Context: an optimization exercise on an open-source flow, tuned for small area, a short achievable clock period and few clock cycles per item. The choices shown serve that exercise and are no tape-out recipe.
RTL that was checked went through simulation tests only; none was proved equivalent to the original.
The series may have gaps, and a smaller design here may also do less where the tests do not look.
Function not checked in runs 3 to 9: the RTL went through the layout flow alone.

Figure 1. Register map, names as in the netlist (run 1).
Scale: 4 px per um. Other sequential cells in the stronger grey, the rest of the logic in the fainter grey.
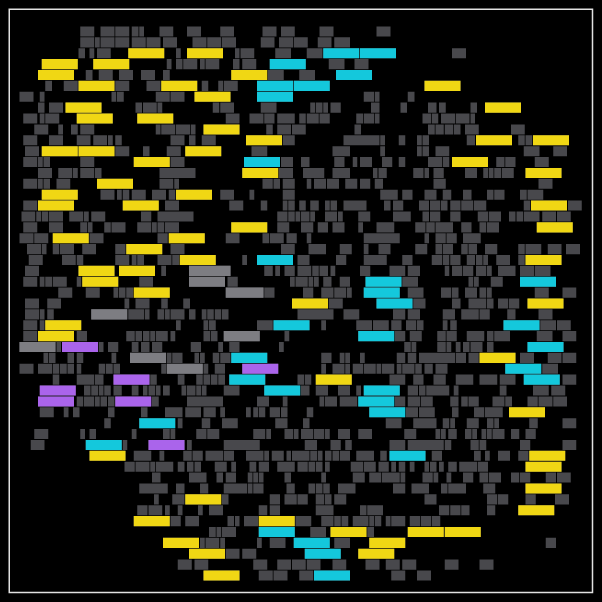
Figure 2. Metal 3 (run 1).
Scale: 6 px per um.
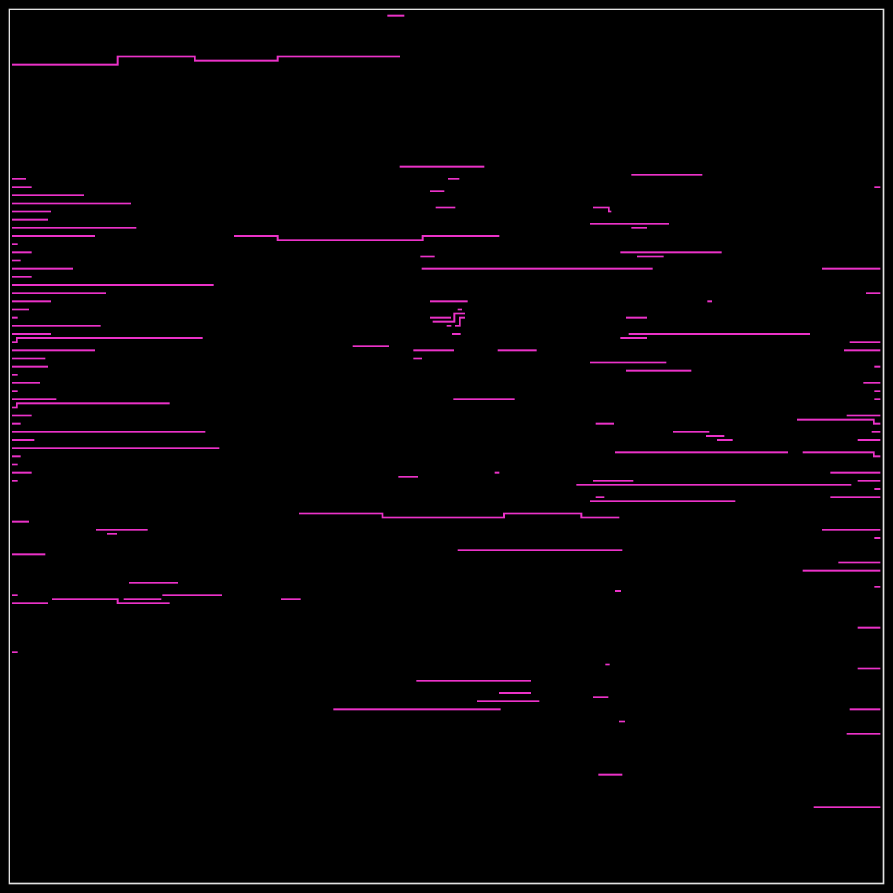
Figure 3. Zoomed window (run 1).
Window x 60 to 85, y 89 to 114 um. Cells in grey, sequential cells in the stronger grey; small squares are vias.
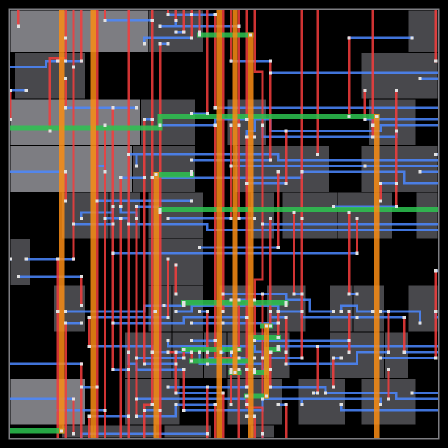
Figure 4. Path with the least slack (run 1).
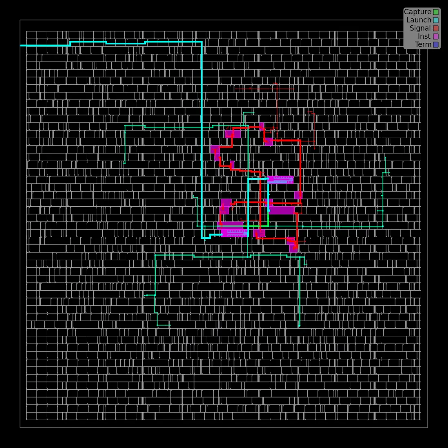
**flow/config.mk**
```make
export PLATFORM = sky130hd
export DESIGN_NAME = mult_controller
export DESIGN_NICKNAME = mult_controller
export VERILOG_FILES = /design/flow/design.v
export SDC_FILE = /design/flow/constraint.sdc
export NUM_CORES = 4
export LEC_CHECK = 0
export CAP_MARGIN = 20
export CORE_MARGIN = 2
export CORE_UTILIZATION = 40
export SLEW_MARGIN = 20
```
**flow/constraint.sdc**
```tcl
create_clock -name core_clock -period 4.5 [get_ports {clk}]
set_input_delay 0.9000 -clock core_clock [delete_from_list [all_inputs] [get_ports {clk}]]
set_output_delay 0.9000 -clock core_clock [all_outputs]
set_load 0.01 [all_outputs]
```
**flow/design.v**
```verilog
module mult_controller #(
    parameter integer WIDTH = 32
)
(
    input logic clk,
    input logic rst_n,
    input logic start,
    input logic signed [WIDTH - 1: 0] multiplicand,
    input logic signed [WIDTH - 1: 0] multiplier,
    output logic signed [2 * WIDTH - 1: 0] product,   
    output logic done
);
    logic clear_product;
    logic shift_product;
    logic add_multiplicand;
    logic [$clog2(WIDTH)+1:0] bit_count;   
    logic signed [WIDTH-1:0] multiplicand_reg;   
    logic signed [2*WIDTH: 0] product_reg;  
    logic sign_adjustment_needed;  
    typedef enum logic [2:0] {
        IDLE,
        LOAD,
        CHECK,
        ADD,
        SHIFT,
        ADJUST,
        COMPLETE
    } state_t;
    state_t state;   
    always_ff @(posedge clk or negedge rst_n) begin
        if (!rst_n) begin
            state <= IDLE;
            bit_count <= '0;
            shift_product <= 1'b0;
            clear_product <= 1'b0;
            add_multiplicand <= 1'b0;
            done <= 1'b0;
            sign_adjustment_needed <= 1'b0;
        end else begin
            case (state) 
                IDLE: begin
                    if (start) begin
                        state <= LOAD;
                        clear_product <= 1'b1;
                        done <= 1'b0;
                    end
                end
                LOAD: begin
                    clear_product <= 1'b0;
                    state <= CHECK;
                    bit_count <= '0;   
                    sign_adjustment_needed <= multiplier[WIDTH-1];
                end
                CHECK: begin
                    if (product_reg[0]) begin
                        state <= ADD;
                        add_multiplicand <= 1'b1;
                    end else begin
                        state <= SHIFT;
                        shift_product <= 1'b1;   
                    end
                end
                ADD: begin   
                    add_multiplicand <= 1'b0;
                    state <= SHIFT;
                    shift_product <= 1'b1;
                end
                SHIFT: begin
                    shift_product <= 1'b0;
                    bit_count <= bit_count + 1;
                    if (bit_count == WIDTH-1) begin
                        state <= sign_adjustment_needed ? ADJUST : COMPLETE;   
                    end else begin
                        state <= CHECK;
                    end
                end
                ADJUST: begin
                    add_multiplicand <= 1'b1;
                    state <= COMPLETE;
                end
                COMPLETE: begin
                    add_multiplicand <= 1'b0;
                    state <= IDLE;
                    done <= 1'b1;
                end
            endcase
        end
    end
    always_ff @(posedge clk or negedge rst_n) begin
        if (!rst_n) begin
            multiplicand_reg <= '0;
            product_reg <= '0;
        end else begin
            if (clear_product) begin
                multiplicand_reg <= multiplicand;
                product_reg <= {{(WIDTH+1){1'b0}}, multiplier};
            end else if (add_multiplicand) begin
                if (state == COMPLETE) begin   
                    product_reg[2*WIDTH:WIDTH] <= product_reg[2*WIDTH:WIDTH] - {multiplicand_reg[WIDTH-1], multiplicand_reg};
                end else begin
                    product_reg[2*WIDTH:WIDTH] <= product_reg[2*WIDTH:WIDTH] + {multiplicand_reg[WIDTH-1], multiplicand_reg};
                end
            end else if (shift_product) begin
                product_reg <= product_reg >>> 1;
            end
        end
    end
    assign product = product_reg[2*WIDTH-1:0];
endmodule
```
**flow/run.sh**
```bash
#!/bin/bash
# synth_recipe.tcl (not shown) runs the flow's synth.tcl, then flattens the netlist and writes it again
# the make line also repeats each setting of config.mk as NAME=value (left out here)
make -C /OpenROAD-flow-scripts/flow DESIGN_CONFIG=/design/flow/config.mk WORK_HOME=/design/flow/orfs CLKGATE_MAP_FILE= SYNTH_SCRIPT=/design/flow/synth_recipe.tcl finish
```
==> qor.txt, run 1 <==
# clock sinks - 112
Hold Crit Depth - 1
Worst path most repeated cell - or4_1
Seq cells post-synth - 112
fin. max-slew vios - 0
post-synthesis async set-or-reset flop share - 1.00
Final Net Count - 1062
Synth top cells by count - dfrtp_1, o21ai_0, nand2_1, buf_4, a21oi_1
ANT cells - 0
Initial Util - 0.410
Fmax achieved - 237 MHz
Syn Area/Cell - 8.83 um^2
Crit Path Max Fanout - 11
Top Ports - 132
initial antenna violation count - 0
H-tree depth - 3
CORE AREA - 19500 um^2
RSZ-0062 raised after global routing - no
DP HPWL - 15.6 mm
first-pass GRT wire length - 34.2 mm
port buffer count - 131
worst-case reg-to-reg path depth - 13
outcome - finished clean
critical path's top delay family - simple AND/OR/NAND/NOR gates
worst skew pair latency - 370 ps
Testbench counts for the RTL of run 1, summed over its fixed seeds: cycles 133,720, items 1,600.
-- Figure 1 (at the start) --
legend:
  bit_count:
    colour: purple
    flops: 7
  multiplicand_reg:
    colour: cyan
    flops: 32
  product_reg:
    colour: yellow
    flops: 65
    where: widely spread

-- Figure 2 (at the start) --
longest straight run: 45.5 um
nets with wire on the layer: 115
wire length on this layer: 1180 um
share of all routed wire: 5.6%
main direction: horizontal

-- Figure 3 (at the start) --
legend:
  met1:
    colour: blue
  met2:
    colour: red
  met4:
    colour: orange
  met3:
    colour: green
sequential cells in the window: 3
netlist names of flops here include: product_reg (2), multiplicand_reg (1)
cells with their middle in the window: 38
most frequent: xnor2_1 (6), a21oi_1 (4), nor2_1 (4)

-- Figure 4 (at the start) --
setup TNS: 0 ps
Layout Cells excl Fill: 1230

[run 1: final timing paths]
path / from / endpoint / slack [ps]
min: sign_adjustment_needed$_DFFE_PN0P_ / sign_adjustment_needed$_DFFE_PN0P_ / 540
max in group asynchronous: rst_n / product_reg[64]$_DFFE_PN0P_ / 2940
min in group asynchronous: rst_n / product_reg[45]$_DFFE_PN0P_ / 610
min reg2reg: sign_adjustment_needed$_DFFE_PN0P_ / sign_adjustment_needed$_DFFE_PN0P_ / 540
max: multiplicand_reg[21]$_DFFE_PN0P_ / product_reg[64]$_DFFE_PN0P_ / 270
max reg2reg: multiplicand_reg[21]$_DFFE_PN0P_ / product_reg[64]$_DFFE_PN0P_ / 270
[run 1: cells in the final DEF, fill, tap and decap left out, drive strengths merged, types with 6 or more instances in the layout]
cell,instances
nor2b,10
nand3,15
nor2,60
a31oi,7
nand2b,6
ha,34
nor3,14
xor2,27
buf,27
o31ai,9
mux2,37
nand4,12
clkbuf,9
nand2,86
clkdlybuf4s50,130
a21oi,62
inv,22
xnor2,23
mux2i,44
o2111ai,6
dfrtp,112
a21o,21
a211oi,25
or4,9
o21ai,90
[run 1: per-stage QoR]
stage | instance area, um^2 | hold slack (ps)
final | 9500 | 540
after detailed placement | 9160 | 522
after CTS | 9480 | 543
after global routing | 9500 | 567
after floorplan | 8000 | 494
after global placement | 9160 | 516
[run 1: cell type report]
| class | instances | area, um^2 |
|---|---|---|
| well taps | 265 | 332 |
| repair buffers | 157 | 1500 |
| flip-flops and latches | 112 | 2810 |
| clock buffers | 9 | 225 |
| inverters | 21 | 78.8 |
| fillers | 1890 | 10000 |
| clock inverters | 7 | 92.6 |
| multi-input cells | 659 | 4460 |
[run 1: routing by layer]
metal	vias up	track usage	wire, um
li1	3302	-	-
met1	3120	0.270	9940
met2	182	0.325	9760
met3	27	0.0433	1180
met4	0	0.0549	363
met5	-	0	0
[run 1: kinds of logic after synthesis]
kind of cell,count (synthesis),synth area share
AO/OA/AOI/OAI,259,0.200
AND/OR/NAND/NOR,233,0.136
buffers and inverters,135,0.0952
flip-flops,112,0.350
multiplexers,81,0.107
XOR/XNOR,50,0.0547
adder cells (fa/ha/maj),36,0.0569
[run 1: repair_timing]
item                       4_1_cts  5_1_grt
resized for setup                0        5
buffers inserted                 0        0
setup endpoints to repair        0        4
==> run 2: changes to the inputs <==
==> flow/design.v (replaced) <==
module mult_controller #(
    parameter integer WIDTH = 32
)
(
    input logic clk,
    input logic rst_n,
    input logic start,
    input logic signed [WIDTH - 1: 0] multiplicand,
    input logic signed [WIDTH - 1: 0] multiplier,
    output logic signed [2 * WIDTH - 1: 0] product,
    output logic done
);
    localparam integer D  = 2;                
    localparam integer N  = WIDTH / (2 * D);  
    localparam integer CW = (N > 1) ? $clog2(N) : 1;
    localparam integer SW = WIDTH + 2 * D;    
    logic [2*WIDTH-1:0] p;       
    logic               busy;
    logic [CW-1:0]      cnt;
    logic [WIDTH:0]     bx;
    logic [2*D:0]       win;
    assign bx  = {multiplier, 1'b0};
    assign win = bx[2*D*cnt +: 2*D+1];
    logic signed [SW-1:0] sum;
    always_comb begin
        logic [2:0] w;
        logic signed [WIDTH:0] mag;
        logic signed [WIDTH-1:0] acc;
        logic signed [SW-1:0] pp, ng;
        acc = p[2*WIDTH-1:WIDTH] & {WIDTH{busy}};
        sum = acc;
        for (int i = 0; i < D; i++) begin
            w = win[2*i +: 3];
            if (w == 3'b001 || w == 3'b010 || w == 3'b101 || w == 3'b110)
                mag = {multiplicand[WIDTH-1], multiplicand};
            else if (w == 3'b011 || w == 3'b100)
                mag = {multiplicand, 1'b0};
            else
                mag = '0;
            if (w[2]) mag = ~mag;
            pp = mag;
            ng = '0;
            ng[0] = w[2];
            sum = sum + (pp <<< (2*i)) + (ng <<< (2*i));
        end
    end
    always_ff @(posedge clk or negedge rst_n) begin
        if (!rst_n) begin
            busy <= 1'b0;
            done <= 1'b0;
            cnt  <= '0;
        end else if (busy) begin
            cnt <= cnt + 1'b1;
            if (cnt == CW'(N-1)) begin
                busy <= 1'b0;
                done <= 1'b1;
            end
        end else if (start) begin
            if (N > 1) begin
                cnt  <= 1;
                busy <= 1'b1;
                done <= 1'b0;
            end else begin
                done <= 1'b1;
            end
        end
    end
    always_ff @(posedge clk) begin
        if (busy || start)
            p <= {sum[SW-1:2*D], sum[2*D-1:0], p[WIDTH-1:2*D]};
    end
    assign product = p;
endmodule
==> run 2 against run 1 <==
  * The layout now fails its checks (setup timing)
  * Sequential share of layout area down 14 points
  * Area after synthesis fell by 2.1%
  * Maximum frequency shrank 16%
  * Worst hold slack lost 95 ps
  * Design area rose by 43%
  * Clock-buffer cell count did not move
  * Critical path type is now input port to register
==> qor.txt, run 2 <==
H-tree depth - 3 (unchanged)
Initial Util - 0.405 (-0.00455)
Syn Area/Cell - 9.07 um^2 (+2.7%)
commonest cells after routing, fill and taps aside - buf_4, clkdlybuf4s50_1, nand2_1
DP HPWL - 20.3 mm (+30%)
# clock sinks - 69 (-38%)
most common cell after layout, fill and taps aside - buf_4
RSZ-0062 raised after global routing - yes
fin crit share - 1.11
setup violators final - 27
Iter 0 DRT Violations - 575
Final Worst Setup Slack - -517 ps
Crit Path Max Fanout - 5 (-6)
first-pass GRT wire length - 44.1 mm (+29%)
fin. max-slew vios - 0 (unchanged)
via count - 8440
Reg2Reg Setup Slack - -410 ps (-680 ps)
adder-cell share of the synthesized area - 0.197 (+0.140)
Fillers - 1440 (-24%)
outcome - finished with violations
Top Ports - 132 (unchanged)
Synth Area in Simple Gates - 0.138 (+0.00272)
Final Net Count - 1406 (+32%)
worst skew pair latency - 360 ps (about the same)
port buffer count - 131 (unchanged)
Synth Warn # - 1
post-synth top area cell - edfxtp_1
Setup Skew - 19.0 ps
Blocking Checks - setup timing
CORE AREA - 19300 um^2 (-0.98%)
Total GRT Usage - 0.275
Seq cells post-synth - 69 (-38%)
setup TNS - -9240 ps (-9240 ps)
post-synthesis async set-or-reset flop share - 0.0725 (-0.928)
main combinational cell family by area after synthesis - compound AO/OA/AOI/OAI gates
mux cell area share after synthesis - 0.0805 (-0.0266)
Synth top cells by count - o21ai_0, nand2_1, ha_1, a21oi_1, edfxtp_1
critical path class - input port to register
WHS - 445 ps (-94.8 ps)
post-synthesis compound-gate area fraction - 0.240 (+0.0399)
initial antenna violation count - 0 (unchanged)
ANT cells - 0 (unchanged)
Fmax achieved - 199 MHz (-16%)
Testbench counts for the RTL of run 2, summed over its fixed seeds: cycles 12,808, items 1,600.
[run 2: worst max-delay path: stages]
cell and delay [ps]:
clkdlybuf4s15_1 170, mux4_2 480, mux2i_4 240, buf_6 160
or2_4 180, buf_12 130, buf_8 100, o21ai_2 50
o21ai_2 130, nand2_2 90, fa_1 590, ha_4 220
ha_4 280, nand4_1 230, o221ai_4 320, a31oi_4 170
a31o_4 280, a2111oi_4 300, a311oi_1 70
[run 2: routing by layer]
| metal | routed length (um) | vias up | track usage | part of all wire |
|---|---|---|---|---|
| met5 | 0 | - | 0 | 0 |
| met4 | 809 | 0 | 0.102 | 0.028 |
| met3 | 1780 | 59 | 0.0474 | 0.061 |
| met2 | 13700 | 300 | 0.452 | 0.47 |
| met1 | 12600 | 4097 | 0.363 | 0.44 |
| li1 | - | 3984 | - | - |
[run 2: final cells by class]
type,count,area [um^2],area share
Multi-Input combinational cell,702,6890,0.508
Timing Repair Buffer,423,3850,0.284
Sequential cell,69,2050,0.151
Tap cell,265,332,0.0244
Clock buffer,9,225,0.0166
Inverter,31,116,0.00857
Clock inverter,7,104,0.00765
[run 2: logic make-up after synthesis]
family	after synthesis
compound gates	292
buf+inv	93
xor+xnor	28
simple gates	232
flops	69
mux	47
fa+ha+maj	103
[run 2: final timing paths]
| kind | from | endpoint | cells past startpoint |
|---|---|---|---|
| worst max-delay path | multiplier[22] | p[55]$_DFFE_PP_ | 19 |
| worst min-delay path | p[18]$_DFFE_PP_ | p[14]$_DFFE_PP_ | 0 |
| worst max register to register | cnt[0]$_DFFE_PN0P_ | p[55]$_DFFE_PP_ | 20 |
| worst min register to register | p[18]$_DFFE_PP_ | p[14]$_DFFE_PP_ | 0 |
| max in group asynchronous | rst_n | cnt[1]$_DFFE_PN0P_ | 1 |
| min in group asynchronous | rst_n | done$_DFFE_PN0P_ | 1 |
[run 2: what timing repair did]
item | 4_1_cts | 5_1_grt
gates cloned | 5 | 0
endpoints found under the setup margin | 30 | 28
resized for setup | 299 | 70
pin swaps | 90 | 62
buffers inserted | 53 | 27
[run 2: per-stage QoR]
step | cell area [um^2] | instances
floorplan | 8320 | 864
global placement | 11400 | 1426
detailed placement | 11400 | 1426
CTS | 13200 | 1490
global route | 13600 | 1506
finish | 13600 | 1506
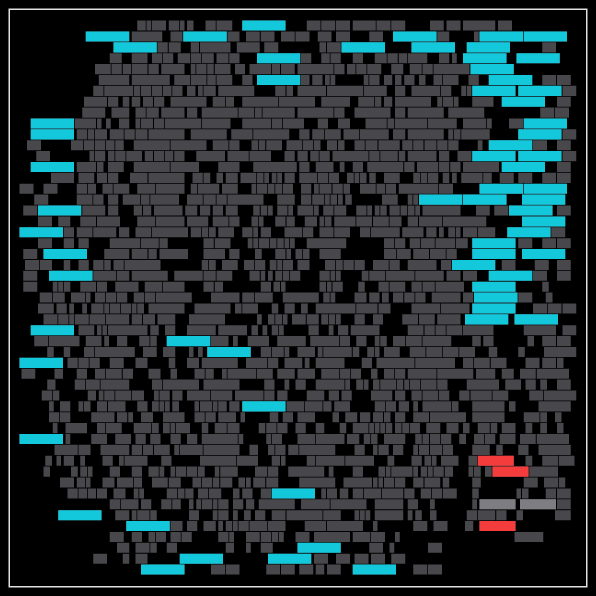
Figure 5: run 2, register map, names as in the netlist.
Scale: 4 px per um. Other sequential cells in the stronger grey, the rest of the logic in the fainter grey.
legend:
  cnt:
    colour: red
    flops: 3
  p:
    colour: cyan
    flops: 64
    where: widely spread
not coloured: 2

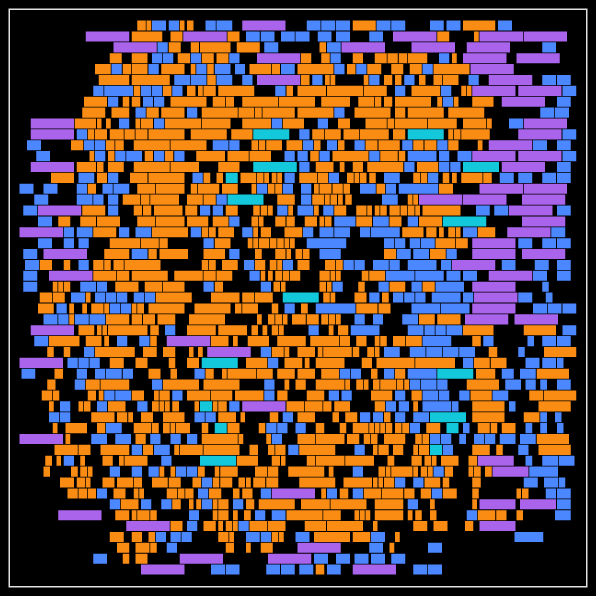
Figure 6: run 2, placed cells, one colour a class.
Scale: 4 px per um.
legend:
  other buffers and delay cells:
    colour: blue
    cells: 423
    share_of_their_area: 29%
  clock drivers and dummy loads:
    colour: cyan
    cells: 16
    share_of_their_area: 2.5%
  flops:
    colour: purple
    cells: 69
    share_of_their_area: 15%
  all other logic:
    colour: orange
    cells: 733
    share_of_their_area: 53%

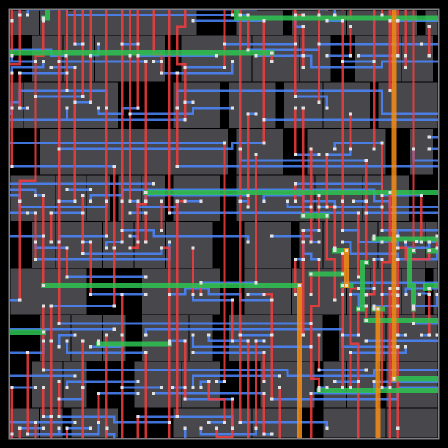
Figure 7: run 2, zoomed window.
Window x 59 to 84, y 88 to 113 um. Cells in grey, sequential cells in the stronger grey; small squares are vias.
legend:
  met4:
    colour: orange
  met2:
    colour: red
  met3:
    colour: green
  met1:
    colour: blue
most frequent: buf_4 (17), nor2_1 (7), nand2_1 (7)
cells with their middle in the window: 69
sequential cells in the window: 0

Figure 8. Metal 3 (run 2).
Scale: 6 px per um.
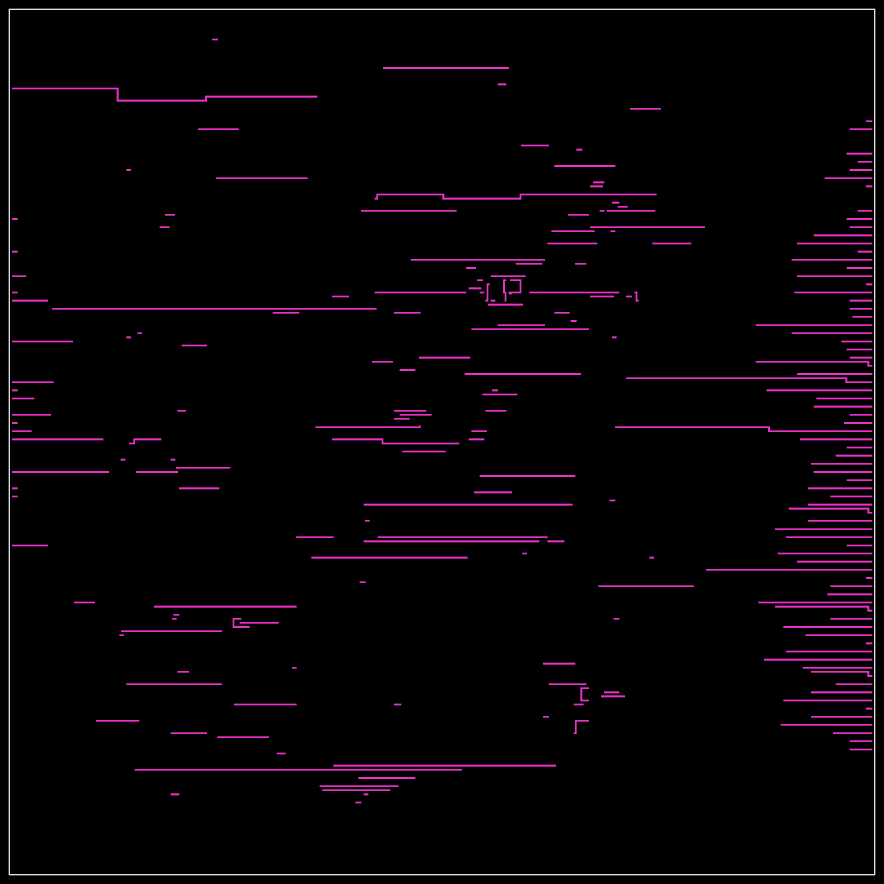

## Run 3: files that changed since run 2, shown whole
==> flow/design.v <==
module mult_controller #(
    parameter integer WIDTH = 32
)
(
    input logic clk,
    input logic rst_n,
    input logic start,
    input logic signed [WIDTH - 1: 0] multiplicand,
    input logic signed [WIDTH - 1: 0] multiplier,
    output logic signed [2 * WIDTH - 1: 0] product,
    output logic done
);
    logic busy;                   
    logic [2:0] cnt;             
    logic [31:0] pl;              
    logic bprev;                  
    logic [31:0] ph;              
    logic [35:0] q0, q1;          
    wire [31:0] mx = multiplier;
    wire [3:0] mb = busy ? pl[3:0] : mx[3:0];
    wire [4:0] win = {mb, bprev & busy};
    wire [32:0] am = {multiplicand[31], multiplicand};   
    wire [32:0] a2 = {multiplicand, 1'b0};               
    wire [1:0] ng;
    wire [2:0] w0 = win[2:0];
    wire one0 = w0[0] ^ w0[1];
    wire two0 = (w0[2] & ~w0[1] & ~w0[0]) | (~w0[2] & w0[1] & w0[0]);
    assign ng[0] = w0[2];
    wire [32:0] x0 = ((am & {33{one0}}) | (a2 & {33{two0}})) ^ {33{ng[0]}};
    wire [2:0] w1 = win[4:2];
    wire one1 = w1[0] ^ w1[1];
    wire two1 = (w1[2] & ~w1[1] & ~w1[0]) | (~w1[2] & w1[1] & w1[0]);
    assign ng[1] = w1[2];
    wire [32:0] x1 = ((am & {33{one1}}) | (a2 & {33{two1}})) ^ {33{ng[1]}};
    wire s1 = x0[2] ^ x1[0];
    wire c2 = x0[2] & x1[0];
    wire s3 = x0[3] ^ x1[1];
    wire c4 = x0[3] & x1[1];
    wire s5 = x0[4] ^ x1[2];
    wire c6 = x0[4] & x1[2];
    wire s7 = x0[5] ^ x1[3];
    wire c8 = x0[5] & x1[3];
    wire s9 = x0[6] ^ x1[4];
    wire c10 = x0[6] & x1[4];
    wire s11 = x0[7] ^ x1[5];
    wire c12 = x0[7] & x1[5];
    wire s13 = x0[8] ^ x1[6];
    wire c14 = x0[8] & x1[6];
    wire s15 = x0[9] ^ x1[7];
    wire c16 = x0[9] & x1[7];
    wire s17 = x0[10] ^ x1[8];
    wire c18 = x0[10] & x1[8];
    wire s19 = x0[11] ^ x1[9];
    wire c20 = x0[11] & x1[9];
    wire s21 = x0[12] ^ x1[10];
    wire c22 = x0[12] & x1[10];
    wire s23 = x0[13] ^ x1[11];
    wire c24 = x0[13] & x1[11];
    wire s25 = x0[14] ^ x1[12];
    wire c26 = x0[14] & x1[12];
    wire s27 = x0[15] ^ x1[13];
    wire c28 = x0[15] & x1[13];
    wire s29 = x0[16] ^ x1[14];
    wire c30 = x0[16] & x1[14];
    wire s31 = x0[17] ^ x1[15];
    wire c32 = x0[17] & x1[15];
    wire s33 = x0[18] ^ x1[16];
    wire c34 = x0[18] & x1[16];
    wire s35 = x0[19] ^ x1[17];
    wire c36 = x0[19] & x1[17];
    wire s37 = x0[20] ^ x1[18];
    wire c38 = x0[20] & x1[18];
    wire s39 = x0[21] ^ x1[19];
    wire c40 = x0[21] & x1[19];
    wire s41 = x0[22] ^ x1[20];
    wire c42 = x0[22] & x1[20];
    wire s43 = x0[23] ^ x1[21];
    wire c44 = x0[23] & x1[21];
    wire s45 = x0[24] ^ x1[22];
    wire c46 = x0[24] & x1[22];
    wire s47 = x0[25] ^ x1[23];
    wire c48 = x0[25] & x1[23];
    wire s49 = x0[26] ^ x1[24];
    wire c50 = x0[26] & x1[24];
    wire s51 = x0[27] ^ x1[25];
    wire c52 = x0[27] & x1[25];
    wire s53 = x0[28] ^ x1[26];
    wire c54 = x0[28] & x1[26];
    wire s55 = x0[29] ^ x1[27];
    wire c56 = x0[29] & x1[27];
    wire s57 = x0[30] ^ x1[28];
    wire c58 = x0[30] & x1[28];
    wire s59 = x0[31] ^ x1[29] ^ 1'b1;
    wire c60 = (x0[31] & x1[29]) | (x0[31] & 1'b1) | (x1[29] & 1'b1);
    wire s61 = ~x0[32] ^ x1[30];
    wire c62 = ~x0[32] & x1[30];
    wire s63 = x1[31] ^ 1'b1;
    wire c64 = x1[31] & 1'b1;
    always_ff @(posedge clk) begin
        q0 <= {1'b1, ~x1[32], s63, s61, s59, s57, s55, s53, s51, s49, s47, s45, s43, s41, s39, s37, s35, s33, s31, s29, s27, s25, s23, s21, s19, s17, s15, s13, s11, s9, s7, s5, s3, s1, x0[1], x0[0]};
        q1 <= {1'b0, c64, c62, c60, c58, c56, c54, c52, c50, c48, c46, c44, c42, c40, c38, c36, c34, c32, c30, c28, c26, c24, c22, c20, c18, c16, c14, c12, c10, c8, c6, c4, c2, ng[1], 1'b0, ng[0]};
    end
    wire [35:0] acc = {4'd0, ~ph[31], ph[30:0]};
    wire [35:0] t0 = acc ^ q0 ^ q1;
    wire [35:0] t1 = {(acc[34:0] & q0[34:0]) | (acc[34:0] & q1[34:0]) | (q0[34:0] & q1[34:0]), 1'b0};
    wire [35:0] sum = t0 + t1;
    always_ff @(posedge clk or negedge rst_n) begin
        if (!rst_n) begin
            busy <= 1'b0;
            cnt  <= '0;
            done <= 1'b0;
        end else if (busy) begin
            cnt  <= cnt + 1'b1;
            if (cnt == 3'd7) begin
                busy <= 1'b0;
                done <= 1'b1;
            end
        end else if (start) begin
            busy <= 1'b1;
            cnt  <= '0;
            done <= 1'b0;
        end
    end
    always_ff @(posedge clk) begin
        if (busy) begin
            pl    <= {sum[3:0], pl[31:4]};
            ph    <= sum[35:4];
            bprev <= pl[3];
        end else if (start) begin
            ph    <= '0;
            pl    <= {4'd0, mx[31:4]};
            bprev <= mx[3];
        end
    end
    assign product = {ph, pl};
endmodule
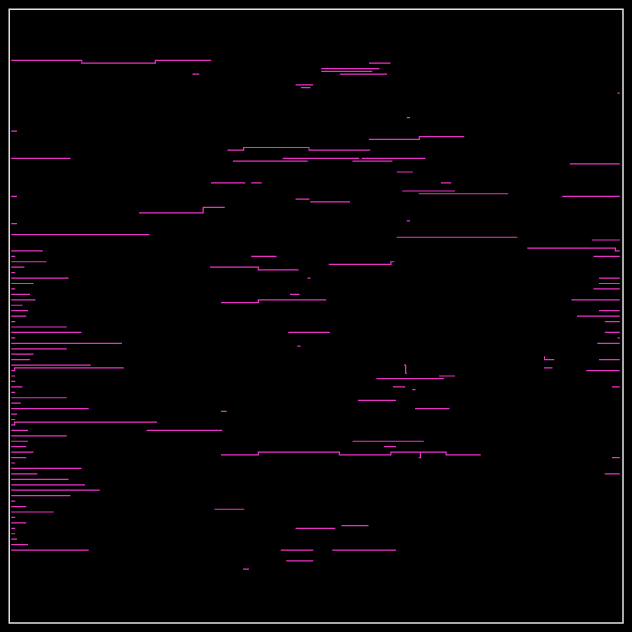
Figure 9: run 3, metal 3.
Scale: 4 px per um.
main direction: horizontal
share of all routed wire: 5.3%
nets with wire on the layer: 121
wire length on this layer: 1270 um

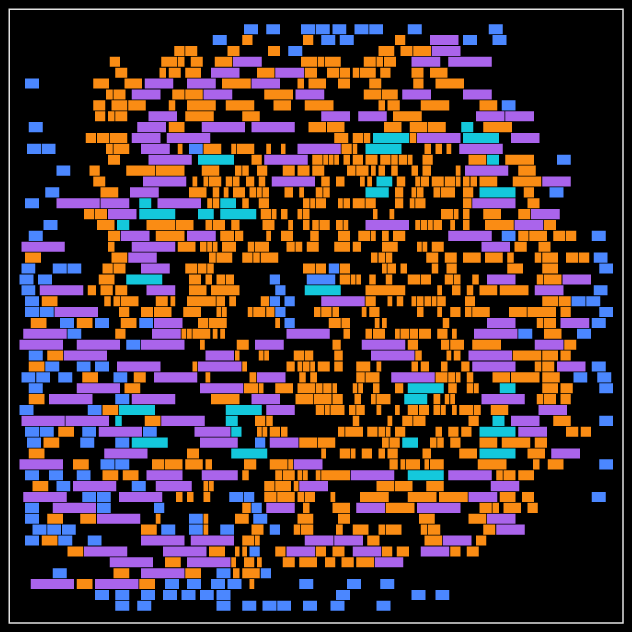
Figure 10: run 3, placed cells, one colour a class.
Scale: 4 px per um.
legend:
  clock drivers and dummy loads:
    colour: cyan
    cells: 32
    share_of_their_area: 5.4%
  flops:
    colour: purple
    cells: 139
    share_of_their_area: 32%
  all other logic:
    colour: orange
    cells: 650
    share_of_their_area: 49%
  other buffers and delay cells:
    colour: blue
    cells: 146
    share_of_their_area: 13%

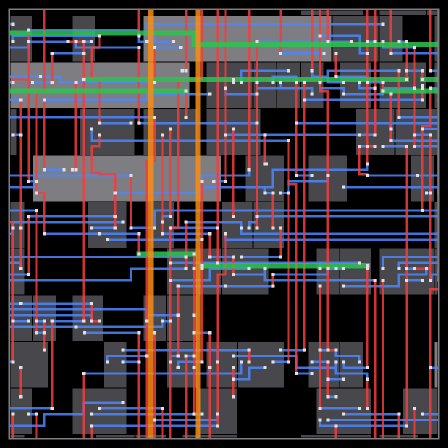
Figure 11: run 3, zoomed window.
Window x 64 to 89, y 95 to 120 um. Cells in grey, sequential cells in the stronger grey; small squares are vias.
legend:
  met3:
    colour: green
  met4:
    colour: orange
  met1:
    colour: blue
  met2:
    colour: red
most frequent: nor2_1 (9), xnor2_1 (7), a21oi_1 (6)
sequential cells in the window: 3
netlist names of flops here include: ph (3)
cells with their middle in the window: 47

==> run 3 against run 2 <==
  * The run now finishes clean
  * Setup slack gained 1400 ps
  * Final cell count fell by 17%
  * Utilization fell by 19 points
  * Via count shrank 18%
  * Critical path type is now register to register
==> qor.txt, run 3 <==
outcome - finished clean
RSZ-0062 raised after global routing - no
Placed Area - 10500 um^2 (-8.0%)
CORE AREA - 21800 um^2 (+13%)
post-synthesis async set-or-reset flop share - 0.0360 (-0.0365)
design area - 11100 um^2 (-18%)
Crit Path Max Fanout - 5 (unchanged)
first-pass GRT wire length - 38.5 mm (-13%)
worst skew pair latency - 440 ps (+80 ps)
Synth Warn # - 1 (unchanged)
fin. max-slew vios - 0 (unchanged)
crit-path cells - inv_1 -> fa_1 -> inv_1 -> ha_1 -> inv_1 -> fa_1 -> nor2b_1 -> o2111a_1 -> o211ai_2 -> a2111oi_0 -> o21a_1 -> or3_1 -> nand3_1
Setup Buffers After CTS - 0 (-100%)
critical path class - register to register
Iter 0 DRT Violations - 373 (-35%)
Layout Cells excl Fill - 1247 (-17%)
initial antenna violation count - 0 (unchanged)
Final Net Count - 1124 (-20%)
slowest cell on the critical path - a2111oi_0
HP Class - register to register
# clock sinks - 139 (+100%)
Total GRT Usage - 0.208 (-0.0666)
Top Ports - 132 (unchanged)
Synth top cells by count - a21oi_1, ha_1, dfxtp_1, edfxtp_1, mux2_2
commonest cells after routing, fill and taps aside - clkdlybuf4s50_1, a21oi_1, ha_1
setup violators final - 0 (-100%)
critical path's top delay family - compound AO/OA/AOI/OAI gates
via count - 6898 (-18%)
WHS - 496 ps (+50.7 ps)
Tmin final - 3670 ps
setup TNS - 0 ps (+9240 ps)
DP HPWL - 17.2 mm (-15%)
post-cts resize count - 0 (-100%)
Fillers - 2014 (+40%)
Fmax achieved - 273 MHz (+37%)
post-synth top area cell - edfxtp_1
Max stage delay on crit path - 760 ps (+170 ps)
Syn Area/Cell - 10.6 um^2 (+17%)
Seq cells post-synth - 139 (+100%)
port buffer count - 131 (unchanged)
ANT cells - 0 (unchanged)
worst path buffer plus inverter count - 3 (-1)
Setup Skew - 13.3 ps (-5.68 ps)
run 3: layout make-up:
type	count	area, um^2	share of cell area
Multi-Input combinational cell	623	5140	0.464
Sequential cell	139	3460	0.313
Timing Repair Buffer	146	1440	0.130
Clock buffer	17	425	0.0385
Tap cell	280	350	0.0317
Clock inverter	15	154	0.0139
Inverter	27	101	0.00916
run 3: routing by layer:
metal | GRT usage | up-vias | wire [um]
met5 | 0 | - | 0
met4 | 0.0525 | 0 | 323
met3 | 0.0530 | 19 | 1270
met2 | 0.340 | 185 | 11300
met1 | 0.276 | 3329 | 11000
li1 | - | 3365 | -
run 3: path summary, 6_finish.rpt:
path | start | end | slack, ps | cells past startpoint
worst max-delay path | ph[0]$_SDFFCE_PN0P_ | ph[29]$_SDFFCE_PN0P_ | 830 | 13
worst min-delay path | cnt[0]$_DFFE_PN0P_ | cnt[0]$_DFFE_PN0P_ | 500 | 1
worst max register to register | ph[0]$_SDFFCE_PN0P_ | ph[29]$_SDFFCE_PN0P_ | 830 | 13
worst min register to register | cnt[0]$_DFFE_PN0P_ | cnt[0]$_DFFE_PN0P_ | 500 | 1
max in group asynchronous | rst_n | busy$_DFF_PN0_ | 3610 | 1
min in group asynchronous | rst_n | cnt[0]$_DFFE_PN0P_ | 680 | 1
run 3: logic make-up (layout without fill, tap and decap cells):
logic type                 after synthesis  count (layout)  synth area share
AOI/OAI and AO/OA                      243             243             0.184
and+or+nand+nor                        158             158            0.0856
DFF                                    139             139             0.389
adders and majority gates              104             104             0.173
buffers and inverters                   76             205            0.0338
muxes                                   65              65            0.0814
xor gates and xnor gates                53              53            0.0522
run 3: through the flow:
step	setup WS (ps)	util
6_report	835	0.507
5_1_grt	545	0.507
4_1_cts	879	0.507
3_5_place_dp	650	0.480
3_3_place_gp	711	0.480
2_1_floorplan	1240	-
Figure 12. Register map, names as in the netlist (run 3).
Scale: 4 px per um. Other sequential cells in the stronger grey, the rest of the logic in the fainter grey.
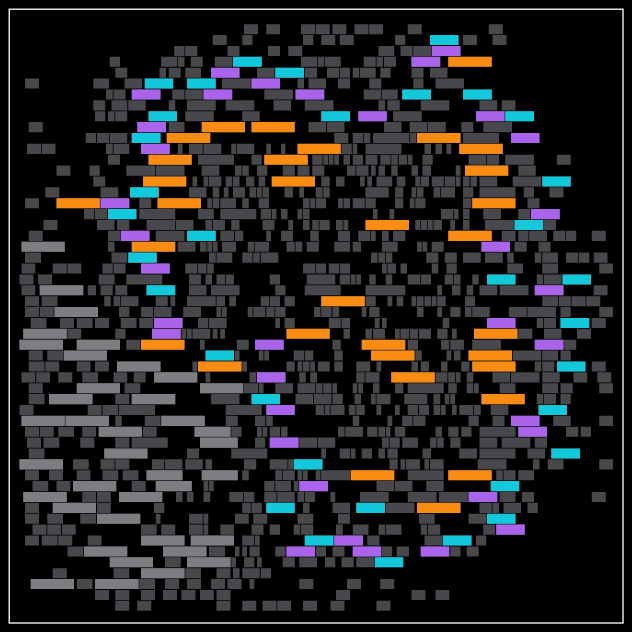

==> run 4: changes to the inputs <==
--- a/flow/config.mk
+++ b/flow/config.mk
@@ -8,4 +8,5 @@
 export CAP_MARGIN = 20
 export CORE_MARGIN = 2
 export CORE_UTILIZATION = 40
+export SETUP_SLACK_MARGIN = 1.0
 export SLEW_MARGIN = 20
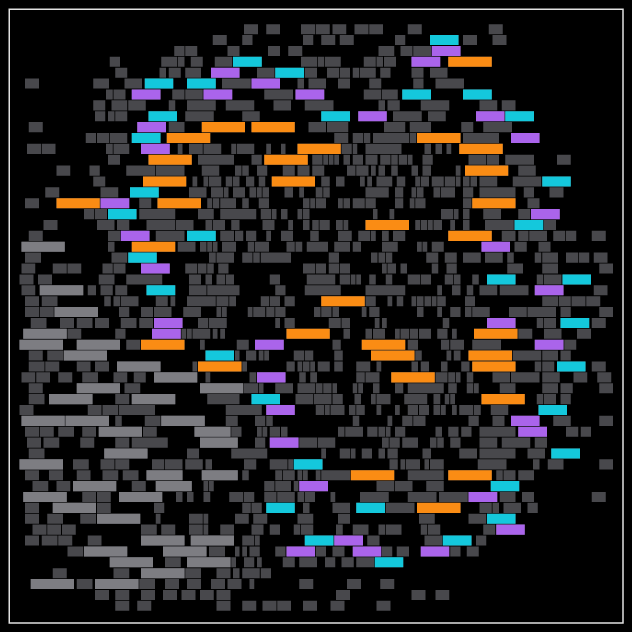
Figure 13: run 4, register map, names as in the netlist.
Scale: 4 px per um. Other sequential cells in the stronger grey, the rest of the logic in the fainter grey.
legend:
  q1:
    colour: cyan
    flops: 34
    where: widely spread
  ph:
    colour: orange
    flops: 32
  q0:
    colour: purple
    flops: 35
    where: widely spread
not coloured: 38

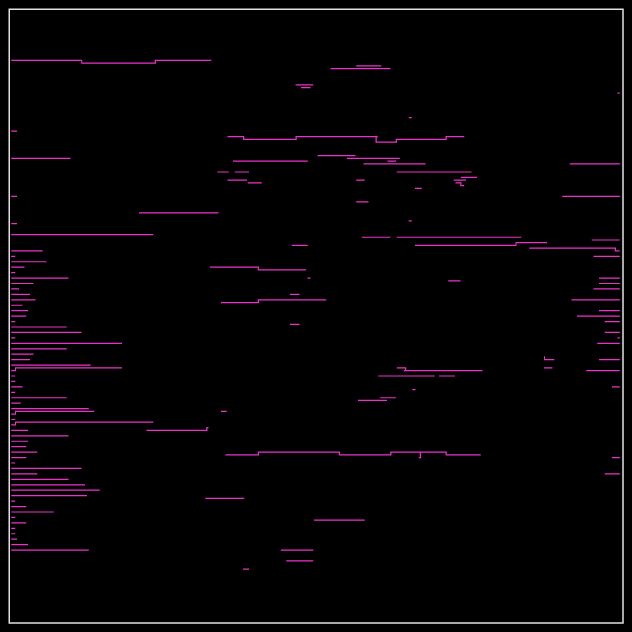
Figure 14: run 4, metal 3.
Scale: 4 px per um.
main direction: horizontal
share of all routed wire: 5.1%
wire length on this layer: 1230 um

==> run 4 against run 3 <==
  * Utilization rose by 0.30 points
  * Maximum frequency rose by 8.7%
  * Wire length rose by 0.13%
  * Worst hold slack barely moved
  * Synthesized cell count did not move
  * Sequential cell count did not move
  * Largest cell class unchanged
==> qor.txt, run 4 <==
RSZ-0062 raised after global routing - no
Top Ports - 132 (unchanged)
post-synth top area cell - edfxtp_1
Final Net Count - 1128 (+0.36%)
outcome - finished clean
Total GRT Usage - 0.208 (about the same)
HP Class - register to register
ANT cells - 0 (unchanged)
routed length on met3 - 1.23 mm (-2.9%)
Fmax achieved - 297 MHz (+8.7%)
# clock sinks - 139 (unchanged)
Syn Area/Cell - 10.6 um^2 (unchanged)
Setup Skew - 11.7 ps (-1.69 ps)
Layout Cells excl Fill - 1251 (+0.32%)
Max Used Layer - met4
setup TNS - 0 ps (unchanged)
first-pass GRT wire length - 38.5 mm (about the same)
Placed Area - 10500 um^2 (unchanged)
critical path class - register to register
Seq cells post-synth - 139 (unchanged)
Synth top cells by count - a21oi_1, ha_1, dfxtp_1, edfxtp_1, mux2_2
design area - 11100 um^2 (+0.60%)
initial antenna violation count - 0 (unchanged)
Iter 0 DRT Violations - 396 (+6.2%)
Synth Warn # - 1 (unchanged)
WL met2 - 11.4 mm (+0.83%)
commonest cells after routing, fill and taps aside - clkdlybuf4s50_1, a21oi_1, dfxtp_1
post-synthesis async set-or-reset flop share - 0.0360 (unchanged)
port buffer count - 131 (unchanged)
DP HPWL - 17.2 mm (unchanged)
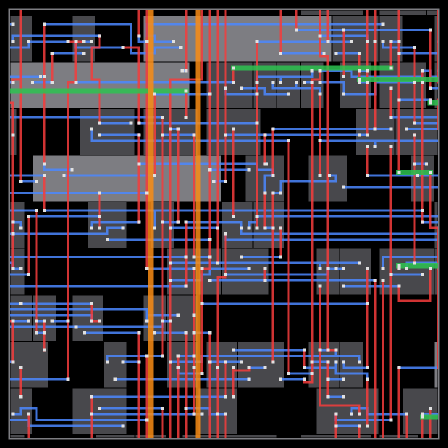
Figure 15: run 4, zoomed window.
Window x 64 to 89, y 95 to 120 um. Cells in grey, sequential cells in the stronger grey; small squares are vias.
legend:
  met1:
    colour: blue
  met3:
    colour: green
  met4:
    colour: orange
  met2:
    colour: red
netlist names of flops here include: ph (3)
most frequent: nor2_1 (9), xnor2_1 (7), a21oi_1 (6)
sequential cells in the window: 3
cells with their middle in the window: 47

[run 4: cell counts after synthesis]
No cell type changed its count.
[run 4: layout make-up]
class                   count  area [um^2]
clock buffers              17          425
inverters                  27          101
repair buffers            150         1470
multi-input cells         623         5170
clock inverters            15          154
well taps                 280          350
flip-flops and latches    139         3460
fillers                  2010        10700
[run 4: per-layer routing]
layer  global-route usage  vias to the layer above
li1                     -                     3375
met1                0.276                     3348
met2                0.340                      181
met3               0.0539                       18
met4               0.0525                        0
met5                    0                        -
[run 4: cell families (layout without fill, tap and decap cells)]
logic type / Yosys count / in the layout / synth area share
AOI/OAI and AO/OA: 243 / 243 / 0.184
and+or+nand+nor: 158 / 158 / 0.0856
DFF: 139 / 139 / 0.389
adders and majority gates: 104 / 104 / 0.173
buffers and inverters: 76 / 209 / 0.0338
muxes: 65 / 65 / 0.0814
xor gates and xnor gates: 53 / 53 / 0.0522
[run 4: metrics by stage]
step	hold WS, ps	setup WS (ps)
final	496	1130
after global routing	518	1000
after CTS	503	1020
after detailed placement	485	650
after global placement	482	711
after floorplan	454	1240
[run 4: final timing paths]
kind | startpoint | to | slack [ps] | depth (start not counted)
worst max-delay path | ph[2]$_SDFFCE_PN0P_ | ph[31]$_SDFFCE_PN0P_ | 1130 | 10
worst min-delay path | cnt[0]$_DFFE_PN0P_ | cnt[0]$_DFFE_PN0P_ | 500 | 1
worst max register to register | ph[2]$_SDFFCE_PN0P_ | ph[31]$_SDFFCE_PN0P_ | 1130 | 10
worst min register to register | cnt[0]$_DFFE_PN0P_ | cnt[0]$_DFFE_PN0P_ | 500 | 1
max in group asynchronous | rst_n | busy$_DFF_PN0_ | 3610 | 1
min in group asynchronous | rst_n | cnt[0]$_DFFE_PN0P_ | 680 | 1
[run 4: repair_timing]
action | CTS | global route
resized for setup | 3 | 10
pin swaps | 1 | 4
endpoints found under the setup margin | 6 | 22
buffers inserted | 0 | 4
[run 4: critical path: stages, from the launching register on]
cell       delay, ps
edfxtp_1         470
fa_1             590
inv_1             70
fa_2             360
nor2b_2          160
o2111a_2         260
o211ai_4         110
a211o_1          380
a2111oi_4        470
or4_1            170
nand4_1           80
==> run 5: changes to the inputs <==
--- a/flow/config.mk
+++ b/flow/config.mk
@@ -8,5 +8,5 @@
 export CAP_MARGIN = 20
 export CORE_MARGIN = 2
 export CORE_UTILIZATION = 40
-export SETUP_SLACK_MARGIN = 1.0
+export SETUP_SLACK_MARGIN = 1.5
 export SLEW_MARGIN = 20
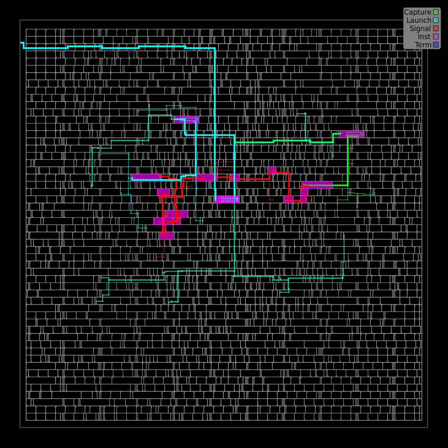
Figure 16: run 5, path with the least slack.
post-layout util: 0.532
Final Worst Setup Slack: 1280 ps
Layout Cells excl Fill: 1272
Tmin final: 3220 ps

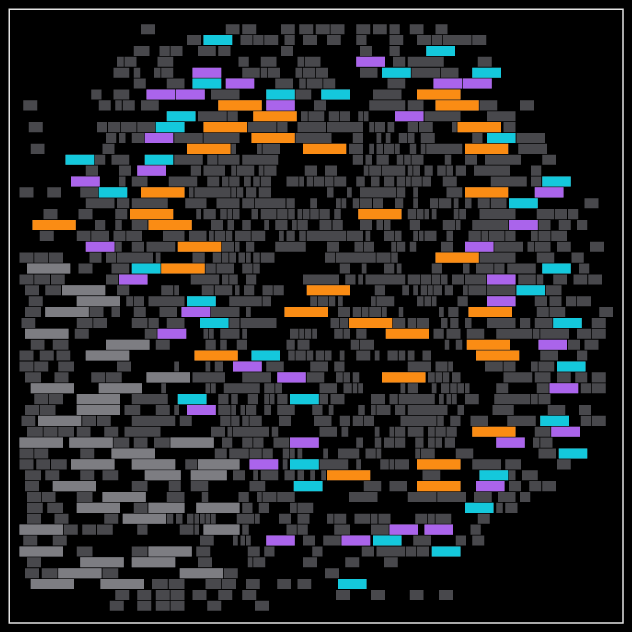
Figure 17: run 5, register map, names as in the netlist.
Scale: 4 px per um. Other sequential cells in the stronger grey, the rest of the logic in the fainter grey.
legend:
  q0:
    colour: purple
    flops: 35
    where: widely spread
  ph:
    colour: orange
    flops: 32
  q1:
    colour: cyan
    flops: 34
    where: widely spread
not coloured: 38

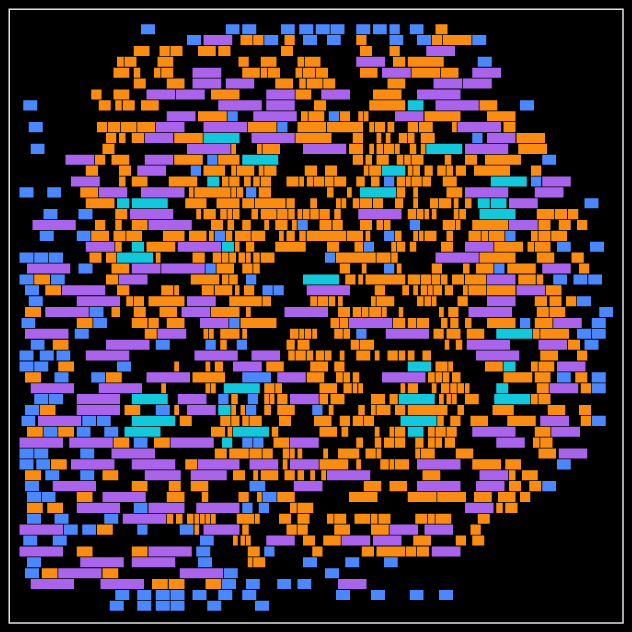
Figure 18: run 5, placed cells, one colour a class.
Scale: 4 px per um.
legend:
  other buffers and delay cells:
    colour: blue
    cells: 171
    share_of_their_area: 14%
  all other logic:
    colour: orange
    cells: 650
    share_of_their_area: 50%
  flops:
    colour: purple
    cells: 139
    share_of_their_area: 31%
  clock drivers and dummy loads:
    colour: cyan
    cells: 32
    share_of_their_area: 5.3%

==> run 5 against run 4 <==
  * Still clean
  * Critical path depth rose by 1
  * Worst hold slack lost 5.8 ps
  * Design area increased by 4.4%
  * Sequential share of layout area fell by 1.3 points
  * First-iteration DRC count grew 28%
  * Clock-buffer cell count is the same
  * Via count increased by 2.7%
  * Critical path type unchanged
==> qor.txt, run 5 <==
outcome - finished clean
Total GRT Usage - 0.207 (-0.00126)
Hold Crit Depth - 1 (unchanged)
Setup Skew - 11.3 ps (-0.348 ps)
mux cell area share after synthesis - 0.0814 (unchanged)
pre-CTS setup slack - 757 ps (+107 ps)
critical path class - register to register
Fillers - 1931 (-3.9%)
post-synth top area cell - edfxtp_1
Synth top cells by count - a21oi_1, ha_1, dfxtp_1, edfxtp_1, mux2_2
HP Class - register to register
RSZ-0062 raised after global routing - yes
Syn Area/Cell - 10.6 um^2 (unchanged)
XOR/XNOR Fraction of Synth Area - 0.0522 (unchanged)
main combinational cell family by area after synthesis - compound AO/OA/AOI/OAI gates
Synth Warn # - 1 (unchanged)
initial antenna violation count - 0 (unchanged)
ANT cells - 0 (unchanged)
DP HPWL - 17.3 mm (+0.53%)
port buffer count - 131 (unchanged)
first-pass GRT wire length - 38.8 mm (+0.63%)
Top Ports - 132 (unchanged)
Final Net Count - 1149 (+1.9%)
# clock sinks - 139 (unchanged)
adder-cell share of the synthesized area - 0.173 (unchanged)
Synth Area in Simple Gates - 0.0856 (unchanged)
post-synthesis async set-or-reset flop share - 0.0360 (unchanged)
post-synthesis compound-gate area fraction - 0.184 (unchanged)
==> run 5: changes by cell type in the layout (fill, tap and decap cells not counted), sizes merged <==
cell	change
inv	-1
buf	+21
bufinv	+1
==> run 5: stage by stage <==
stage	hold slack (ps)	cell area [um^2]
floorplan	454	8900
global placement	482	10500
detailed placement	483	10500
CTS	493	11400
global route	535	11600
finish	490	11600
==> run 5: repair_timing <==
action | 4_1_cts | 5_1_grt
pin swaps | 13 | 22
gates resized for setup | 36 | 36
buffers inserted | 14 | 12
setup endpoints to repair | 47 | 52
==> run 5: path summary, 6_finish.rpt <==
path,startpoint,to
worst max-delay path,ph[2]$_SDFFCE_PN0P_,ph[19]$_SDFFCE_PN0P_
worst min-delay path,cnt[0]$_DFFE_PN0P_,cnt[0]$_DFFE_PN0P_
worst max register to register,ph[2]$_SDFFCE_PN0P_,ph[19]$_SDFFCE_PN0P_
worst min register to register,cnt[0]$_DFFE_PN0P_,cnt[0]$_DFFE_PN0P_
max in group asynchronous,rst_n,busy$_DFF_PN0_
min in group asynchronous,rst_n,cnt[0]$_DFFE_PN0P_
==> run 5: kinds of logic (layout without fill, tap and decap cells) <==
kind of cell,Yosys count,after routing
and+or+nand+nor,158,158
muxes,65,65
adders and majority gates,104,104
xor gates and xnor gates,53,53
AOI/OAI and AO/OA,243,243
buffers and inverters,76,230
DFF,139,139
==> run 5: critical path: stages, from the launching register on <==
cell	delay (ps)
edfxtp_1	430
fa_1	540
inv_2	50
fa_2	380
nor2b_4	130
o2111a_2	260
o211ai_4	120
a211o_1	370
buf_4	160
a31o_1	210
and3_1	170
o21a_1	160
==> run 5: per-layer routing <==
| metal | wire length (um) | part of all wire | track usage | vias to the layer above |
|---|---|---|---|---|
| met5 | 0 | 0 | 0 | - |
| met4 | 193 | 0.0080 | 0.0441 | 0 |
| met2 | 11500 | 0.47 | 0.339 | 181 |
| met1 | 11200 | 0.46 | 0.276 | 3501 |
| met3 | 1330 | 0.055 | 0.0547 | 17 |
| li1 | - | - | - | 3410 |
==> run 5: final cells by class <==
class                      instances  area [um^2]  area share
multi-input combinational        623         5480       0.471
sequential                       139         3460       0.298
inverter                          27          101     0.00872
timing repair buffer             171         1630       0.140
tap                              280          350      0.0302
clock buffer                      17          425      0.0366
clock inverter                    15          174      0.0150
==> run 6: changes to the inputs <==
--- a/flow/config.mk
+++ b/flow/config.mk
@@ -8,5 +8,5 @@
 export CAP_MARGIN = 20
 export CORE_MARGIN = 2
 export CORE_UTILIZATION = 40
-export SETUP_SLACK_MARGIN = 1.5
+export SETUP_SLACK_MARGIN = 2.0
 export SLEW_MARGIN = 20
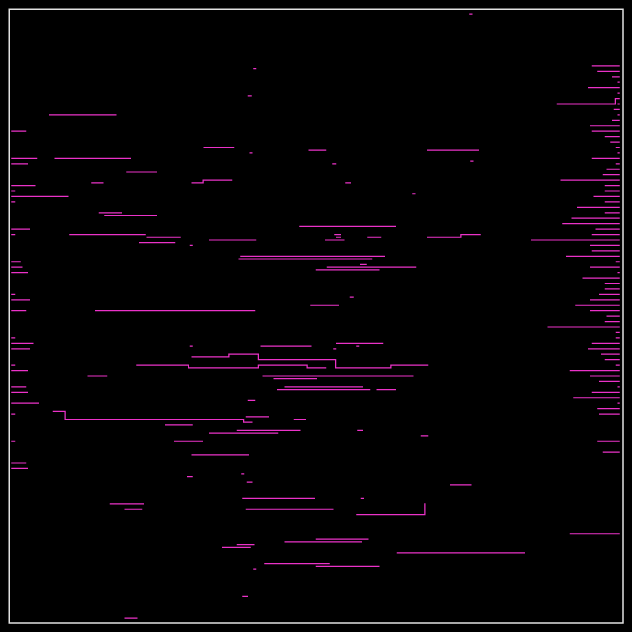
Figure 19: run 6, metal 3.
Scale: 4 px per um.
wire length on this layer: 1380 um
longest straight run: 44.6 um

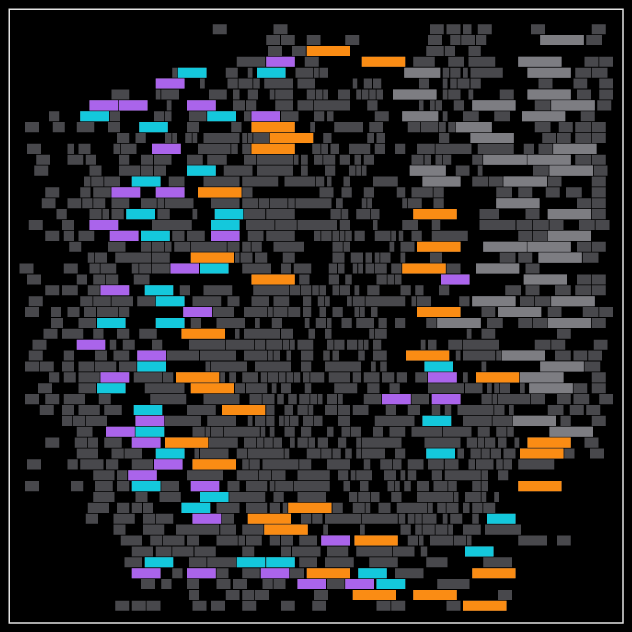
Figure 20: run 6, register map, names as in the netlist.
Scale: 4 px per um. Other sequential cells in the stronger grey, the rest of the logic in the fainter grey.
legend:
  ph:
    colour: orange
    flops: 32
  q1:
    colour: cyan
    flops: 34
  q0:
    colour: purple
    flops: 35

==> run 6 against run 5 <==
  * Utilization increased by 4.2 points
  * Setup slack improved by 66 ps
  * Sequential cell count unchanged
  * Area after synthesis unchanged
  * Non-clock buffer count increased by 33
  * Register-to-register slack improved by 70 ps
  * Largest cell class unchanged
  * Synthesized cell count unchanged
  * Global-route usage increased by 1.1 points
  * Highest routed layer unchanged
==> qor.txt, run 6 <==
outcome - finished clean
Routed WL - 25.7 mm
ANT cells - 0 (unchanged)
Total GRT Usage - 0.218 (+0.0109)
headroom to the max-slew limit - 0.579
worst slew pin tran - 631 ps
Seq cells post-synth - 139
Final Worst Setup Slack - 1340 ps (+65.8 ps)
clock buffer count from CTS - 17
port buffer count - 131 (unchanged)
critical path class - register to register
# clock sinks - 139 (unchanged)
Routed wire per std cell - 19.7 um
CP Capture Type - register
Max-cap violations - 0
Top Ports - 132 (unchanged)
vias in the first global route - 7280
register area share after synthesis - 0.389
CORE AREA - 21800 um^2
Reg2Reg Setup Slack - 1340 ps
Syn Area/Cell - 10.6 um^2 (unchanged)
worst skew pair latency - 420 ps
Final Hold Vio Count - 0
CTS tree - done
root buffer cell - clkbuf_16
most frequent cell after synthesis - a21oi_1
GP Congestion - 0.877
DR DRC count - 0
via count - 7305
Synth Warn # - 1 (unchanged)
Hold Crit Depth - 1 (unchanged)
RSZ-0062 raised after global routing - yes
Final Net Count - 1183 (+3.0%)
initial antenna violation count - 0 (unchanged)
Synth top cells by count - a21oi_1, ha_1, dfxtp_1, edfxtp_1, mux2_2
post-synth top area cell - edfxtp_1
Vias/cell - 5.59
HP Class - register to register
largest net degree at the start of global routing - 55
Die Ht - 153 um
fin. max-slew vios - 0
Tmin final - 3160 ps (-65.8 ps)
Worst R2R End - ph[29]$_SDFFCE_PN0P_
most common cell after layout, fill and taps aside - clkdlybuf4s50_1
DP HPWL - 17.8 mm (+2.8%)
worst-case reg-to-reg path depth - 12
worst flop-to-flop path startpoint - ph[2]$_SDFFCE_PN0P_
Layout Cells excl Fill - 1306 (+2.7%)
end of the worst hold path - cnt[0]$_DFFE_PN0P_
layout cell share with drive strength beyond 1 - 0.293
Max Root-Sink Buffers - 2
first-pass GRT wire length - 40.2 mm (+3.8%)
hold_sp - cnt[0]$_DFFE_PN0P_
Setup Skew - 8.27 ps (-3.03 ps)
pre-CTS setup slack - 842 ps (+84.1 ps)
post-synthesis async set-or-reset flop share - 0.0360 (unchanged)
Fmax achieved - 317 MHz
post-synthesis cell count - 838
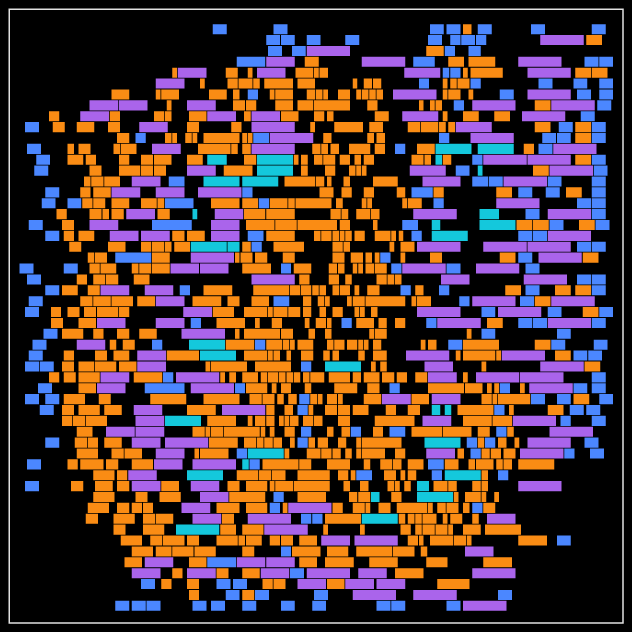
Figure 21: run 6, placed cells, one colour a class.
Scale: 4 px per um.
legend:
  all other logic:
    colour: orange
    cells: 651
    share_of_their_area: 50%
  flops:
    colour: purple
    cells: 139
    share_of_their_area: 28%
  clock drivers and dummy loads:
    colour: cyan
    cells: 32
    share_of_their_area: 4.9%
  other buffers and delay cells:
    colour: blue
    cells: 204
    share_of_their_area: 16%

==> run 6: cell counts after synthesis <==
No cell type changed its count.
==> run 6: worst max-delay path by stage <==
stage | startpoint | endpoint | slack [ps] | cells past startpoint
final | ph[2]$_SDFFCE_PN0P_ | ph[29]$_SDFFCE_PN0P_ | 1340 | 12
after floorplan | ph[2]$_SDFFCE_PN0P_ | ph[27]$_SDFFCE_PN0P_ | 1460 | 10
after detailed placement | multiplier[1] | q0[6]$_DFF_P_ | 840 | 9
after global placement | multiplier[1] | q0[6]$_DFF_P_ | 820 | 9
after CTS | ph[20]$_SDFFCE_PN0P_ | ph[27]$_SDFFCE_PN0P_ | 1270 | 8
after global routing | ph[2]$_SDFFCE_PN0P_ | ph[29]$_SDFFCE_PN0P_ | 1240 | 12
==> run 6: cell families after synthesis <==
group / count (synthesis) / share of synthesized area
AOI/OAI and AO/OA: 243 / 0.184
xor gates and xnor gates: 53 / 0.0522
adders and majority gates: 104 / 0.173
buffers and inverters: 76 / 0.0338
DFF: 139 / 0.389
muxes: 65 / 0.0814
and+or+nand+nor: 158 / 0.0856
==> run 6: critical path, cell delays in order (launching register included) <==
cell	delay, ps
edfxtp_1	430
fa_1	520
inv_1	60
fa_2	360
nor2b_4	130
o2111a_2	230
o211ai_4	90
buf_6	140
buf_6	110
a2111oi_4	410
o21a_1	220
or3_1	120
nand3_1	80
==> run 6: final cells by class <==
class	count	area, um^2
Clock buffer	23	510
Clock inverter	9	81.3
Fill cell	1830	9300
Inverter	27	108
Multi-Input combinational cell	623	6010
Sequential cell	139	3460
Tap cell	280	350
Timing Repair Buffer	204	2000
Timing Repair inverter	1	7.51
==> run 6: metrics by stage <==
stage	hold slack, ps	cell area [um^2]	utilization
3_5_place_dp	484	10700	0.491
2_1_floorplan	454	9230	-
3_3_place_gp	479	10700	0.491
4_1_cts	489	12000	0.551
6_report	491	12500	0.574
5_1_grt	526	12500	0.574
==> run 6: layer usage <==
metal	wire, um	vias up	global-route usage
li1	-	3480	-
met1	12600	3558	0.325
met2	11200	232	0.325
met3	1380	35	0.0329
met4	555	0	0.0661
met5	0	-	0
==> run 6: repair_timing <==
action	in CTS	in global routing
pin swaps	55	50
hold buffers	0	0
gates resized for setup	85	74
endpoints found under the hold margin	0	0
endpoints found under the setup margin	118	111
buffers inserted	39	18
gates cloned	3	1
Figure 22. Path with the least slack (run 6).
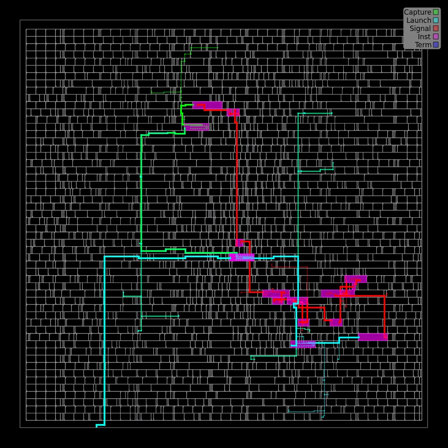

--- run 7 (changed files replaced; the others as in run 6) ---
==> flow/design.v <==
module mult_controller #(
    parameter integer WIDTH = 32
)
(
    input logic clk,
    input logic rst_n,
    input logic start,
    input logic signed [WIDTH - 1: 0] multiplicand,
    input logic signed [WIDTH - 1: 0] multiplier,
    output logic signed [2 * WIDTH - 1: 0] product,
    output logic done
);
    logic busy;                   
    logic [2:0] cnt;             
    logic [31:0] pl;              
    logic bprev;                  
    logic [31:0] ph;              
    wire [31:0] msrc = busy ? pl : multiplier;
    wire [4:0] win = {msrc[3:0], bprev & busy};
    wire [32:0] am = {multiplicand[31], multiplicand};   
    wire [32:0] a2 = {multiplicand, 1'b0};               
    wire [1:0] ng;
    wire [2:0] w0 = win[2:0];
    wire one0 = w0[0] ^ w0[1];
    wire two0 = (w0[2] & ~w0[1] & ~w0[0]) | (~w0[2] & w0[1] & w0[0]);
    assign ng[0] = w0[2];
    wire [32:0] x0 = ((am & {33{one0}}) | (a2 & {33{two0}})) ^ {33{ng[0]}};
    wire [2:0] w1 = win[4:2];
    wire one1 = w1[0] ^ w1[1];
    wire two1 = (w1[2] & ~w1[1] & ~w1[0]) | (~w1[2] & w1[1] & w1[0]);
    assign ng[1] = w1[2];
    wire [32:0] x1 = ((am & {33{one1}}) | (a2 & {33{two1}})) ^ {33{ng[1]}};
    wire [31:0] acc = ph & {32{busy}};
    wire s1 = x0[2] ^ x1[0];
    wire c2 = x0[2] & x1[0];
    wire s3 = x0[3] ^ x1[1];
    wire c4 = x0[3] & x1[1];
    wire s5 = x0[4] ^ x1[2];
    wire c6 = x0[4] & x1[2];
    wire s7 = x0[5] ^ x1[3];
    wire c8 = x0[5] & x1[3];
    wire s9 = x0[6] ^ x1[4];
    wire c10 = x0[6] & x1[4];
    wire s11 = x0[7] ^ x1[5];
    wire c12 = x0[7] & x1[5];
    wire s13 = x0[8] ^ x1[6];
    wire c14 = x0[8] & x1[6];
    wire s15 = x0[9] ^ x1[7];
    wire c16 = x0[9] & x1[7];
    wire s17 = x0[10] ^ x1[8];
    wire c18 = x0[10] & x1[8];
    wire s19 = x0[11] ^ x1[9];
    wire c20 = x0[11] & x1[9];
    wire s21 = x0[12] ^ x1[10];
    wire c22 = x0[12] & x1[10];
    wire s23 = x0[13] ^ x1[11];
    wire c24 = x0[13] & x1[11];
    wire s25 = x0[14] ^ x1[12];
    wire c26 = x0[14] & x1[12];
    wire s27 = x0[15] ^ x1[13];
    wire c28 = x0[15] & x1[13];
    wire s29 = x0[16] ^ x1[14];
    wire c30 = x0[16] & x1[14];
    wire s31 = x0[17] ^ x1[15];
    wire c32 = x0[17] & x1[15];
    wire s33 = x0[18] ^ x1[16];
    wire c34 = x0[18] & x1[16];
    wire s35 = x0[19] ^ x1[17];
    wire c36 = x0[19] & x1[17];
    wire s37 = x0[20] ^ x1[18];
    wire c38 = x0[20] & x1[18];
    wire s39 = x0[21] ^ x1[19];
    wire c40 = x0[21] & x1[19];
    wire s41 = x0[22] ^ x1[20];
    wire c42 = x0[22] & x1[20];
    wire s43 = x0[23] ^ x1[21];
    wire c44 = x0[23] & x1[21];
    wire s45 = x0[24] ^ x1[22];
    wire c46 = x0[24] & x1[22];
    wire s47 = x0[25] ^ x1[23];
    wire c48 = x0[25] & x1[23];
    wire s49 = x0[26] ^ x1[24];
    wire c50 = x0[26] & x1[24];
    wire s51 = x0[27] ^ x1[25];
    wire c52 = x0[27] & x1[25];
    wire s53 = x0[28] ^ x1[26];
    wire c54 = x0[28] & x1[26];
    wire s55 = x0[29] ^ x1[27];
    wire c56 = x0[29] & x1[27];
    wire s57 = x0[30] ^ x1[28];
    wire c58 = x0[30] & x1[28];
    wire s59 = x0[31] ^ x1[29] ^ ~acc[31];
    wire c60 = (x0[31] & x1[29]) | (x0[31] & ~acc[31]) | (x1[29] & ~acc[31]);
    wire s61 = x0[0] ^ ng[0];
    wire c62 = x0[0] & ng[0];
    wire s63 = x0[1] ^ acc[1];
    wire c64 = x0[1] & acc[1];
    wire s65 = s1 ^ ng[1] ^ acc[2];
    wire c66 = (s1 & ng[1]) | (s1 & acc[2]) | (ng[1] & acc[2]);
    wire s67 = s3 ^ acc[3] ^ c2;
    wire c68 = (s3 & acc[3]) | (s3 & c2) | (acc[3] & c2);
    wire s69 = s5 ^ acc[4] ^ c4;
    wire c70 = (s5 & acc[4]) | (s5 & c4) | (acc[4] & c4);
    wire s71 = s7 ^ acc[5] ^ c6;
    wire c72 = (s7 & acc[5]) | (s7 & c6) | (acc[5] & c6);
    wire s73 = s9 ^ acc[6] ^ c8;
    wire c74 = (s9 & acc[6]) | (s9 & c8) | (acc[6] & c8);
    wire s75 = s11 ^ acc[7] ^ c10;
    wire c76 = (s11 & acc[7]) | (s11 & c10) | (acc[7] & c10);
    wire s77 = s13 ^ acc[8] ^ c12;
    wire c78 = (s13 & acc[8]) | (s13 & c12) | (acc[8] & c12);
    wire s79 = s15 ^ acc[9] ^ c14;
    wire c80 = (s15 & acc[9]) | (s15 & c14) | (acc[9] & c14);
    wire s81 = s17 ^ acc[10] ^ c16;
    wire c82 = (s17 & acc[10]) | (s17 & c16) | (acc[10] & c16);
    wire s83 = s19 ^ acc[11] ^ c18;
    wire c84 = (s19 & acc[11]) | (s19 & c18) | (acc[11] & c18);
    wire s85 = s21 ^ acc[12] ^ c20;
    wire c86 = (s21 & acc[12]) | (s21 & c20) | (acc[12] & c20);
    wire s87 = s23 ^ acc[13] ^ c22;
    wire c88 = (s23 & acc[13]) | (s23 & c22) | (acc[13] & c22);
    wire s89 = s25 ^ acc[14] ^ c24;
    wire c90 = (s25 & acc[14]) | (s25 & c24) | (acc[14] & c24);
    wire s91 = s27 ^ acc[15] ^ c26;
    wire c92 = (s27 & acc[15]) | (s27 & c26) | (acc[15] & c26);
    wire s93 = s29 ^ acc[16] ^ c28;
    wire c94 = (s29 & acc[16]) | (s29 & c28) | (acc[16] & c28);
    wire s95 = s31 ^ acc[17] ^ c30;
    wire c96 = (s31 & acc[17]) | (s31 & c30) | (acc[17] & c30);
    wire s97 = s33 ^ acc[18] ^ c32;
    wire c98 = (s33 & acc[18]) | (s33 & c32) | (acc[18] & c32);
    wire s99 = s35 ^ acc[19] ^ c34;
    wire c100 = (s35 & acc[19]) | (s35 & c34) | (acc[19] & c34);
    wire s101 = s37 ^ acc[20] ^ c36;
    wire c102 = (s37 & acc[20]) | (s37 & c36) | (acc[20] & c36);
    wire s103 = s39 ^ acc[21] ^ c38;
    wire c104 = (s39 & acc[21]) | (s39 & c38) | (acc[21] & c38);
    wire s105 = s41 ^ acc[22] ^ c40;
    wire c106 = (s41 & acc[22]) | (s41 & c40) | (acc[22] & c40);
    wire s107 = s43 ^ acc[23] ^ c42;
    wire c108 = (s43 & acc[23]) | (s43 & c42) | (acc[23] & c42);
    wire s109 = s45 ^ acc[24] ^ c44;
    wire c110 = (s45 & acc[24]) | (s45 & c44) | (acc[24] & c44);
    wire s111 = s47 ^ acc[25] ^ c46;
    wire c112 = (s47 & acc[25]) | (s47 & c46) | (acc[25] & c46);
    wire s113 = s49 ^ acc[26] ^ c48;
    wire c114 = (s49 & acc[26]) | (s49 & c48) | (acc[26] & c48);
    wire s115 = s51 ^ acc[27] ^ c50;
    wire c116 = (s51 & acc[27]) | (s51 & c50) | (acc[27] & c50);
    wire s117 = s53 ^ acc[28] ^ c52;
    wire c118 = (s53 & acc[28]) | (s53 & c52) | (acc[28] & c52);
    wire s119 = s55 ^ acc[29] ^ c54;
    wire c120 = (s55 & acc[29]) | (s55 & c54) | (acc[29] & c54);
    wire s121 = s57 ^ acc[30] ^ c56;
    wire c122 = (s57 & acc[30]) | (s57 & c56) | (acc[30] & c56);
    wire s123 = s59 ^ 1'b1 ^ c58;
    wire c124 = (s59 & 1'b1) | (s59 & c58) | (1'b1 & c58);
    wire s125 = ~x0[32] ^ x1[30] ^ c60;
    wire c126 = (~x0[32] & x1[30]) | (~x0[32] & c60) | (x1[30] & c60);
    wire s127 = x1[31] ^ 1'b1;
    wire c128 = x1[31] & 1'b1;
    wire [35:0] r0 = {1'b1, ~x1[32], s127, s125, s123, s121, s119, s117, s115, s113, s111, s109, s107, s105, s103, s101, s99, s97, s95, s93, s91, s89, s87, s85, s83, s81, s79, s77, s75, s73, s71, s69, s67, s65, s63, s61};
    wire [35:0] r1 = {1'b0, c128, c126, c124, c122, c120, c118, c116, c114, c112, c110, c108, c106, c104, c102, c100, c98, c96, c94, c92, c90, c88, c86, c84, c82, c80, c78, c76, c74, c72, c70, c68, c66, c64, c62, acc[0]};
    wire [35:0] sum = r0 + r1;
    always_ff @(posedge clk or negedge rst_n) begin
        if (!rst_n) begin
            busy <= 1'b0;
            cnt  <= '0;
            done <= 1'b0;
        end else if (busy) begin
            cnt <= cnt + 1'b1;
            if (cnt == 3'd7) begin
                busy <= 1'b0;
                done <= 1'b1;
            end
        end else if (start) begin
            cnt  <= 3'd1;
            busy <= 1'b1;
            done <= 1'b0;
        end
    end
    always_ff @(posedge clk) begin
        if (busy || start) begin
            pl <= {sum[3:0], msrc[31:4]};
            ph <= sum[35:4];
            bprev <= msrc[3];
        end
    end
    assign product = {ph, pl};
endmodule
==> flow/config.mk <==
export PLATFORM = sky130hd
export DESIGN_NAME = mult_controller
export DESIGN_NICKNAME = mult_controller
export VERILOG_FILES = /design/flow/design.v
export SDC_FILE = /design/flow/constraint.sdc
export NUM_CORES = 4
export LEC_CHECK = 0
export CAP_MARGIN = 20
export CORE_MARGIN = 2
export CORE_UTILIZATION = 40
export SLEW_MARGIN = 20
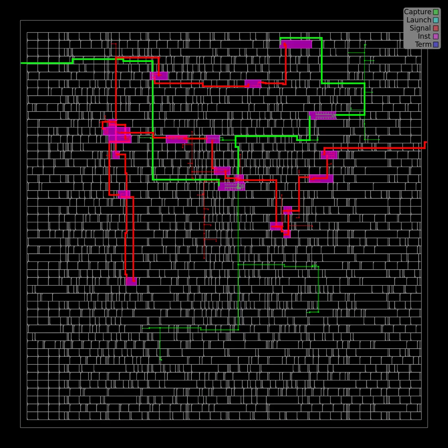
Figure 23: run 7, path with the least slack.
Tmin final: 4650 ps
post-layout util: 0.637
setup TNS: -861 ps

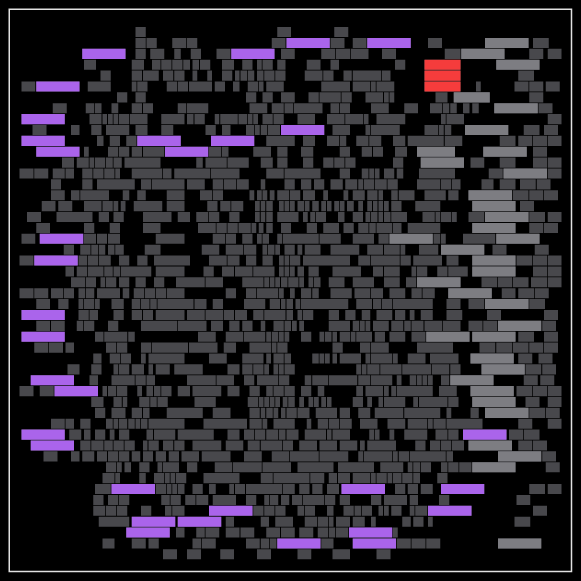
Figure 24: run 7, register map, names as in the netlist.
Scale: 4 px per um. Other sequential cells in the stronger grey, the rest of the logic in the fainter grey.
legend:
  cnt:
    colour: red
    flops: 3
  ph:
    colour: purple
    flops: 32
    where: widely spread
not coloured: 35

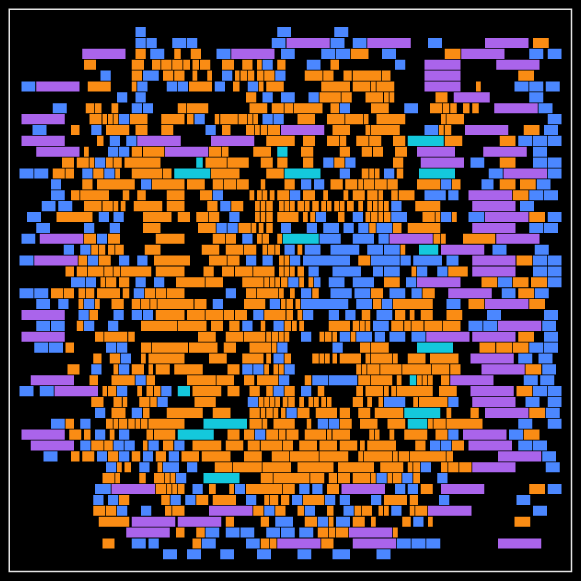
Figure 25: run 7, placed cells, one colour a class.
Scale: 4 px per um.
legend:
  clock drivers and dummy loads:
    colour: cyan
    cells: 16
    share_of_their_area: 2.7%
  all other logic:
    colour: orange
    cells: 668
    share_of_their_area: 51%
  other buffers and delay cells:
    colour: blue
    cells: 345
    share_of_their_area: 28%
  flops:
    colour: purple
    cells: 70
    share_of_their_area: 18%

==> run 7 against run 6 <==
  * The layout now fails its checks (setup timing)
  * Synthesized cell count shrank 6.0%
  * Utilization grew 6.4 points
  * Worst hold slack lost 4.6 ps
  * Critical path depth grew 5
  * Critical endpoint is now ph[31]$_DFFE_PP_
  * Largest cell class unchanged
==> qor.txt, run 7 <==
Fillers - 1440 (-21%)
Layout Cells excl Fill - 1328 (+1.7%)
Die Ht - 140 um (-8.4%)
Routed WL - 23.6 mm (-8.5%)
setup violators final - 8
hold_buf cts - 0 (unchanged)
WHS - 486 ps (-4.62 ps)
most frequent cell after synthesis - nor2_1
outcome - finished with violations
CTS tree - done
post-synthesis async set-or-reset flop share - 0.0714 (+0.0355)
Max-cap violations - 0 (unchanged)
register area share after synthesis - 0.280 (-0.109)
fin. max-slew vios - 0 (unchanged)
Final Net Count - 1262 (+6.7%)
GP Congestion - 0.916 (+4.4%)
via count - 7141 (-2.2%)
port buffer count - 131 (unchanged)
CP Capture Type - register
critical path class - input port to register
DP HPWL - 17.7 mm (-0.66%)
headroom to the max-slew limit - 0.504 (-0.0751)
largest net degree at the start of global routing - 68 (+24%)
worst slew pin tran - 744 ps (+113 ps)
GRT met3 Usage - 0.0417 (+0.00882)
Final Worst Setup Slack - -153 ps (-1490 ps)
Blocking Checks - setup timing
run 7: changes by cell type after synthesis, sizes merged, moves of 9 or more:
cell / before / now
o21ai: 30 / 57
dfxtp: 69 / 0
and2: 6 / 31
mux2: 58 / 28
nor2: 49 / 113
a21oi: 77 / 38
inv: 26 / 35
run 7: path summary, 6_finish.rpt:
kind	from	end	slack, ps	cells past startpoint
worst max-delay path	multiplier[1]	ph[31]$_DFFE_PP_	-150	17
worst min-delay path	cnt[0]$_DFFE_PN0P_	cnt[0]$_DFFE_PN0P_	490	1
worst max register to register	busy$_DFF_PN0_	ph[31]$_DFFE_PP_	-90	16
worst min register to register	cnt[0]$_DFFE_PN0P_	cnt[0]$_DFFE_PN0P_	490	1
max in group asynchronous	rst_n	busy$_DFF_PN0_	3510	1
min in group asynchronous	rst_n	busy$_DFF_PN0_	780	1
run 7: layer usage:
layer  part of all wire  vias to the layer above
met5                  0                        -
met4              0.016                        0
met3              0.058                       26
met2               0.47                      245
met1               0.46                     3405
li1                   -                     3465
run 7: stage by stage:
step | setup WS, ps
5_1_grt | -310
6_report | -153
3_5_place_dp | -1010
2_1_floorplan | -119
4_1_cts | -111
3_3_place_gp | -960
run 7: area by class of cell:
class                   instances  area [um^2]  area share
flip-flops and latches         70         2080       0.180
well taps                     229          287      0.0249
clock buffers                  11          253      0.0219
repair buffers                345         3150       0.273
clock inverters                 5         56.3     0.00488
inverters                      37          141      0.0123
multi-input cells             631         5570       0.483
run 7: cells by family (layout without fill, tap and decap cells):
group	after synthesis	count (layout)	share of synthesized area
mux	31	31	0.0483
xor+xnor	69	69	0.0815
compound gates	220	220	0.212
fa+ha+maj	101	101	0.203
buf+inv	87	398	0.0486
flops	70	70	0.280
simple gates	210	210	0.127
run 7: critical path: cells and delay by family:
kind                       cells  cell delay [ps]
muxes                          1              250
buffers and inverters          4              630
and+or+nand+nor                3              760
adders and majority gates      3             1120
AOI/OAI and AO/OA              6             1150
run 7: repair_timing:
item / in CTS / in global routing
gates resized for setup: 68 / 69
buffers inserted: 14 / 22
setup endpoints to repair: 24 / 17
cloned: 3 / 0
pin swaps: 31 / 41
--- run 8 (changed files replaced; the others as in run 7) ---
==> flow/design.v <==
module mult_controller #(
    parameter integer WIDTH = 32
)
(
    input logic clk,
    input logic rst_n,
    input logic start,
    input logic signed [WIDTH - 1: 0] multiplicand,
    input logic signed [WIDTH - 1: 0] multiplier,
    output logic signed [2 * WIDTH - 1: 0] product,
    output logic done
);
    logic busy;                   
    logic [2:0] cnt;             
    logic [31:0] pl;              
    logic bprev;                  
    logic [32:0] s, c;          
    logic cy;                     
    wire [31:0] msrc = busy ? pl : multiplier;
    wire [4:0] win = {msrc[3:0], bprev & busy};
    wire [32:0] am = {multiplicand[31], multiplicand};   
    wire [32:0] a2 = {multiplicand, 1'b0};               
    wire [1:0] ng;
    wire [2:0] w0 = win[2:0];
    wire one0 = w0[0] ^ w0[1];
    wire two0 = (w0[2] & ~w0[1] & ~w0[0]) | (~w0[2] & w0[1] & w0[0]);
    assign ng[0] = w0[2];
    wire [32:0] x0 = ((am & {33{one0}}) | (a2 & {33{two0}})) ^ {33{ng[0]}};
    wire [2:0] w1 = win[4:2];
    wire one1 = w1[0] ^ w1[1];
    wire two1 = (w1[2] & ~w1[1] & ~w1[0]) | (~w1[2] & w1[1] & w1[0]);
    assign ng[1] = w1[2];
    wire [32:0] x1 = ((am & {33{one1}}) | (a2 & {33{two1}})) ^ {33{ng[1]}};
    wire [32:0] as = s & {33{busy}};
    wire [32:0] ac = c & {33{busy}};
    wire s1 = x0[2] ^ x1[0];
    wire c2 = x0[2] & x1[0];
    wire s3 = x0[3] ^ x1[1];
    wire c4 = x0[3] & x1[1];
    wire s5 = x0[4] ^ x1[2];
    wire c6 = x0[4] & x1[2];
    wire s7 = x0[5] ^ x1[3];
    wire c8 = x0[5] & x1[3];
    wire s9 = x0[6] ^ x1[4];
    wire c10 = x0[6] & x1[4];
    wire s11 = x0[7] ^ x1[5];
    wire c12 = x0[7] & x1[5];
    wire s13 = x0[8] ^ x1[6];
    wire c14 = x0[8] & x1[6];
    wire s15 = x0[9] ^ x1[7];
    wire c16 = x0[9] & x1[7];
    wire s17 = x0[10] ^ x1[8];
    wire c18 = x0[10] & x1[8];
    wire s19 = x0[11] ^ x1[9];
    wire c20 = x0[11] & x1[9];
    wire s21 = x0[12] ^ x1[10];
    wire c22 = x0[12] & x1[10];
    wire s23 = x0[13] ^ x1[11];
    wire c24 = x0[13] & x1[11];
    wire s25 = x0[14] ^ x1[12];
    wire c26 = x0[14] & x1[12];
    wire s27 = x0[15] ^ x1[13];
    wire c28 = x0[15] & x1[13];
    wire s29 = x0[16] ^ x1[14];
    wire c30 = x0[16] & x1[14];
    wire s31 = x0[17] ^ x1[15];
    wire c32 = x0[17] & x1[15];
    wire s33 = x0[18] ^ x1[16];
    wire c34 = x0[18] & x1[16];
    wire s35 = x0[19] ^ x1[17];
    wire c36 = x0[19] & x1[17];
    wire s37 = x0[20] ^ x1[18];
    wire c38 = x0[20] & x1[18];
    wire s39 = x0[21] ^ x1[19];
    wire c40 = x0[21] & x1[19];
    wire s41 = x0[22] ^ x1[20];
    wire c42 = x0[22] & x1[20];
    wire s43 = x0[23] ^ x1[21];
    wire c44 = x0[23] & x1[21];
    wire s45 = x0[24] ^ x1[22];
    wire c46 = x0[24] & x1[22];
    wire s47 = x0[25] ^ x1[23];
    wire c48 = x0[25] & x1[23];
    wire s49 = x0[26] ^ x1[24];
    wire c50 = x0[26] & x1[24];
    wire s51 = x0[27] ^ x1[25];
    wire c52 = x0[27] & x1[25];
    wire s53 = x0[28] ^ x1[26];
    wire c54 = x0[28] & x1[26];
    wire s55 = x0[29] ^ x1[27];
    wire c56 = x0[29] & x1[27];
    wire s57 = x0[30] ^ x1[28];
    wire c58 = x0[30] & x1[28];
    wire s59 = x0[31] ^ x1[29];
    wire c60 = x0[31] & x1[29];
    wire s61 = ~x0[32] ^ x1[30];
    wire c62 = ~x0[32] & x1[30];
    wire s63 = x0[0] ^ ng[0];
    wire c64 = x0[0] & ng[0];
    wire s65 = x0[1] ^ as[1];
    wire c66 = x0[1] & as[1];
    wire s67 = s1 ^ ng[1] ^ as[2];
    wire c68 = (s1 & ng[1]) | (s1 & as[2]) | (ng[1] & as[2]);
    wire s69 = s3 ^ as[3] ^ ac[3];
    wire c70 = (s3 & as[3]) | (s3 & ac[3]) | (as[3] & ac[3]);
    wire s71 = s5 ^ as[4] ^ ac[4];
    wire c72 = (s5 & as[4]) | (s5 & ac[4]) | (as[4] & ac[4]);
    wire s73 = s7 ^ as[5] ^ ac[5];
    wire c74 = (s7 & as[5]) | (s7 & ac[5]) | (as[5] & ac[5]);
    wire s75 = s9 ^ as[6] ^ ac[6];
    wire c76 = (s9 & as[6]) | (s9 & ac[6]) | (as[6] & ac[6]);
    wire s77 = s11 ^ as[7] ^ ac[7];
    wire c78 = (s11 & as[7]) | (s11 & ac[7]) | (as[7] & ac[7]);
    wire s79 = s13 ^ as[8] ^ ac[8];
    wire c80 = (s13 & as[8]) | (s13 & ac[8]) | (as[8] & ac[8]);
    wire s81 = s15 ^ as[9] ^ ac[9];
    wire c82 = (s15 & as[9]) | (s15 & ac[9]) | (as[9] & ac[9]);
    wire s83 = s17 ^ as[10] ^ ac[10];
    wire c84 = (s17 & as[10]) | (s17 & ac[10]) | (as[10] & ac[10]);
    wire s85 = s19 ^ as[11] ^ ac[11];
    wire c86 = (s19 & as[11]) | (s19 & ac[11]) | (as[11] & ac[11]);
    wire s87 = s21 ^ as[12] ^ ac[12];
    wire c88 = (s21 & as[12]) | (s21 & ac[12]) | (as[12] & ac[12]);
    wire s89 = s23 ^ as[13] ^ ac[13];
    wire c90 = (s23 & as[13]) | (s23 & ac[13]) | (as[13] & ac[13]);
    wire s91 = s25 ^ as[14] ^ ac[14];
    wire c92 = (s25 & as[14]) | (s25 & ac[14]) | (as[14] & ac[14]);
    wire s93 = s27 ^ as[15] ^ ac[15];
    wire c94 = (s27 & as[15]) | (s27 & ac[15]) | (as[15] & ac[15]);
    wire s95 = s29 ^ as[16] ^ ac[16];
    wire c96 = (s29 & as[16]) | (s29 & ac[16]) | (as[16] & ac[16]);
    wire s97 = s31 ^ as[17] ^ ac[17];
    wire c98 = (s31 & as[17]) | (s31 & ac[17]) | (as[17] & ac[17]);
    wire s99 = s33 ^ as[18] ^ ac[18];
    wire c100 = (s33 & as[18]) | (s33 & ac[18]) | (as[18] & ac[18]);
    wire s101 = s35 ^ as[19] ^ ac[19];
    wire c102 = (s35 & as[19]) | (s35 & ac[19]) | (as[19] & ac[19]);
    wire s103 = s37 ^ as[20] ^ ac[20];
    wire c104 = (s37 & as[20]) | (s37 & ac[20]) | (as[20] & ac[20]);
    wire s105 = s39 ^ as[21] ^ ac[21];
    wire c106 = (s39 & as[21]) | (s39 & ac[21]) | (as[21] & ac[21]);
    wire s107 = s41 ^ as[22] ^ ac[22];
    wire c108 = (s41 & as[22]) | (s41 & ac[22]) | (as[22] & ac[22]);
    wire s109 = s43 ^ as[23] ^ ac[23];
    wire c110 = (s43 & as[23]) | (s43 & ac[23]) | (as[23] & ac[23]);
    wire s111 = s45 ^ as[24] ^ ac[24];
    wire c112 = (s45 & as[24]) | (s45 & ac[24]) | (as[24] & ac[24]);
    wire s113 = s47 ^ as[25] ^ ac[25];
    wire c114 = (s47 & as[25]) | (s47 & ac[25]) | (as[25] & ac[25]);
    wire s115 = s49 ^ as[26] ^ ac[26];
    wire c116 = (s49 & as[26]) | (s49 & ac[26]) | (as[26] & ac[26]);
    wire s117 = s51 ^ as[27] ^ ac[27];
    wire c118 = (s51 & as[27]) | (s51 & ac[27]) | (as[27] & ac[27]);
    wire s119 = s53 ^ as[28] ^ ac[28];
    wire c120 = (s53 & as[28]) | (s53 & ac[28]) | (as[28] & ac[28]);
    wire s121 = s55 ^ as[29] ^ ac[29];
    wire c122 = (s55 & as[29]) | (s55 & ac[29]) | (as[29] & ac[29]);
    wire s123 = s57 ^ as[30] ^ ac[30];
    wire c124 = (s57 & as[30]) | (s57 & ac[30]) | (as[30] & ac[30]);
    wire s125 = s59 ^ as[31] ^ ac[31];
    wire c126 = (s59 & as[31]) | (s59 & ac[31]) | (as[31] & ac[31]);
    wire s127 = s61 ^ as[32] ^ ac[32];
    wire c128 = (s61 & as[32]) | (s61 & ac[32]) | (as[32] & ac[32]);
    wire s129 = s63 ^ as[0];
    wire c130 = s63 & as[0];
    wire s131 = s65 ^ ac[1] ^ c64;
    wire c132 = (s65 & ac[1]) | (s65 & c64) | (ac[1] & c64);
    wire s133 = s67 ^ ac[2] ^ c66;
    wire c134 = (s67 & ac[2]) | (s67 & c66) | (ac[2] & c66);
    wire s135 = s69 ^ c2 ^ c68;
    wire c136 = (s69 & c2) | (s69 & c68) | (c2 & c68);
    wire s137 = s71 ^ c4 ^ c70;
    wire c138 = (s71 & c4) | (s71 & c70) | (c4 & c70);
    wire s139 = s73 ^ c6 ^ c72;
    wire c140 = (s73 & c6) | (s73 & c72) | (c6 & c72);
    wire s141 = s75 ^ c8 ^ c74;
    wire c142 = (s75 & c8) | (s75 & c74) | (c8 & c74);
    wire s143 = s77 ^ c10 ^ c76;
    wire c144 = (s77 & c10) | (s77 & c76) | (c10 & c76);
    wire s145 = s79 ^ c12 ^ c78;
    wire c146 = (s79 & c12) | (s79 & c78) | (c12 & c78);
    wire s147 = s81 ^ c14 ^ c80;
    wire c148 = (s81 & c14) | (s81 & c80) | (c14 & c80);
    wire s149 = s83 ^ c16 ^ c82;
    wire c150 = (s83 & c16) | (s83 & c82) | (c16 & c82);
    wire s151 = s85 ^ c18 ^ c84;
    wire c152 = (s85 & c18) | (s85 & c84) | (c18 & c84);
    wire s153 = s87 ^ c20 ^ c86;
    wire c154 = (s87 & c20) | (s87 & c86) | (c20 & c86);
    wire s155 = s89 ^ c22 ^ c88;
    wire c156 = (s89 & c22) | (s89 & c88) | (c22 & c88);
    wire s157 = s91 ^ c24 ^ c90;
    wire c158 = (s91 & c24) | (s91 & c90) | (c24 & c90);
    wire s159 = s93 ^ c26 ^ c92;
    wire c160 = (s93 & c26) | (s93 & c92) | (c26 & c92);
    wire s161 = s95 ^ c28 ^ c94;
    wire c162 = (s95 & c28) | (s95 & c94) | (c28 & c94);
    wire s163 = s97 ^ c30 ^ c96;
    wire c164 = (s97 & c30) | (s97 & c96) | (c30 & c96);
    wire s165 = s99 ^ c32 ^ c98;
    wire c166 = (s99 & c32) | (s99 & c98) | (c32 & c98);
    wire s167 = s101 ^ c34 ^ c100;
    wire c168 = (s101 & c34) | (s101 & c100) | (c34 & c100);
    wire s169 = s103 ^ c36 ^ c102;
    wire c170 = (s103 & c36) | (s103 & c102) | (c36 & c102);
    wire s171 = s105 ^ c38 ^ c104;
    wire c172 = (s105 & c38) | (s105 & c104) | (c38 & c104);
    wire s173 = s107 ^ c40 ^ c106;
    wire c174 = (s107 & c40) | (s107 & c106) | (c40 & c106);
    wire s175 = s109 ^ c42 ^ c108;
    wire c176 = (s109 & c42) | (s109 & c108) | (c42 & c108);
    wire s177 = s111 ^ c44 ^ c110;
    wire c178 = (s111 & c44) | (s111 & c110) | (c44 & c110);
    wire s179 = s113 ^ c46 ^ c112;
    wire c180 = (s113 & c46) | (s113 & c112) | (c46 & c112);
    wire s181 = s115 ^ c48 ^ c114;
    wire c182 = (s115 & c48) | (s115 & c114) | (c48 & c114);
    wire s183 = s117 ^ c50 ^ c116;
    wire c184 = (s117 & c50) | (s117 & c116) | (c50 & c116);
    wire s185 = s119 ^ c52 ^ c118;
    wire c186 = (s119 & c52) | (s119 & c118) | (c52 & c118);
    wire s187 = s121 ^ c54 ^ c120;
    wire c188 = (s121 & c54) | (s121 & c120) | (c54 & c120);
    wire s189 = s123 ^ c56 ^ c122;
    wire c190 = (s123 & c56) | (s123 & c122) | (c56 & c122);
    wire s191 = s125 ^ c58 ^ c124;
    wire c192 = (s125 & c58) | (s125 & c124) | (c58 & c124);
    wire s193 = s127 ^ c60 ^ c126;
    wire c194 = (s127 & c60) | (s127 & c126) | (c60 & c126);
    wire s195 = x1[31] ^ c62 ^ c128;
    wire c196 = (x1[31] & c62) | (x1[31] & c128) | (c62 & c128);
    wire [36:0] r0 = {1'b0, 1'b0, ~x1[32], s195, s193, s191, s189, s187, s185, s183, s181, s179, s177, s175, s173, s171, s169, s167, s165, s163, s161, s159, s157, s155, s153, s151, s149, s147, s145, s143, s141, s139, s137, s135, s133, s131, s129};
    wire [36:0] r1 = {1'b0, 1'b0, c196, c194, c192, c190, c188, c186, c184, c182, c180, c178, c176, c174, c172, c170, c168, c166, c164, c162, c160, c158, c156, c154, c152, c150, c148, c146, c144, c142, c140, c138, c136, c134, c132, c130, ac[0]};
    wire [4:0] lo = r0[3:0] + r1[3:0] + (cy & busy);
    always_ff @(posedge clk or negedge rst_n) begin
        if (!rst_n) begin
            busy <= 1'b0;
            cnt  <= '0;
            done <= 1'b0;
        end else if (busy) begin
            cnt <= cnt + 1'b1;
            if (cnt == 3'd7) begin
                busy <= 1'b0;
                done <= 1'b1;
            end
        end else if (start) begin
            cnt  <= 3'd1;
            busy <= 1'b1;
            done <= 1'b0;
        end
    end
    always_ff @(posedge clk) begin
        if (busy || start) begin
            pl <= {lo[3:0], msrc[31:4]};
            s  <= r0[36:4];
            c  <= r1[36:4];
            cy <= lo[4];
            bprev <= msrc[3];
        end
    end
    wire [31:0] ph = s[31:0] + c[31:0] + 32'hAAAAAAAB + cy;
    assign product = {ph, pl};
endmodule
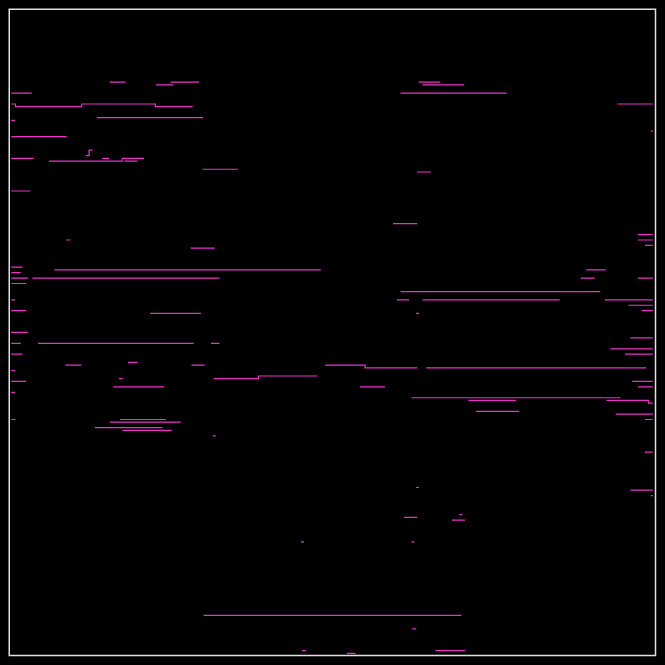
Figure 26: run 8, metal 3.
Scale: 4 px per um.
share of all routed wire: 4.1%
main direction: horizontal
wire length on this layer: 949 um
longest straight run: 66.2 um
nets with wire on the layer: 76

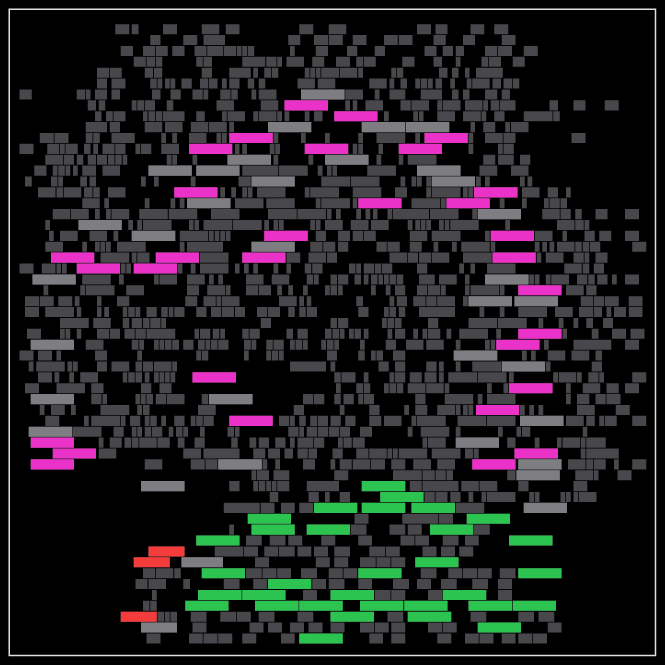
Figure 27: run 8, register map, names as in the netlist.
Scale: 4 px per um. Other sequential cells in the stronger grey, the rest of the logic in the fainter grey.
legend:
  s:
    colour: magenta
    flops: 31
  cnt:
    colour: red
    flops: 3
  pl:
    colour: green
    flops: 32
not coloured: 35

==> run 8 against run 7 <==
  * The run now finishes clean
  * Clock skew about the same
  * Setup slack better by 250 ps
  * Sequential share of layout area up 7.1 points
  * Design area up 4.0%
  * Clock-buffer cell count down 1
  * Via count up 7.1%
  * Register-to-register slack better by 900 ps
  * Wire length down 0.75%
  * Utilization down 14 points
  * First-iteration DRC count up 30%
==> qor.txt, run 8 <==
Routed WL - 23.4 mm (-0.75%)
adder-cell share of the synthesized area - 0.258 (+0.0552)
multi-input logic area - 6050 um^2 (+8.6%)
fin. max-slew vios - 0 (unchanged)
most frequent cell after synthesis - inv_1
headroom to the max-slew limit - 0.586 (+0.0823)
GP Congestion - 0.828 (-9.6%)
post-synthesis cell count - 1052
mux cell area share after synthesis - 0.0349 (-0.0133)
worst-case reg-to-reg path depth - 13 (-3)
Max-cap violations - 0 (unchanged)
Tmin final - 4400 ps (-254 ps)
port buffer count - 131 (unchanged)
hold_buf cts - 0 (unchanged)
worst slew pin tran - 614 ps (-130 ps)
main combinational cell family by area after synthesis - adder cells
Hold Crit Depth - 1 (unchanged)
outcome - finished clean
Final Net Count - 1406 (+11%)
Die Wd - 161 um
setup violators final - 0 (-8)
Fillers - 2298 (+60%)
post-layout util - 0.493 (-0.144)
setup TNS - 0 ps (+861 ps)
CTS tree - done
Die Ht - 161 um (+15%)
hold_sp - cnt[0]$_DFFE_PN0P_
commonest cells after routing, fill and taps aside - inv_1, clkdlybuf4s50_1, ha_1
critical path class - register to primary output
worst flop-to-flop path startpoint - busy$_DFF_PN0_
FF+latch area - 3010 um^2 (+45%)
Reg2Reg Setup Slack - 810 ps (+900 ps)
post-synthesis compound-gate area fraction - 0.140 (-0.0722)
Worst-path clk slew - 70 ps
CP Capture Type - primary output
largest net degree at the start of global routing - 51 (-25%)
register area share after synthesis - 0.304 (+0.0242)
Worst R2R End - cy$_DFFE_PP_
via count - 7649 (+7.1%)
Synth Area in Simple Gates - 0.111 (-0.0154)
Placed Area - 11600 um^2
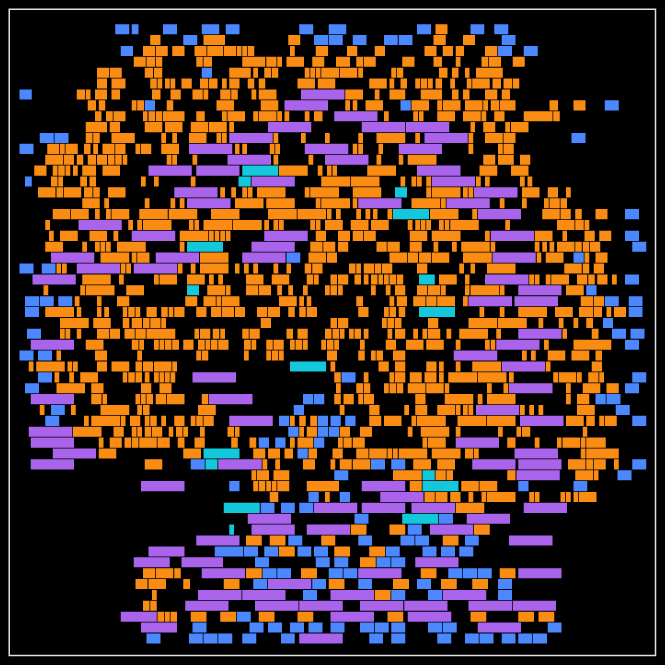
Figure 28: run 8, placed cells, one colour a class.
Scale: 4 px per um.
legend:
  all other logic:
    colour: orange
    cells: 904
    share_of_their_area: 59%
  flops:
    colour: purple
    cells: 101
    share_of_their_area: 26%
  clock drivers and dummy loads:
    colour: cyan
    cells: 16
    share_of_their_area: 2.5%
  other buffers and delay cells:
    colour: blue
    cells: 157
    share_of_their_area: 13%

[run 8: cell families (layout without fill, tap and decap cells)]
family                   Yosys count  after routing
buffers and inverters            242            368
AO/OA/AOI/OAI                    205            205
flip-flops                       101            101
adder cells (fa/ha/maj)          166            166
multiplexers                      31             31
XOR/XNOR                          64             64
AND/OR/NAND/NOR                  243            243
[run 8: layout make-up]
class,count,area share
Tap cell,324,0.0338
Clock buffer,10,0.0191
Multi-Input combinational cell,709,0.504
Sequential cell,101,0.251
Inverter,195,0.0611
Clock inverter,6,0.00459
Timing Repair Buffer,157,0.126
[run 8: through the flow]
| stage | hold slack, ps | worst slack (ps) | instances |
|---|---|---|---|
| finish | 486 | 101 | 1502 |
| global route | 504 | -38.6 | 1502 |
| CTS | 491 | 14.9 | 1502 |
| detailed placement | 481 | 144 | 1484 |
| global placement | 475 | 190 | 1484 |
| floorplan | 454 | 489 | 1052 |
[run 8: worst max-delay path by stage]
stage	start	end
after detailed placement	c[0]$_DFFE_PP_	product[58]
after global routing	c[1]$_DFFE_PP_	product[61]
after global placement	c[0]$_DFFE_PP_	product[58]
final	c[22]$_DFFE_PP_	product[63]
after CTS	c[22]$_DFFE_PP_	product[63]
after floorplan	multiplier[1]	cy$_DFFE_PP_
[run 8: what timing repair did]
item	in CTS	in global routing
pin swaps	4	4
setup endpoints to repair	10	14
endpoints found under the hold margin	0	0
resized for setup	10	19
buffers inserted	2	0
[run 8: critical path: cells and delay by family (launching register included)]
| kind | cells | cell delay (ps) |
|---|---|---|
| AND/OR/NAND/NOR | 4 | 940 |
| AO/OA/AOI/OAI | 3 | 460 |
| buffers and inverters | 1 | 570 |
| flip-flops | 1 | 420 |
| adder cells (fa/ha/maj) | 2 | 750 |
[run 8: metal layers]
| layer | wire, um | GRT usage |
|---|---|---|
| met1 | 10800 | 0.256 |
| met2 | 11200 | 0.302 |
| met3 | 949 | 0.0249 |
| met4 | 403 | 0.0548 |
| met5 | 0 | 0 |
--- run 9 (changed files replaced; the others as in run 8) ---
==> flow/design.v <==
module mult_controller #(
    parameter integer WIDTH = 32
)
(
    input logic clk,
    input logic rst_n,
    input logic start,
    input logic signed [WIDTH - 1: 0] multiplicand,
    input logic signed [WIDTH - 1: 0] multiplier,
    output logic signed [2 * WIDTH - 1: 0] product,
    output logic done
);
    logic busy;                   
    logic [2:0] cnt;             
    logic [35:0] pl;              
    logic bprev;                  
    logic [31:0] ph;              
    logic [37:0] q0, q1;          
    wire [35:0] mx = {{4{multiplier[31]}}, multiplier};
    wire [5:0] mb = busy ? pl[5:0] : mx[5:0];
    wire [6:0] win = {mb, bprev & busy};
    wire [32:0] am = {multiplicand[31], multiplicand};   
    wire [32:0] a2 = {multiplicand, 1'b0};               
    wire [2:0] ng;
    wire [2:0] w0 = win[2:0];
    wire one0 = w0[0] ^ w0[1];
    wire two0 = (w0[2] & ~w0[1] & ~w0[0]) | (~w0[2] & w0[1] & w0[0]);
    assign ng[0] = w0[2];
    wire [32:0] x0 = ((am & {33{one0}}) | (a2 & {33{two0}})) ^ {33{ng[0]}};
    wire [2:0] w1 = win[4:2];
    wire one1 = w1[0] ^ w1[1];
    wire two1 = (w1[2] & ~w1[1] & ~w1[0]) | (~w1[2] & w1[1] & w1[0]);
    assign ng[1] = w1[2];
    wire [32:0] x1 = ((am & {33{one1}}) | (a2 & {33{two1}})) ^ {33{ng[1]}};
    wire [2:0] w2 = win[6:4];
    wire one2 = w2[0] ^ w2[1];
    wire two2 = (w2[2] & ~w2[1] & ~w2[0]) | (~w2[2] & w2[1] & w2[0]);
    assign ng[2] = w2[2];
    wire [32:0] x2 = ((am & {33{one2}}) | (a2 & {33{two2}})) ^ {33{ng[2]}};
    wire s1 = x0[4] ^ x1[2];
    wire c2 = x0[4] & x1[2];
    wire s3 = x0[5] ^ x1[3];
    wire c4 = x0[5] & x1[3];
    wire s5 = x0[6] ^ x1[4];
    wire c6 = x0[6] & x1[4];
    wire s7 = x0[7] ^ x1[5];
    wire c8 = x0[7] & x1[5];
    wire s9 = x0[8] ^ x1[6];
    wire c10 = x0[8] & x1[6];
    wire s11 = x0[9] ^ x1[7];
    wire c12 = x0[9] & x1[7];
    wire s13 = x0[10] ^ x1[8];
    wire c14 = x0[10] & x1[8];
    wire s15 = x0[11] ^ x1[9];
    wire c16 = x0[11] & x1[9];
    wire s17 = x0[12] ^ x1[10];
    wire c18 = x0[12] & x1[10];
    wire s19 = x0[13] ^ x1[11];
    wire c20 = x0[13] & x1[11];
    wire s21 = x0[14] ^ x1[12];
    wire c22 = x0[14] & x1[12];
    wire s23 = x0[15] ^ x1[13];
    wire c24 = x0[15] & x1[13];
    wire s25 = x0[16] ^ x1[14];
    wire c26 = x0[16] & x1[14];
    wire s27 = x0[17] ^ x1[15];
    wire c28 = x0[17] & x1[15];
    wire s29 = x0[18] ^ x1[16];
    wire c30 = x0[18] & x1[16];
    wire s31 = x0[19] ^ x1[17];
    wire c32 = x0[19] & x1[17];
    wire s33 = x0[20] ^ x1[18];
    wire c34 = x0[20] & x1[18];
    wire s35 = x0[21] ^ x1[19];
    wire c36 = x0[21] & x1[19];
    wire s37 = x0[22] ^ x1[20];
    wire c38 = x0[22] & x1[20];
    wire s39 = x0[23] ^ x1[21];
    wire c40 = x0[23] & x1[21];
    wire s41 = x0[24] ^ x1[22];
    wire c42 = x0[24] & x1[22];
    wire s43 = x0[25] ^ x1[23];
    wire c44 = x0[25] & x1[23];
    wire s45 = x0[26] ^ x1[24];
    wire c46 = x0[26] & x1[24];
    wire s47 = x0[27] ^ x1[25];
    wire c48 = x0[27] & x1[25];
    wire s49 = x0[28] ^ x1[26];
    wire c50 = x0[28] & x1[26];
    wire s51 = x0[29] ^ x1[27];
    wire c52 = x0[29] & x1[27];
    wire s53 = x0[30] ^ x1[28];
    wire c54 = x0[30] & x1[28];
    wire s55 = x0[31] ^ x1[29] ^ x2[27];
    wire c56 = (x0[31] & x1[29]) | (x0[31] & x2[27]) | (x1[29] & x2[27]);
    wire s57 = ~x0[32] ^ x1[30];
    wire c58 = ~x0[32] & x1[30];
    wire s59 = x1[31] ^ x2[29];
    wire c60 = x1[31] & x2[29];
    wire s61 = x0[2] ^ x1[0];
    wire c62 = x0[2] & x1[0];
    wire s63 = x0[3] ^ x1[1];
    wire c64 = x0[3] & x1[1];
    wire s65 = s1 ^ x2[0] ^ ng[2];
    wire c66 = (s1 & x2[0]) | (s1 & ng[2]) | (x2[0] & ng[2]);
    wire s67 = s3 ^ x2[1] ^ c2;
    wire c68 = (s3 & x2[1]) | (s3 & c2) | (x2[1] & c2);
    wire s69 = s5 ^ x2[2] ^ c4;
    wire c70 = (s5 & x2[2]) | (s5 & c4) | (x2[2] & c4);
    wire s71 = s7 ^ x2[3] ^ c6;
    wire c72 = (s7 & x2[3]) | (s7 & c6) | (x2[3] & c6);
    wire s73 = s9 ^ x2[4] ^ c8;
    wire c74 = (s9 & x2[4]) | (s9 & c8) | (x2[4] & c8);
    wire s75 = s11 ^ x2[5] ^ c10;
    wire c76 = (s11 & x2[5]) | (s11 & c10) | (x2[5] & c10);
    wire s77 = s13 ^ x2[6] ^ c12;
    wire c78 = (s13 & x2[6]) | (s13 & c12) | (x2[6] & c12);
    wire s79 = s15 ^ x2[7] ^ c14;
    wire c80 = (s15 & x2[7]) | (s15 & c14) | (x2[7] & c14);
    wire s81 = s17 ^ x2[8] ^ c16;
    wire c82 = (s17 & x2[8]) | (s17 & c16) | (x2[8] & c16);
    wire s83 = s19 ^ x2[9] ^ c18;
    wire c84 = (s19 & x2[9]) | (s19 & c18) | (x2[9] & c18);
    wire s85 = s21 ^ x2[10] ^ c20;
    wire c86 = (s21 & x2[10]) | (s21 & c20) | (x2[10] & c20);
    wire s87 = s23 ^ x2[11] ^ c22;
    wire c88 = (s23 & x2[11]) | (s23 & c22) | (x2[11] & c22);
    wire s89 = s25 ^ x2[12] ^ c24;
    wire c90 = (s25 & x2[12]) | (s25 & c24) | (x2[12] & c24);
    wire s91 = s27 ^ x2[13] ^ c26;
    wire c92 = (s27 & x2[13]) | (s27 & c26) | (x2[13] & c26);
    wire s93 = s29 ^ x2[14] ^ c28;
    wire c94 = (s29 & x2[14]) | (s29 & c28) | (x2[14] & c28);
    wire s95 = s31 ^ x2[15] ^ c30;
    wire c96 = (s31 & x2[15]) | (s31 & c30) | (x2[15] & c30);
    wire s97 = s33 ^ x2[16] ^ c32;
    wire c98 = (s33 & x2[16]) | (s33 & c32) | (x2[16] & c32);
    wire s99 = s35 ^ x2[17] ^ c34;
    wire c100 = (s35 & x2[17]) | (s35 & c34) | (x2[17] & c34);
    wire s101 = s37 ^ x2[18] ^ c36;
    wire c102 = (s37 & x2[18]) | (s37 & c36) | (x2[18] & c36);
    wire s103 = s39 ^ x2[19] ^ c38;
    wire c104 = (s39 & x2[19]) | (s39 & c38) | (x2[19] & c38);
    wire s105 = s41 ^ x2[20] ^ c40;
    wire c106 = (s41 & x2[20]) | (s41 & c40) | (x2[20] & c40);
    wire s107 = s43 ^ x2[21] ^ c42;
    wire c108 = (s43 & x2[21]) | (s43 & c42) | (x2[21] & c42);
    wire s109 = s45 ^ x2[22] ^ c44;
    wire c110 = (s45 & x2[22]) | (s45 & c44) | (x2[22] & c44);
    wire s111 = s47 ^ x2[23] ^ c46;
    wire c112 = (s47 & x2[23]) | (s47 & c46) | (x2[23] & c46);
    wire s113 = s49 ^ x2[24] ^ c48;
    wire c114 = (s49 & x2[24]) | (s49 & c48) | (x2[24] & c48);
    wire s115 = s51 ^ x2[25] ^ c50;
    wire c116 = (s51 & x2[25]) | (s51 & c50) | (x2[25] & c50);
    wire s117 = s53 ^ x2[26] ^ c52;
    wire c118 = (s53 & x2[26]) | (s53 & c52) | (x2[26] & c52);
    wire s119 = s55 ^ 1'b1 ^ c54;
    wire c120 = (s55 & 1'b1) | (s55 & c54) | (1'b1 & c54);
    wire s121 = s57 ^ x2[28] ^ c56;
    wire c122 = (s57 & x2[28]) | (s57 & c56) | (x2[28] & c56);
    wire s123 = s59 ^ 1'b1 ^ c58;
    wire c124 = (s59 & 1'b1) | (s59 & c58) | (1'b1 & c58);
    wire s125 = ~x1[32] ^ x2[30] ^ c60;
    wire c126 = (~x1[32] & x2[30]) | (~x1[32] & c60) | (x2[30] & c60);
    wire s127 = x2[31] ^ 1'b1;
    wire c128 = x2[31] & 1'b1;
    always_ff @(posedge clk) begin
        q0 <= {1'b1, ~x2[32], s127, s125, s123, s121, s119, s117, s115, s113, s111, s109, s107, s105, s103, s101, s99, s97, s95, s93, s91, s89, s87, s85, s83, s81, s79, s77, s75, s73, s71, s69, s67, s65, s63, s61, x0[1], x0[0]};
        q1 <= {1'b0, c128, c126, c124, c122, c120, c118, c116, c114, c112, c110, c108, c106, c104, c102, c100, c98, c96, c94, c92, c90, c88, c86, c84, c82, c80, c78, c76, c74, c72, c70, c68, c66, c64, c62, ng[1], 1'b0, ng[0]};
    end
    wire [37:0] acc = {6'd0, ~ph[31], ph[30:0]};
    wire [37:0] t0 = acc ^ q0 ^ q1;
    wire [37:0] t1 = {(acc[36:0] & q0[36:0]) | (acc[36:0] & q1[36:0]) | (q0[36:0] & q1[36:0]), 1'b0};
    wire [37:0] sum = t0 + t1;
    always_ff @(posedge clk or negedge rst_n) begin
        if (!rst_n) begin
            busy <= 1'b0;
            cnt  <= '0;
            done <= 1'b0;
        end else if (busy) begin
            cnt  <= cnt + 1'b1;
            if (cnt == 3'd5) begin
                busy <= 1'b0;
                done <= 1'b1;
            end
        end else if (start) begin
            busy <= 1'b1;
            cnt  <= '0;
            done <= 1'b0;
        end
    end
    always_ff @(posedge clk) begin
        if (busy) begin
            pl    <= {sum[5:0], pl[35:6]};
            ph    <= sum[37:6];
            bprev <= pl[5];
        end else if (start) begin
            ph    <= '0;
            pl    <= {6'd0, mx[35:6]};
            bprev <= mx[5];
        end
    end
    assign product = {ph[27:0], pl};
endmodule
==> flow/config.mk <==
export PLATFORM = sky130hd
export DESIGN_NAME = mult_controller
export DESIGN_NICKNAME = mult_controller
export VERILOG_FILES = /design/flow/design.v
export SDC_FILE = /design/flow/constraint.sdc
export NUM_CORES = 4
export LEC_CHECK = 0
export CAP_MARGIN = 20
export CORE_MARGIN = 2
export CORE_UTILIZATION = 40
export SETUP_SLACK_MARGIN = 1.0
export SLEW_MARGIN = 20
==> run 9 against run 8 <==
  * Global-route usage is 1.4 points higher
  * Design area is 7.9% higher
  * Maximum frequency is 30% higher
  * Critical path depth did not move
  * Area after synthesis grew 11%
==> qor.txt, run 9 <==
outcome - finished clean
Placed Area - 12300 um^2 (+6.1%)
max FFs per register - 37
adder-cell share of the synthesized area - 0.199 (-0.0585)
commonest cells after routing, fill and taps aside - clkdlybuf4s50_1, a21oi_1, ha_1
mux cell area share after synthesis - 0.102 (+0.0666)
main combinational cell family by area after synthesis - adder cells
Max Root-Sink Buffers - 2
GP Congestion - 0.854 (+3.2%)
Die Wd - 170 um (+5.4%)
post-synthesis compound-gate area fraction - 0.187 (+0.0466)
CP Capture Type - register
Final Net Count - 1304 (-7.3%)
Synth Area in Simple Gates - 0.0648 (-0.0463)
most frequent cell after synthesis - a21oi_1
DP HPWL - 21.4 mm
CTS tree - done
Worst-path clk slew - 60 ps (about the same)
setup violators final - 0 (unchanged)
Final Hold Vio Count - 0
Routed WL - 28.6 mm (+22%)
hold_buf cts - 0 (unchanged)
CP required - 4650 ps
fin. max-slew vios - 0 (unchanged)
Reg2Reg Setup Slack - 1120 ps (+310 ps)
post-synthesis async set-or-reset flop share - 0.0340
Max-cap violations - 0 (unchanged)
headroom to the max-slew limit - 0.474 (-0.112)
via count - 8217 (+7.4%)
Initial Util - 0.408
port buffer count - 131 (unchanged)
Crit Path Max Fanout - 5
fin crit share - 0.750
Synth area leaders - edfxtp_1, dfxtp_1, fa_1
setup TNS - 0 ps (unchanged)
worst slew pin tran - 788 ps (+174 ps)
largest net degree at the start of global routing - 37 (-27%)
layout cell share with drive strength beyond 1 - 0.146
Post-synth top flop - dfxtp_1
Die Ht - 170 um (+5.4%)
# clock sinks - 147
critical path class - register to register
first-pass GRT wire length - 44.6 mm
initial antenna violation count - 0
post-synthesis cell count - 1049 (-0.29%)
clock buffer count from CTS - 17
Synth cell types - 69
Setup Skew - 9.66 ps
Tmin final - 3380 ps (-1020 ps)
Vias/cell - 5.66
Syn Area/Cell - 10.5 um^2
register area share after synthesis - 0.332 (+0.0282)
Startpoint Class - register
root buffer cell - clkbuf_16
## run 9: worst paths after layout
path                                startpoint                   end  cells past startpoint
setup / recovery           ph[1]$_SDFFCE_PN0P_  ph[27]$_SDFFCE_PN0P_                     10
hold / removal              cnt[0]$_DFFE_PN0P_    cnt[0]$_DFFE_PN0P_                      1
setup reg to reg           ph[1]$_SDFFCE_PN0P_  ph[27]$_SDFFCE_PN0P_                     10
hold reg to reg             cnt[0]$_DFFE_PN0P_    cnt[0]$_DFFE_PN0P_                      1
max in group asynchronous                rst_n        busy$_DFF_PN0_                      1
min in group asynchronous                rst_n        busy$_DFF_PN0_                      1
## run 9: per-layer routing
layer / vias up / wire [um] / global-route usage
met1: 3979 / 14300 / 0.298
met2: 295 / 12400 / 0.301
met4: 0 / 341 / 0.0517
met3: 25 / 1580 / 0.0281
met5: - / 0 / 0
li1: 3918 / - / -
## run 9: critical path, cell delays in order, from the launching register on
cell      delay (ps)
edfxtp_1         430
ha_1             320
ha_1             240
fa_1             500
a211oi_2         290
o211ai_2         140
a221oi_4         380
o21a_2           270
o211ai_1         210
mux2i_1          210
o311ai_1         120
## run 9: kinds of logic (layout without fill, tap and decap cells)
family,count (synthesis),after routing
fa+ha+maj,139,139
mux,99,99
buf+inv,148,211
xor+xnor,65,65
compound gates,290,290
flops,147,147
simple gates,161,161
## run 9: what timing repair did
item / 4_1_cts / 5_1_grt
setup endpoints to repair: 1 / 8
hold endpoints to repair: 0 / 0
cloned: 0 / 0
buffers inserted: 0 / 1
pin swaps: 0 / 1
resized for setup: 1 / 1
## run 9: per-stage QoR
stage | hold slack (ps) | cells | utilization | setup slack [ps]
final | 521 | 1453 | 0.481 | 1120
after CTS | 532 | 1452 | 0.480 | 1020
after floorplan | 481 | 1049 | - | 1470
after detailed placement | 524 | 1420 | 0.458 | 743
after global placement | 513 | 1420 | 0.458 | 688
after global routing | 572 | 1453 | 0.481 | 1020
## run 9: final cells by class
type	instances	area, um^2
tap	341	427
inverter	26	100
clock buffer	20	479
sequential	147	3660
fill	2456	14000
clock inverter	12	113
multi-input combinational	754	6680
timing repair buffer	153	1490
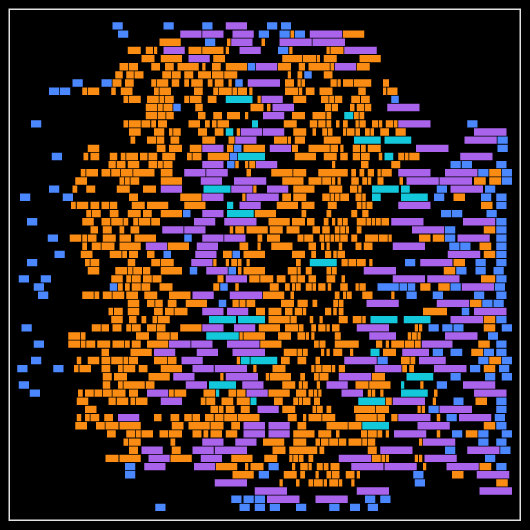
Figure 29: run 9, placed cells, one colour a class.
Scale: 3 px per um.
legend:
  flops:
    colour: purple
    cells: 147
    share_of_their_area: 29%
  other buffers and delay cells:
    colour: blue
    cells: 153
    share_of_their_area: 12%
  all other logic:
    colour: orange
    cells: 780
    share_of_their_area: 54%
  clock drivers and dummy loads:
    colour: cyan
    cells: 32
    share_of_their_area: 4.7%

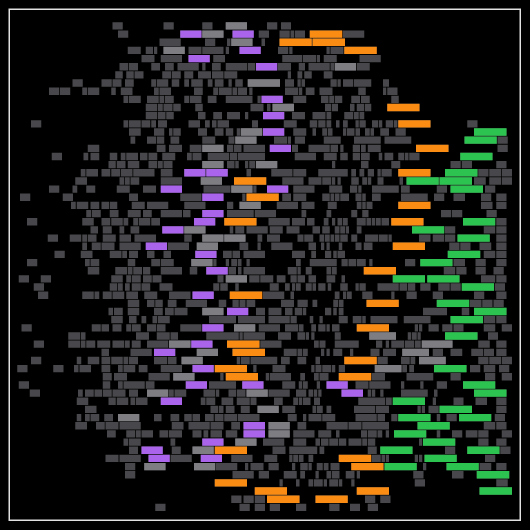
Figure 30: run 9, register map, names as in the netlist.
Scale: 3 px per um. Other sequential cells in the stronger grey, the rest of the logic in the fainter grey.
legend:
  pl:
    colour: green
    flops: 36
  q0:
    colour: purple
    flops: 37
    where: a column down the middle
  ph:
    colour: orange
    flops: 32
not coloured: 42

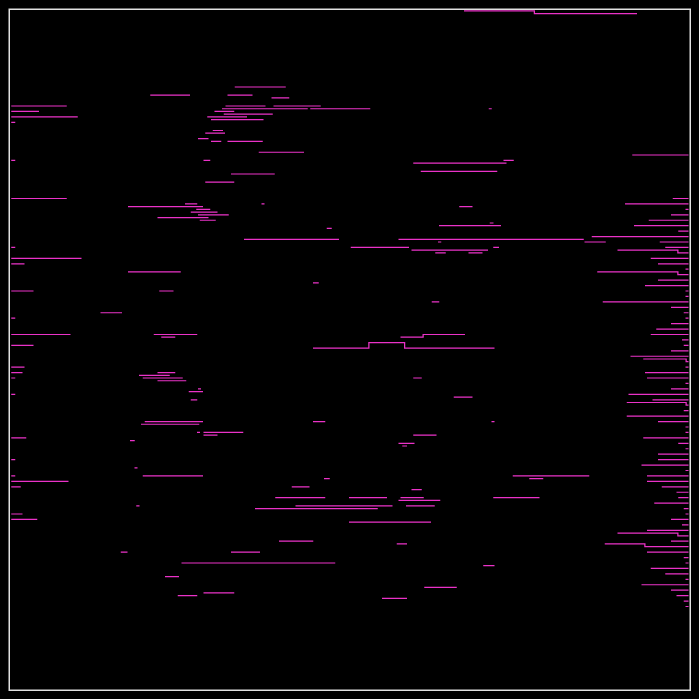
Figure 31: run 9, metal 3.
Scale: 4 px per um.
wire length on this layer: 1580 um
main direction: horizontal
share of all routed wire: 5.5%
longest straight run: 46.0 um
nets with wire on the layer: 170

[re-timing with driven ports]
The flow's constraints put no driver on any port. The routed layouts listed below were extracted and timed again, unchanged, in two steps.
Step 1: set_driving_cell puts a clkbuf_16 on clk and a buf_2 on each other input, an assumption about the parent block.
Step 2 also shifts input and output timing later by t, the mid clock arrival at the registers, as if the neighbouring blocks saw the same clock.
Three values: ideal, step 1, step 2; two values: the first two.
run | shift t [ns] | setup WS [ns] | clock arrival spread, ns | worst data-port slew with drivers (ns)
run 1 | 0.409 | 0.274 / 0.274 / 0.274 | 0.016 / 0.017 | 0.06
run 2 | 0.400 | -0.517 / -0.497 / -0.897 | 0.021 / 0.021 | 0.06
run 3 | 0.475 | 0.835 / 0.835 / 0.687 | 0.013 / 0.013 | 0.05
run 4 | 0.475 | 1.128 / 1.128 / 0.972 | 0.012 / 0.012 | 0.05
run 5 | 0.473 | 1.276 / 1.276 / 1.094 | 0.013 / 0.012 | 0.06
run 6 | 0.461 | 1.341 / 1.341 / 1.341 | 0.008 / 0.008 | 0.05
run 7 | 0.386 | -0.153 / -0.172 / -0.558 | 0.012 / 0.012 | 0.08
run 8 | 0.399 | 0.101 / 0.055 / 0.102 | 0.013 / 0.012 | 0.07
run 9 | 0.466 | 1.123 / 1.123 / 0.716 | 0.009 / 0.010 | 0.05
The setup slack of run 9, which loses most, moves by 0.000 ns with the drivers and by -0.407 ns with both steps.
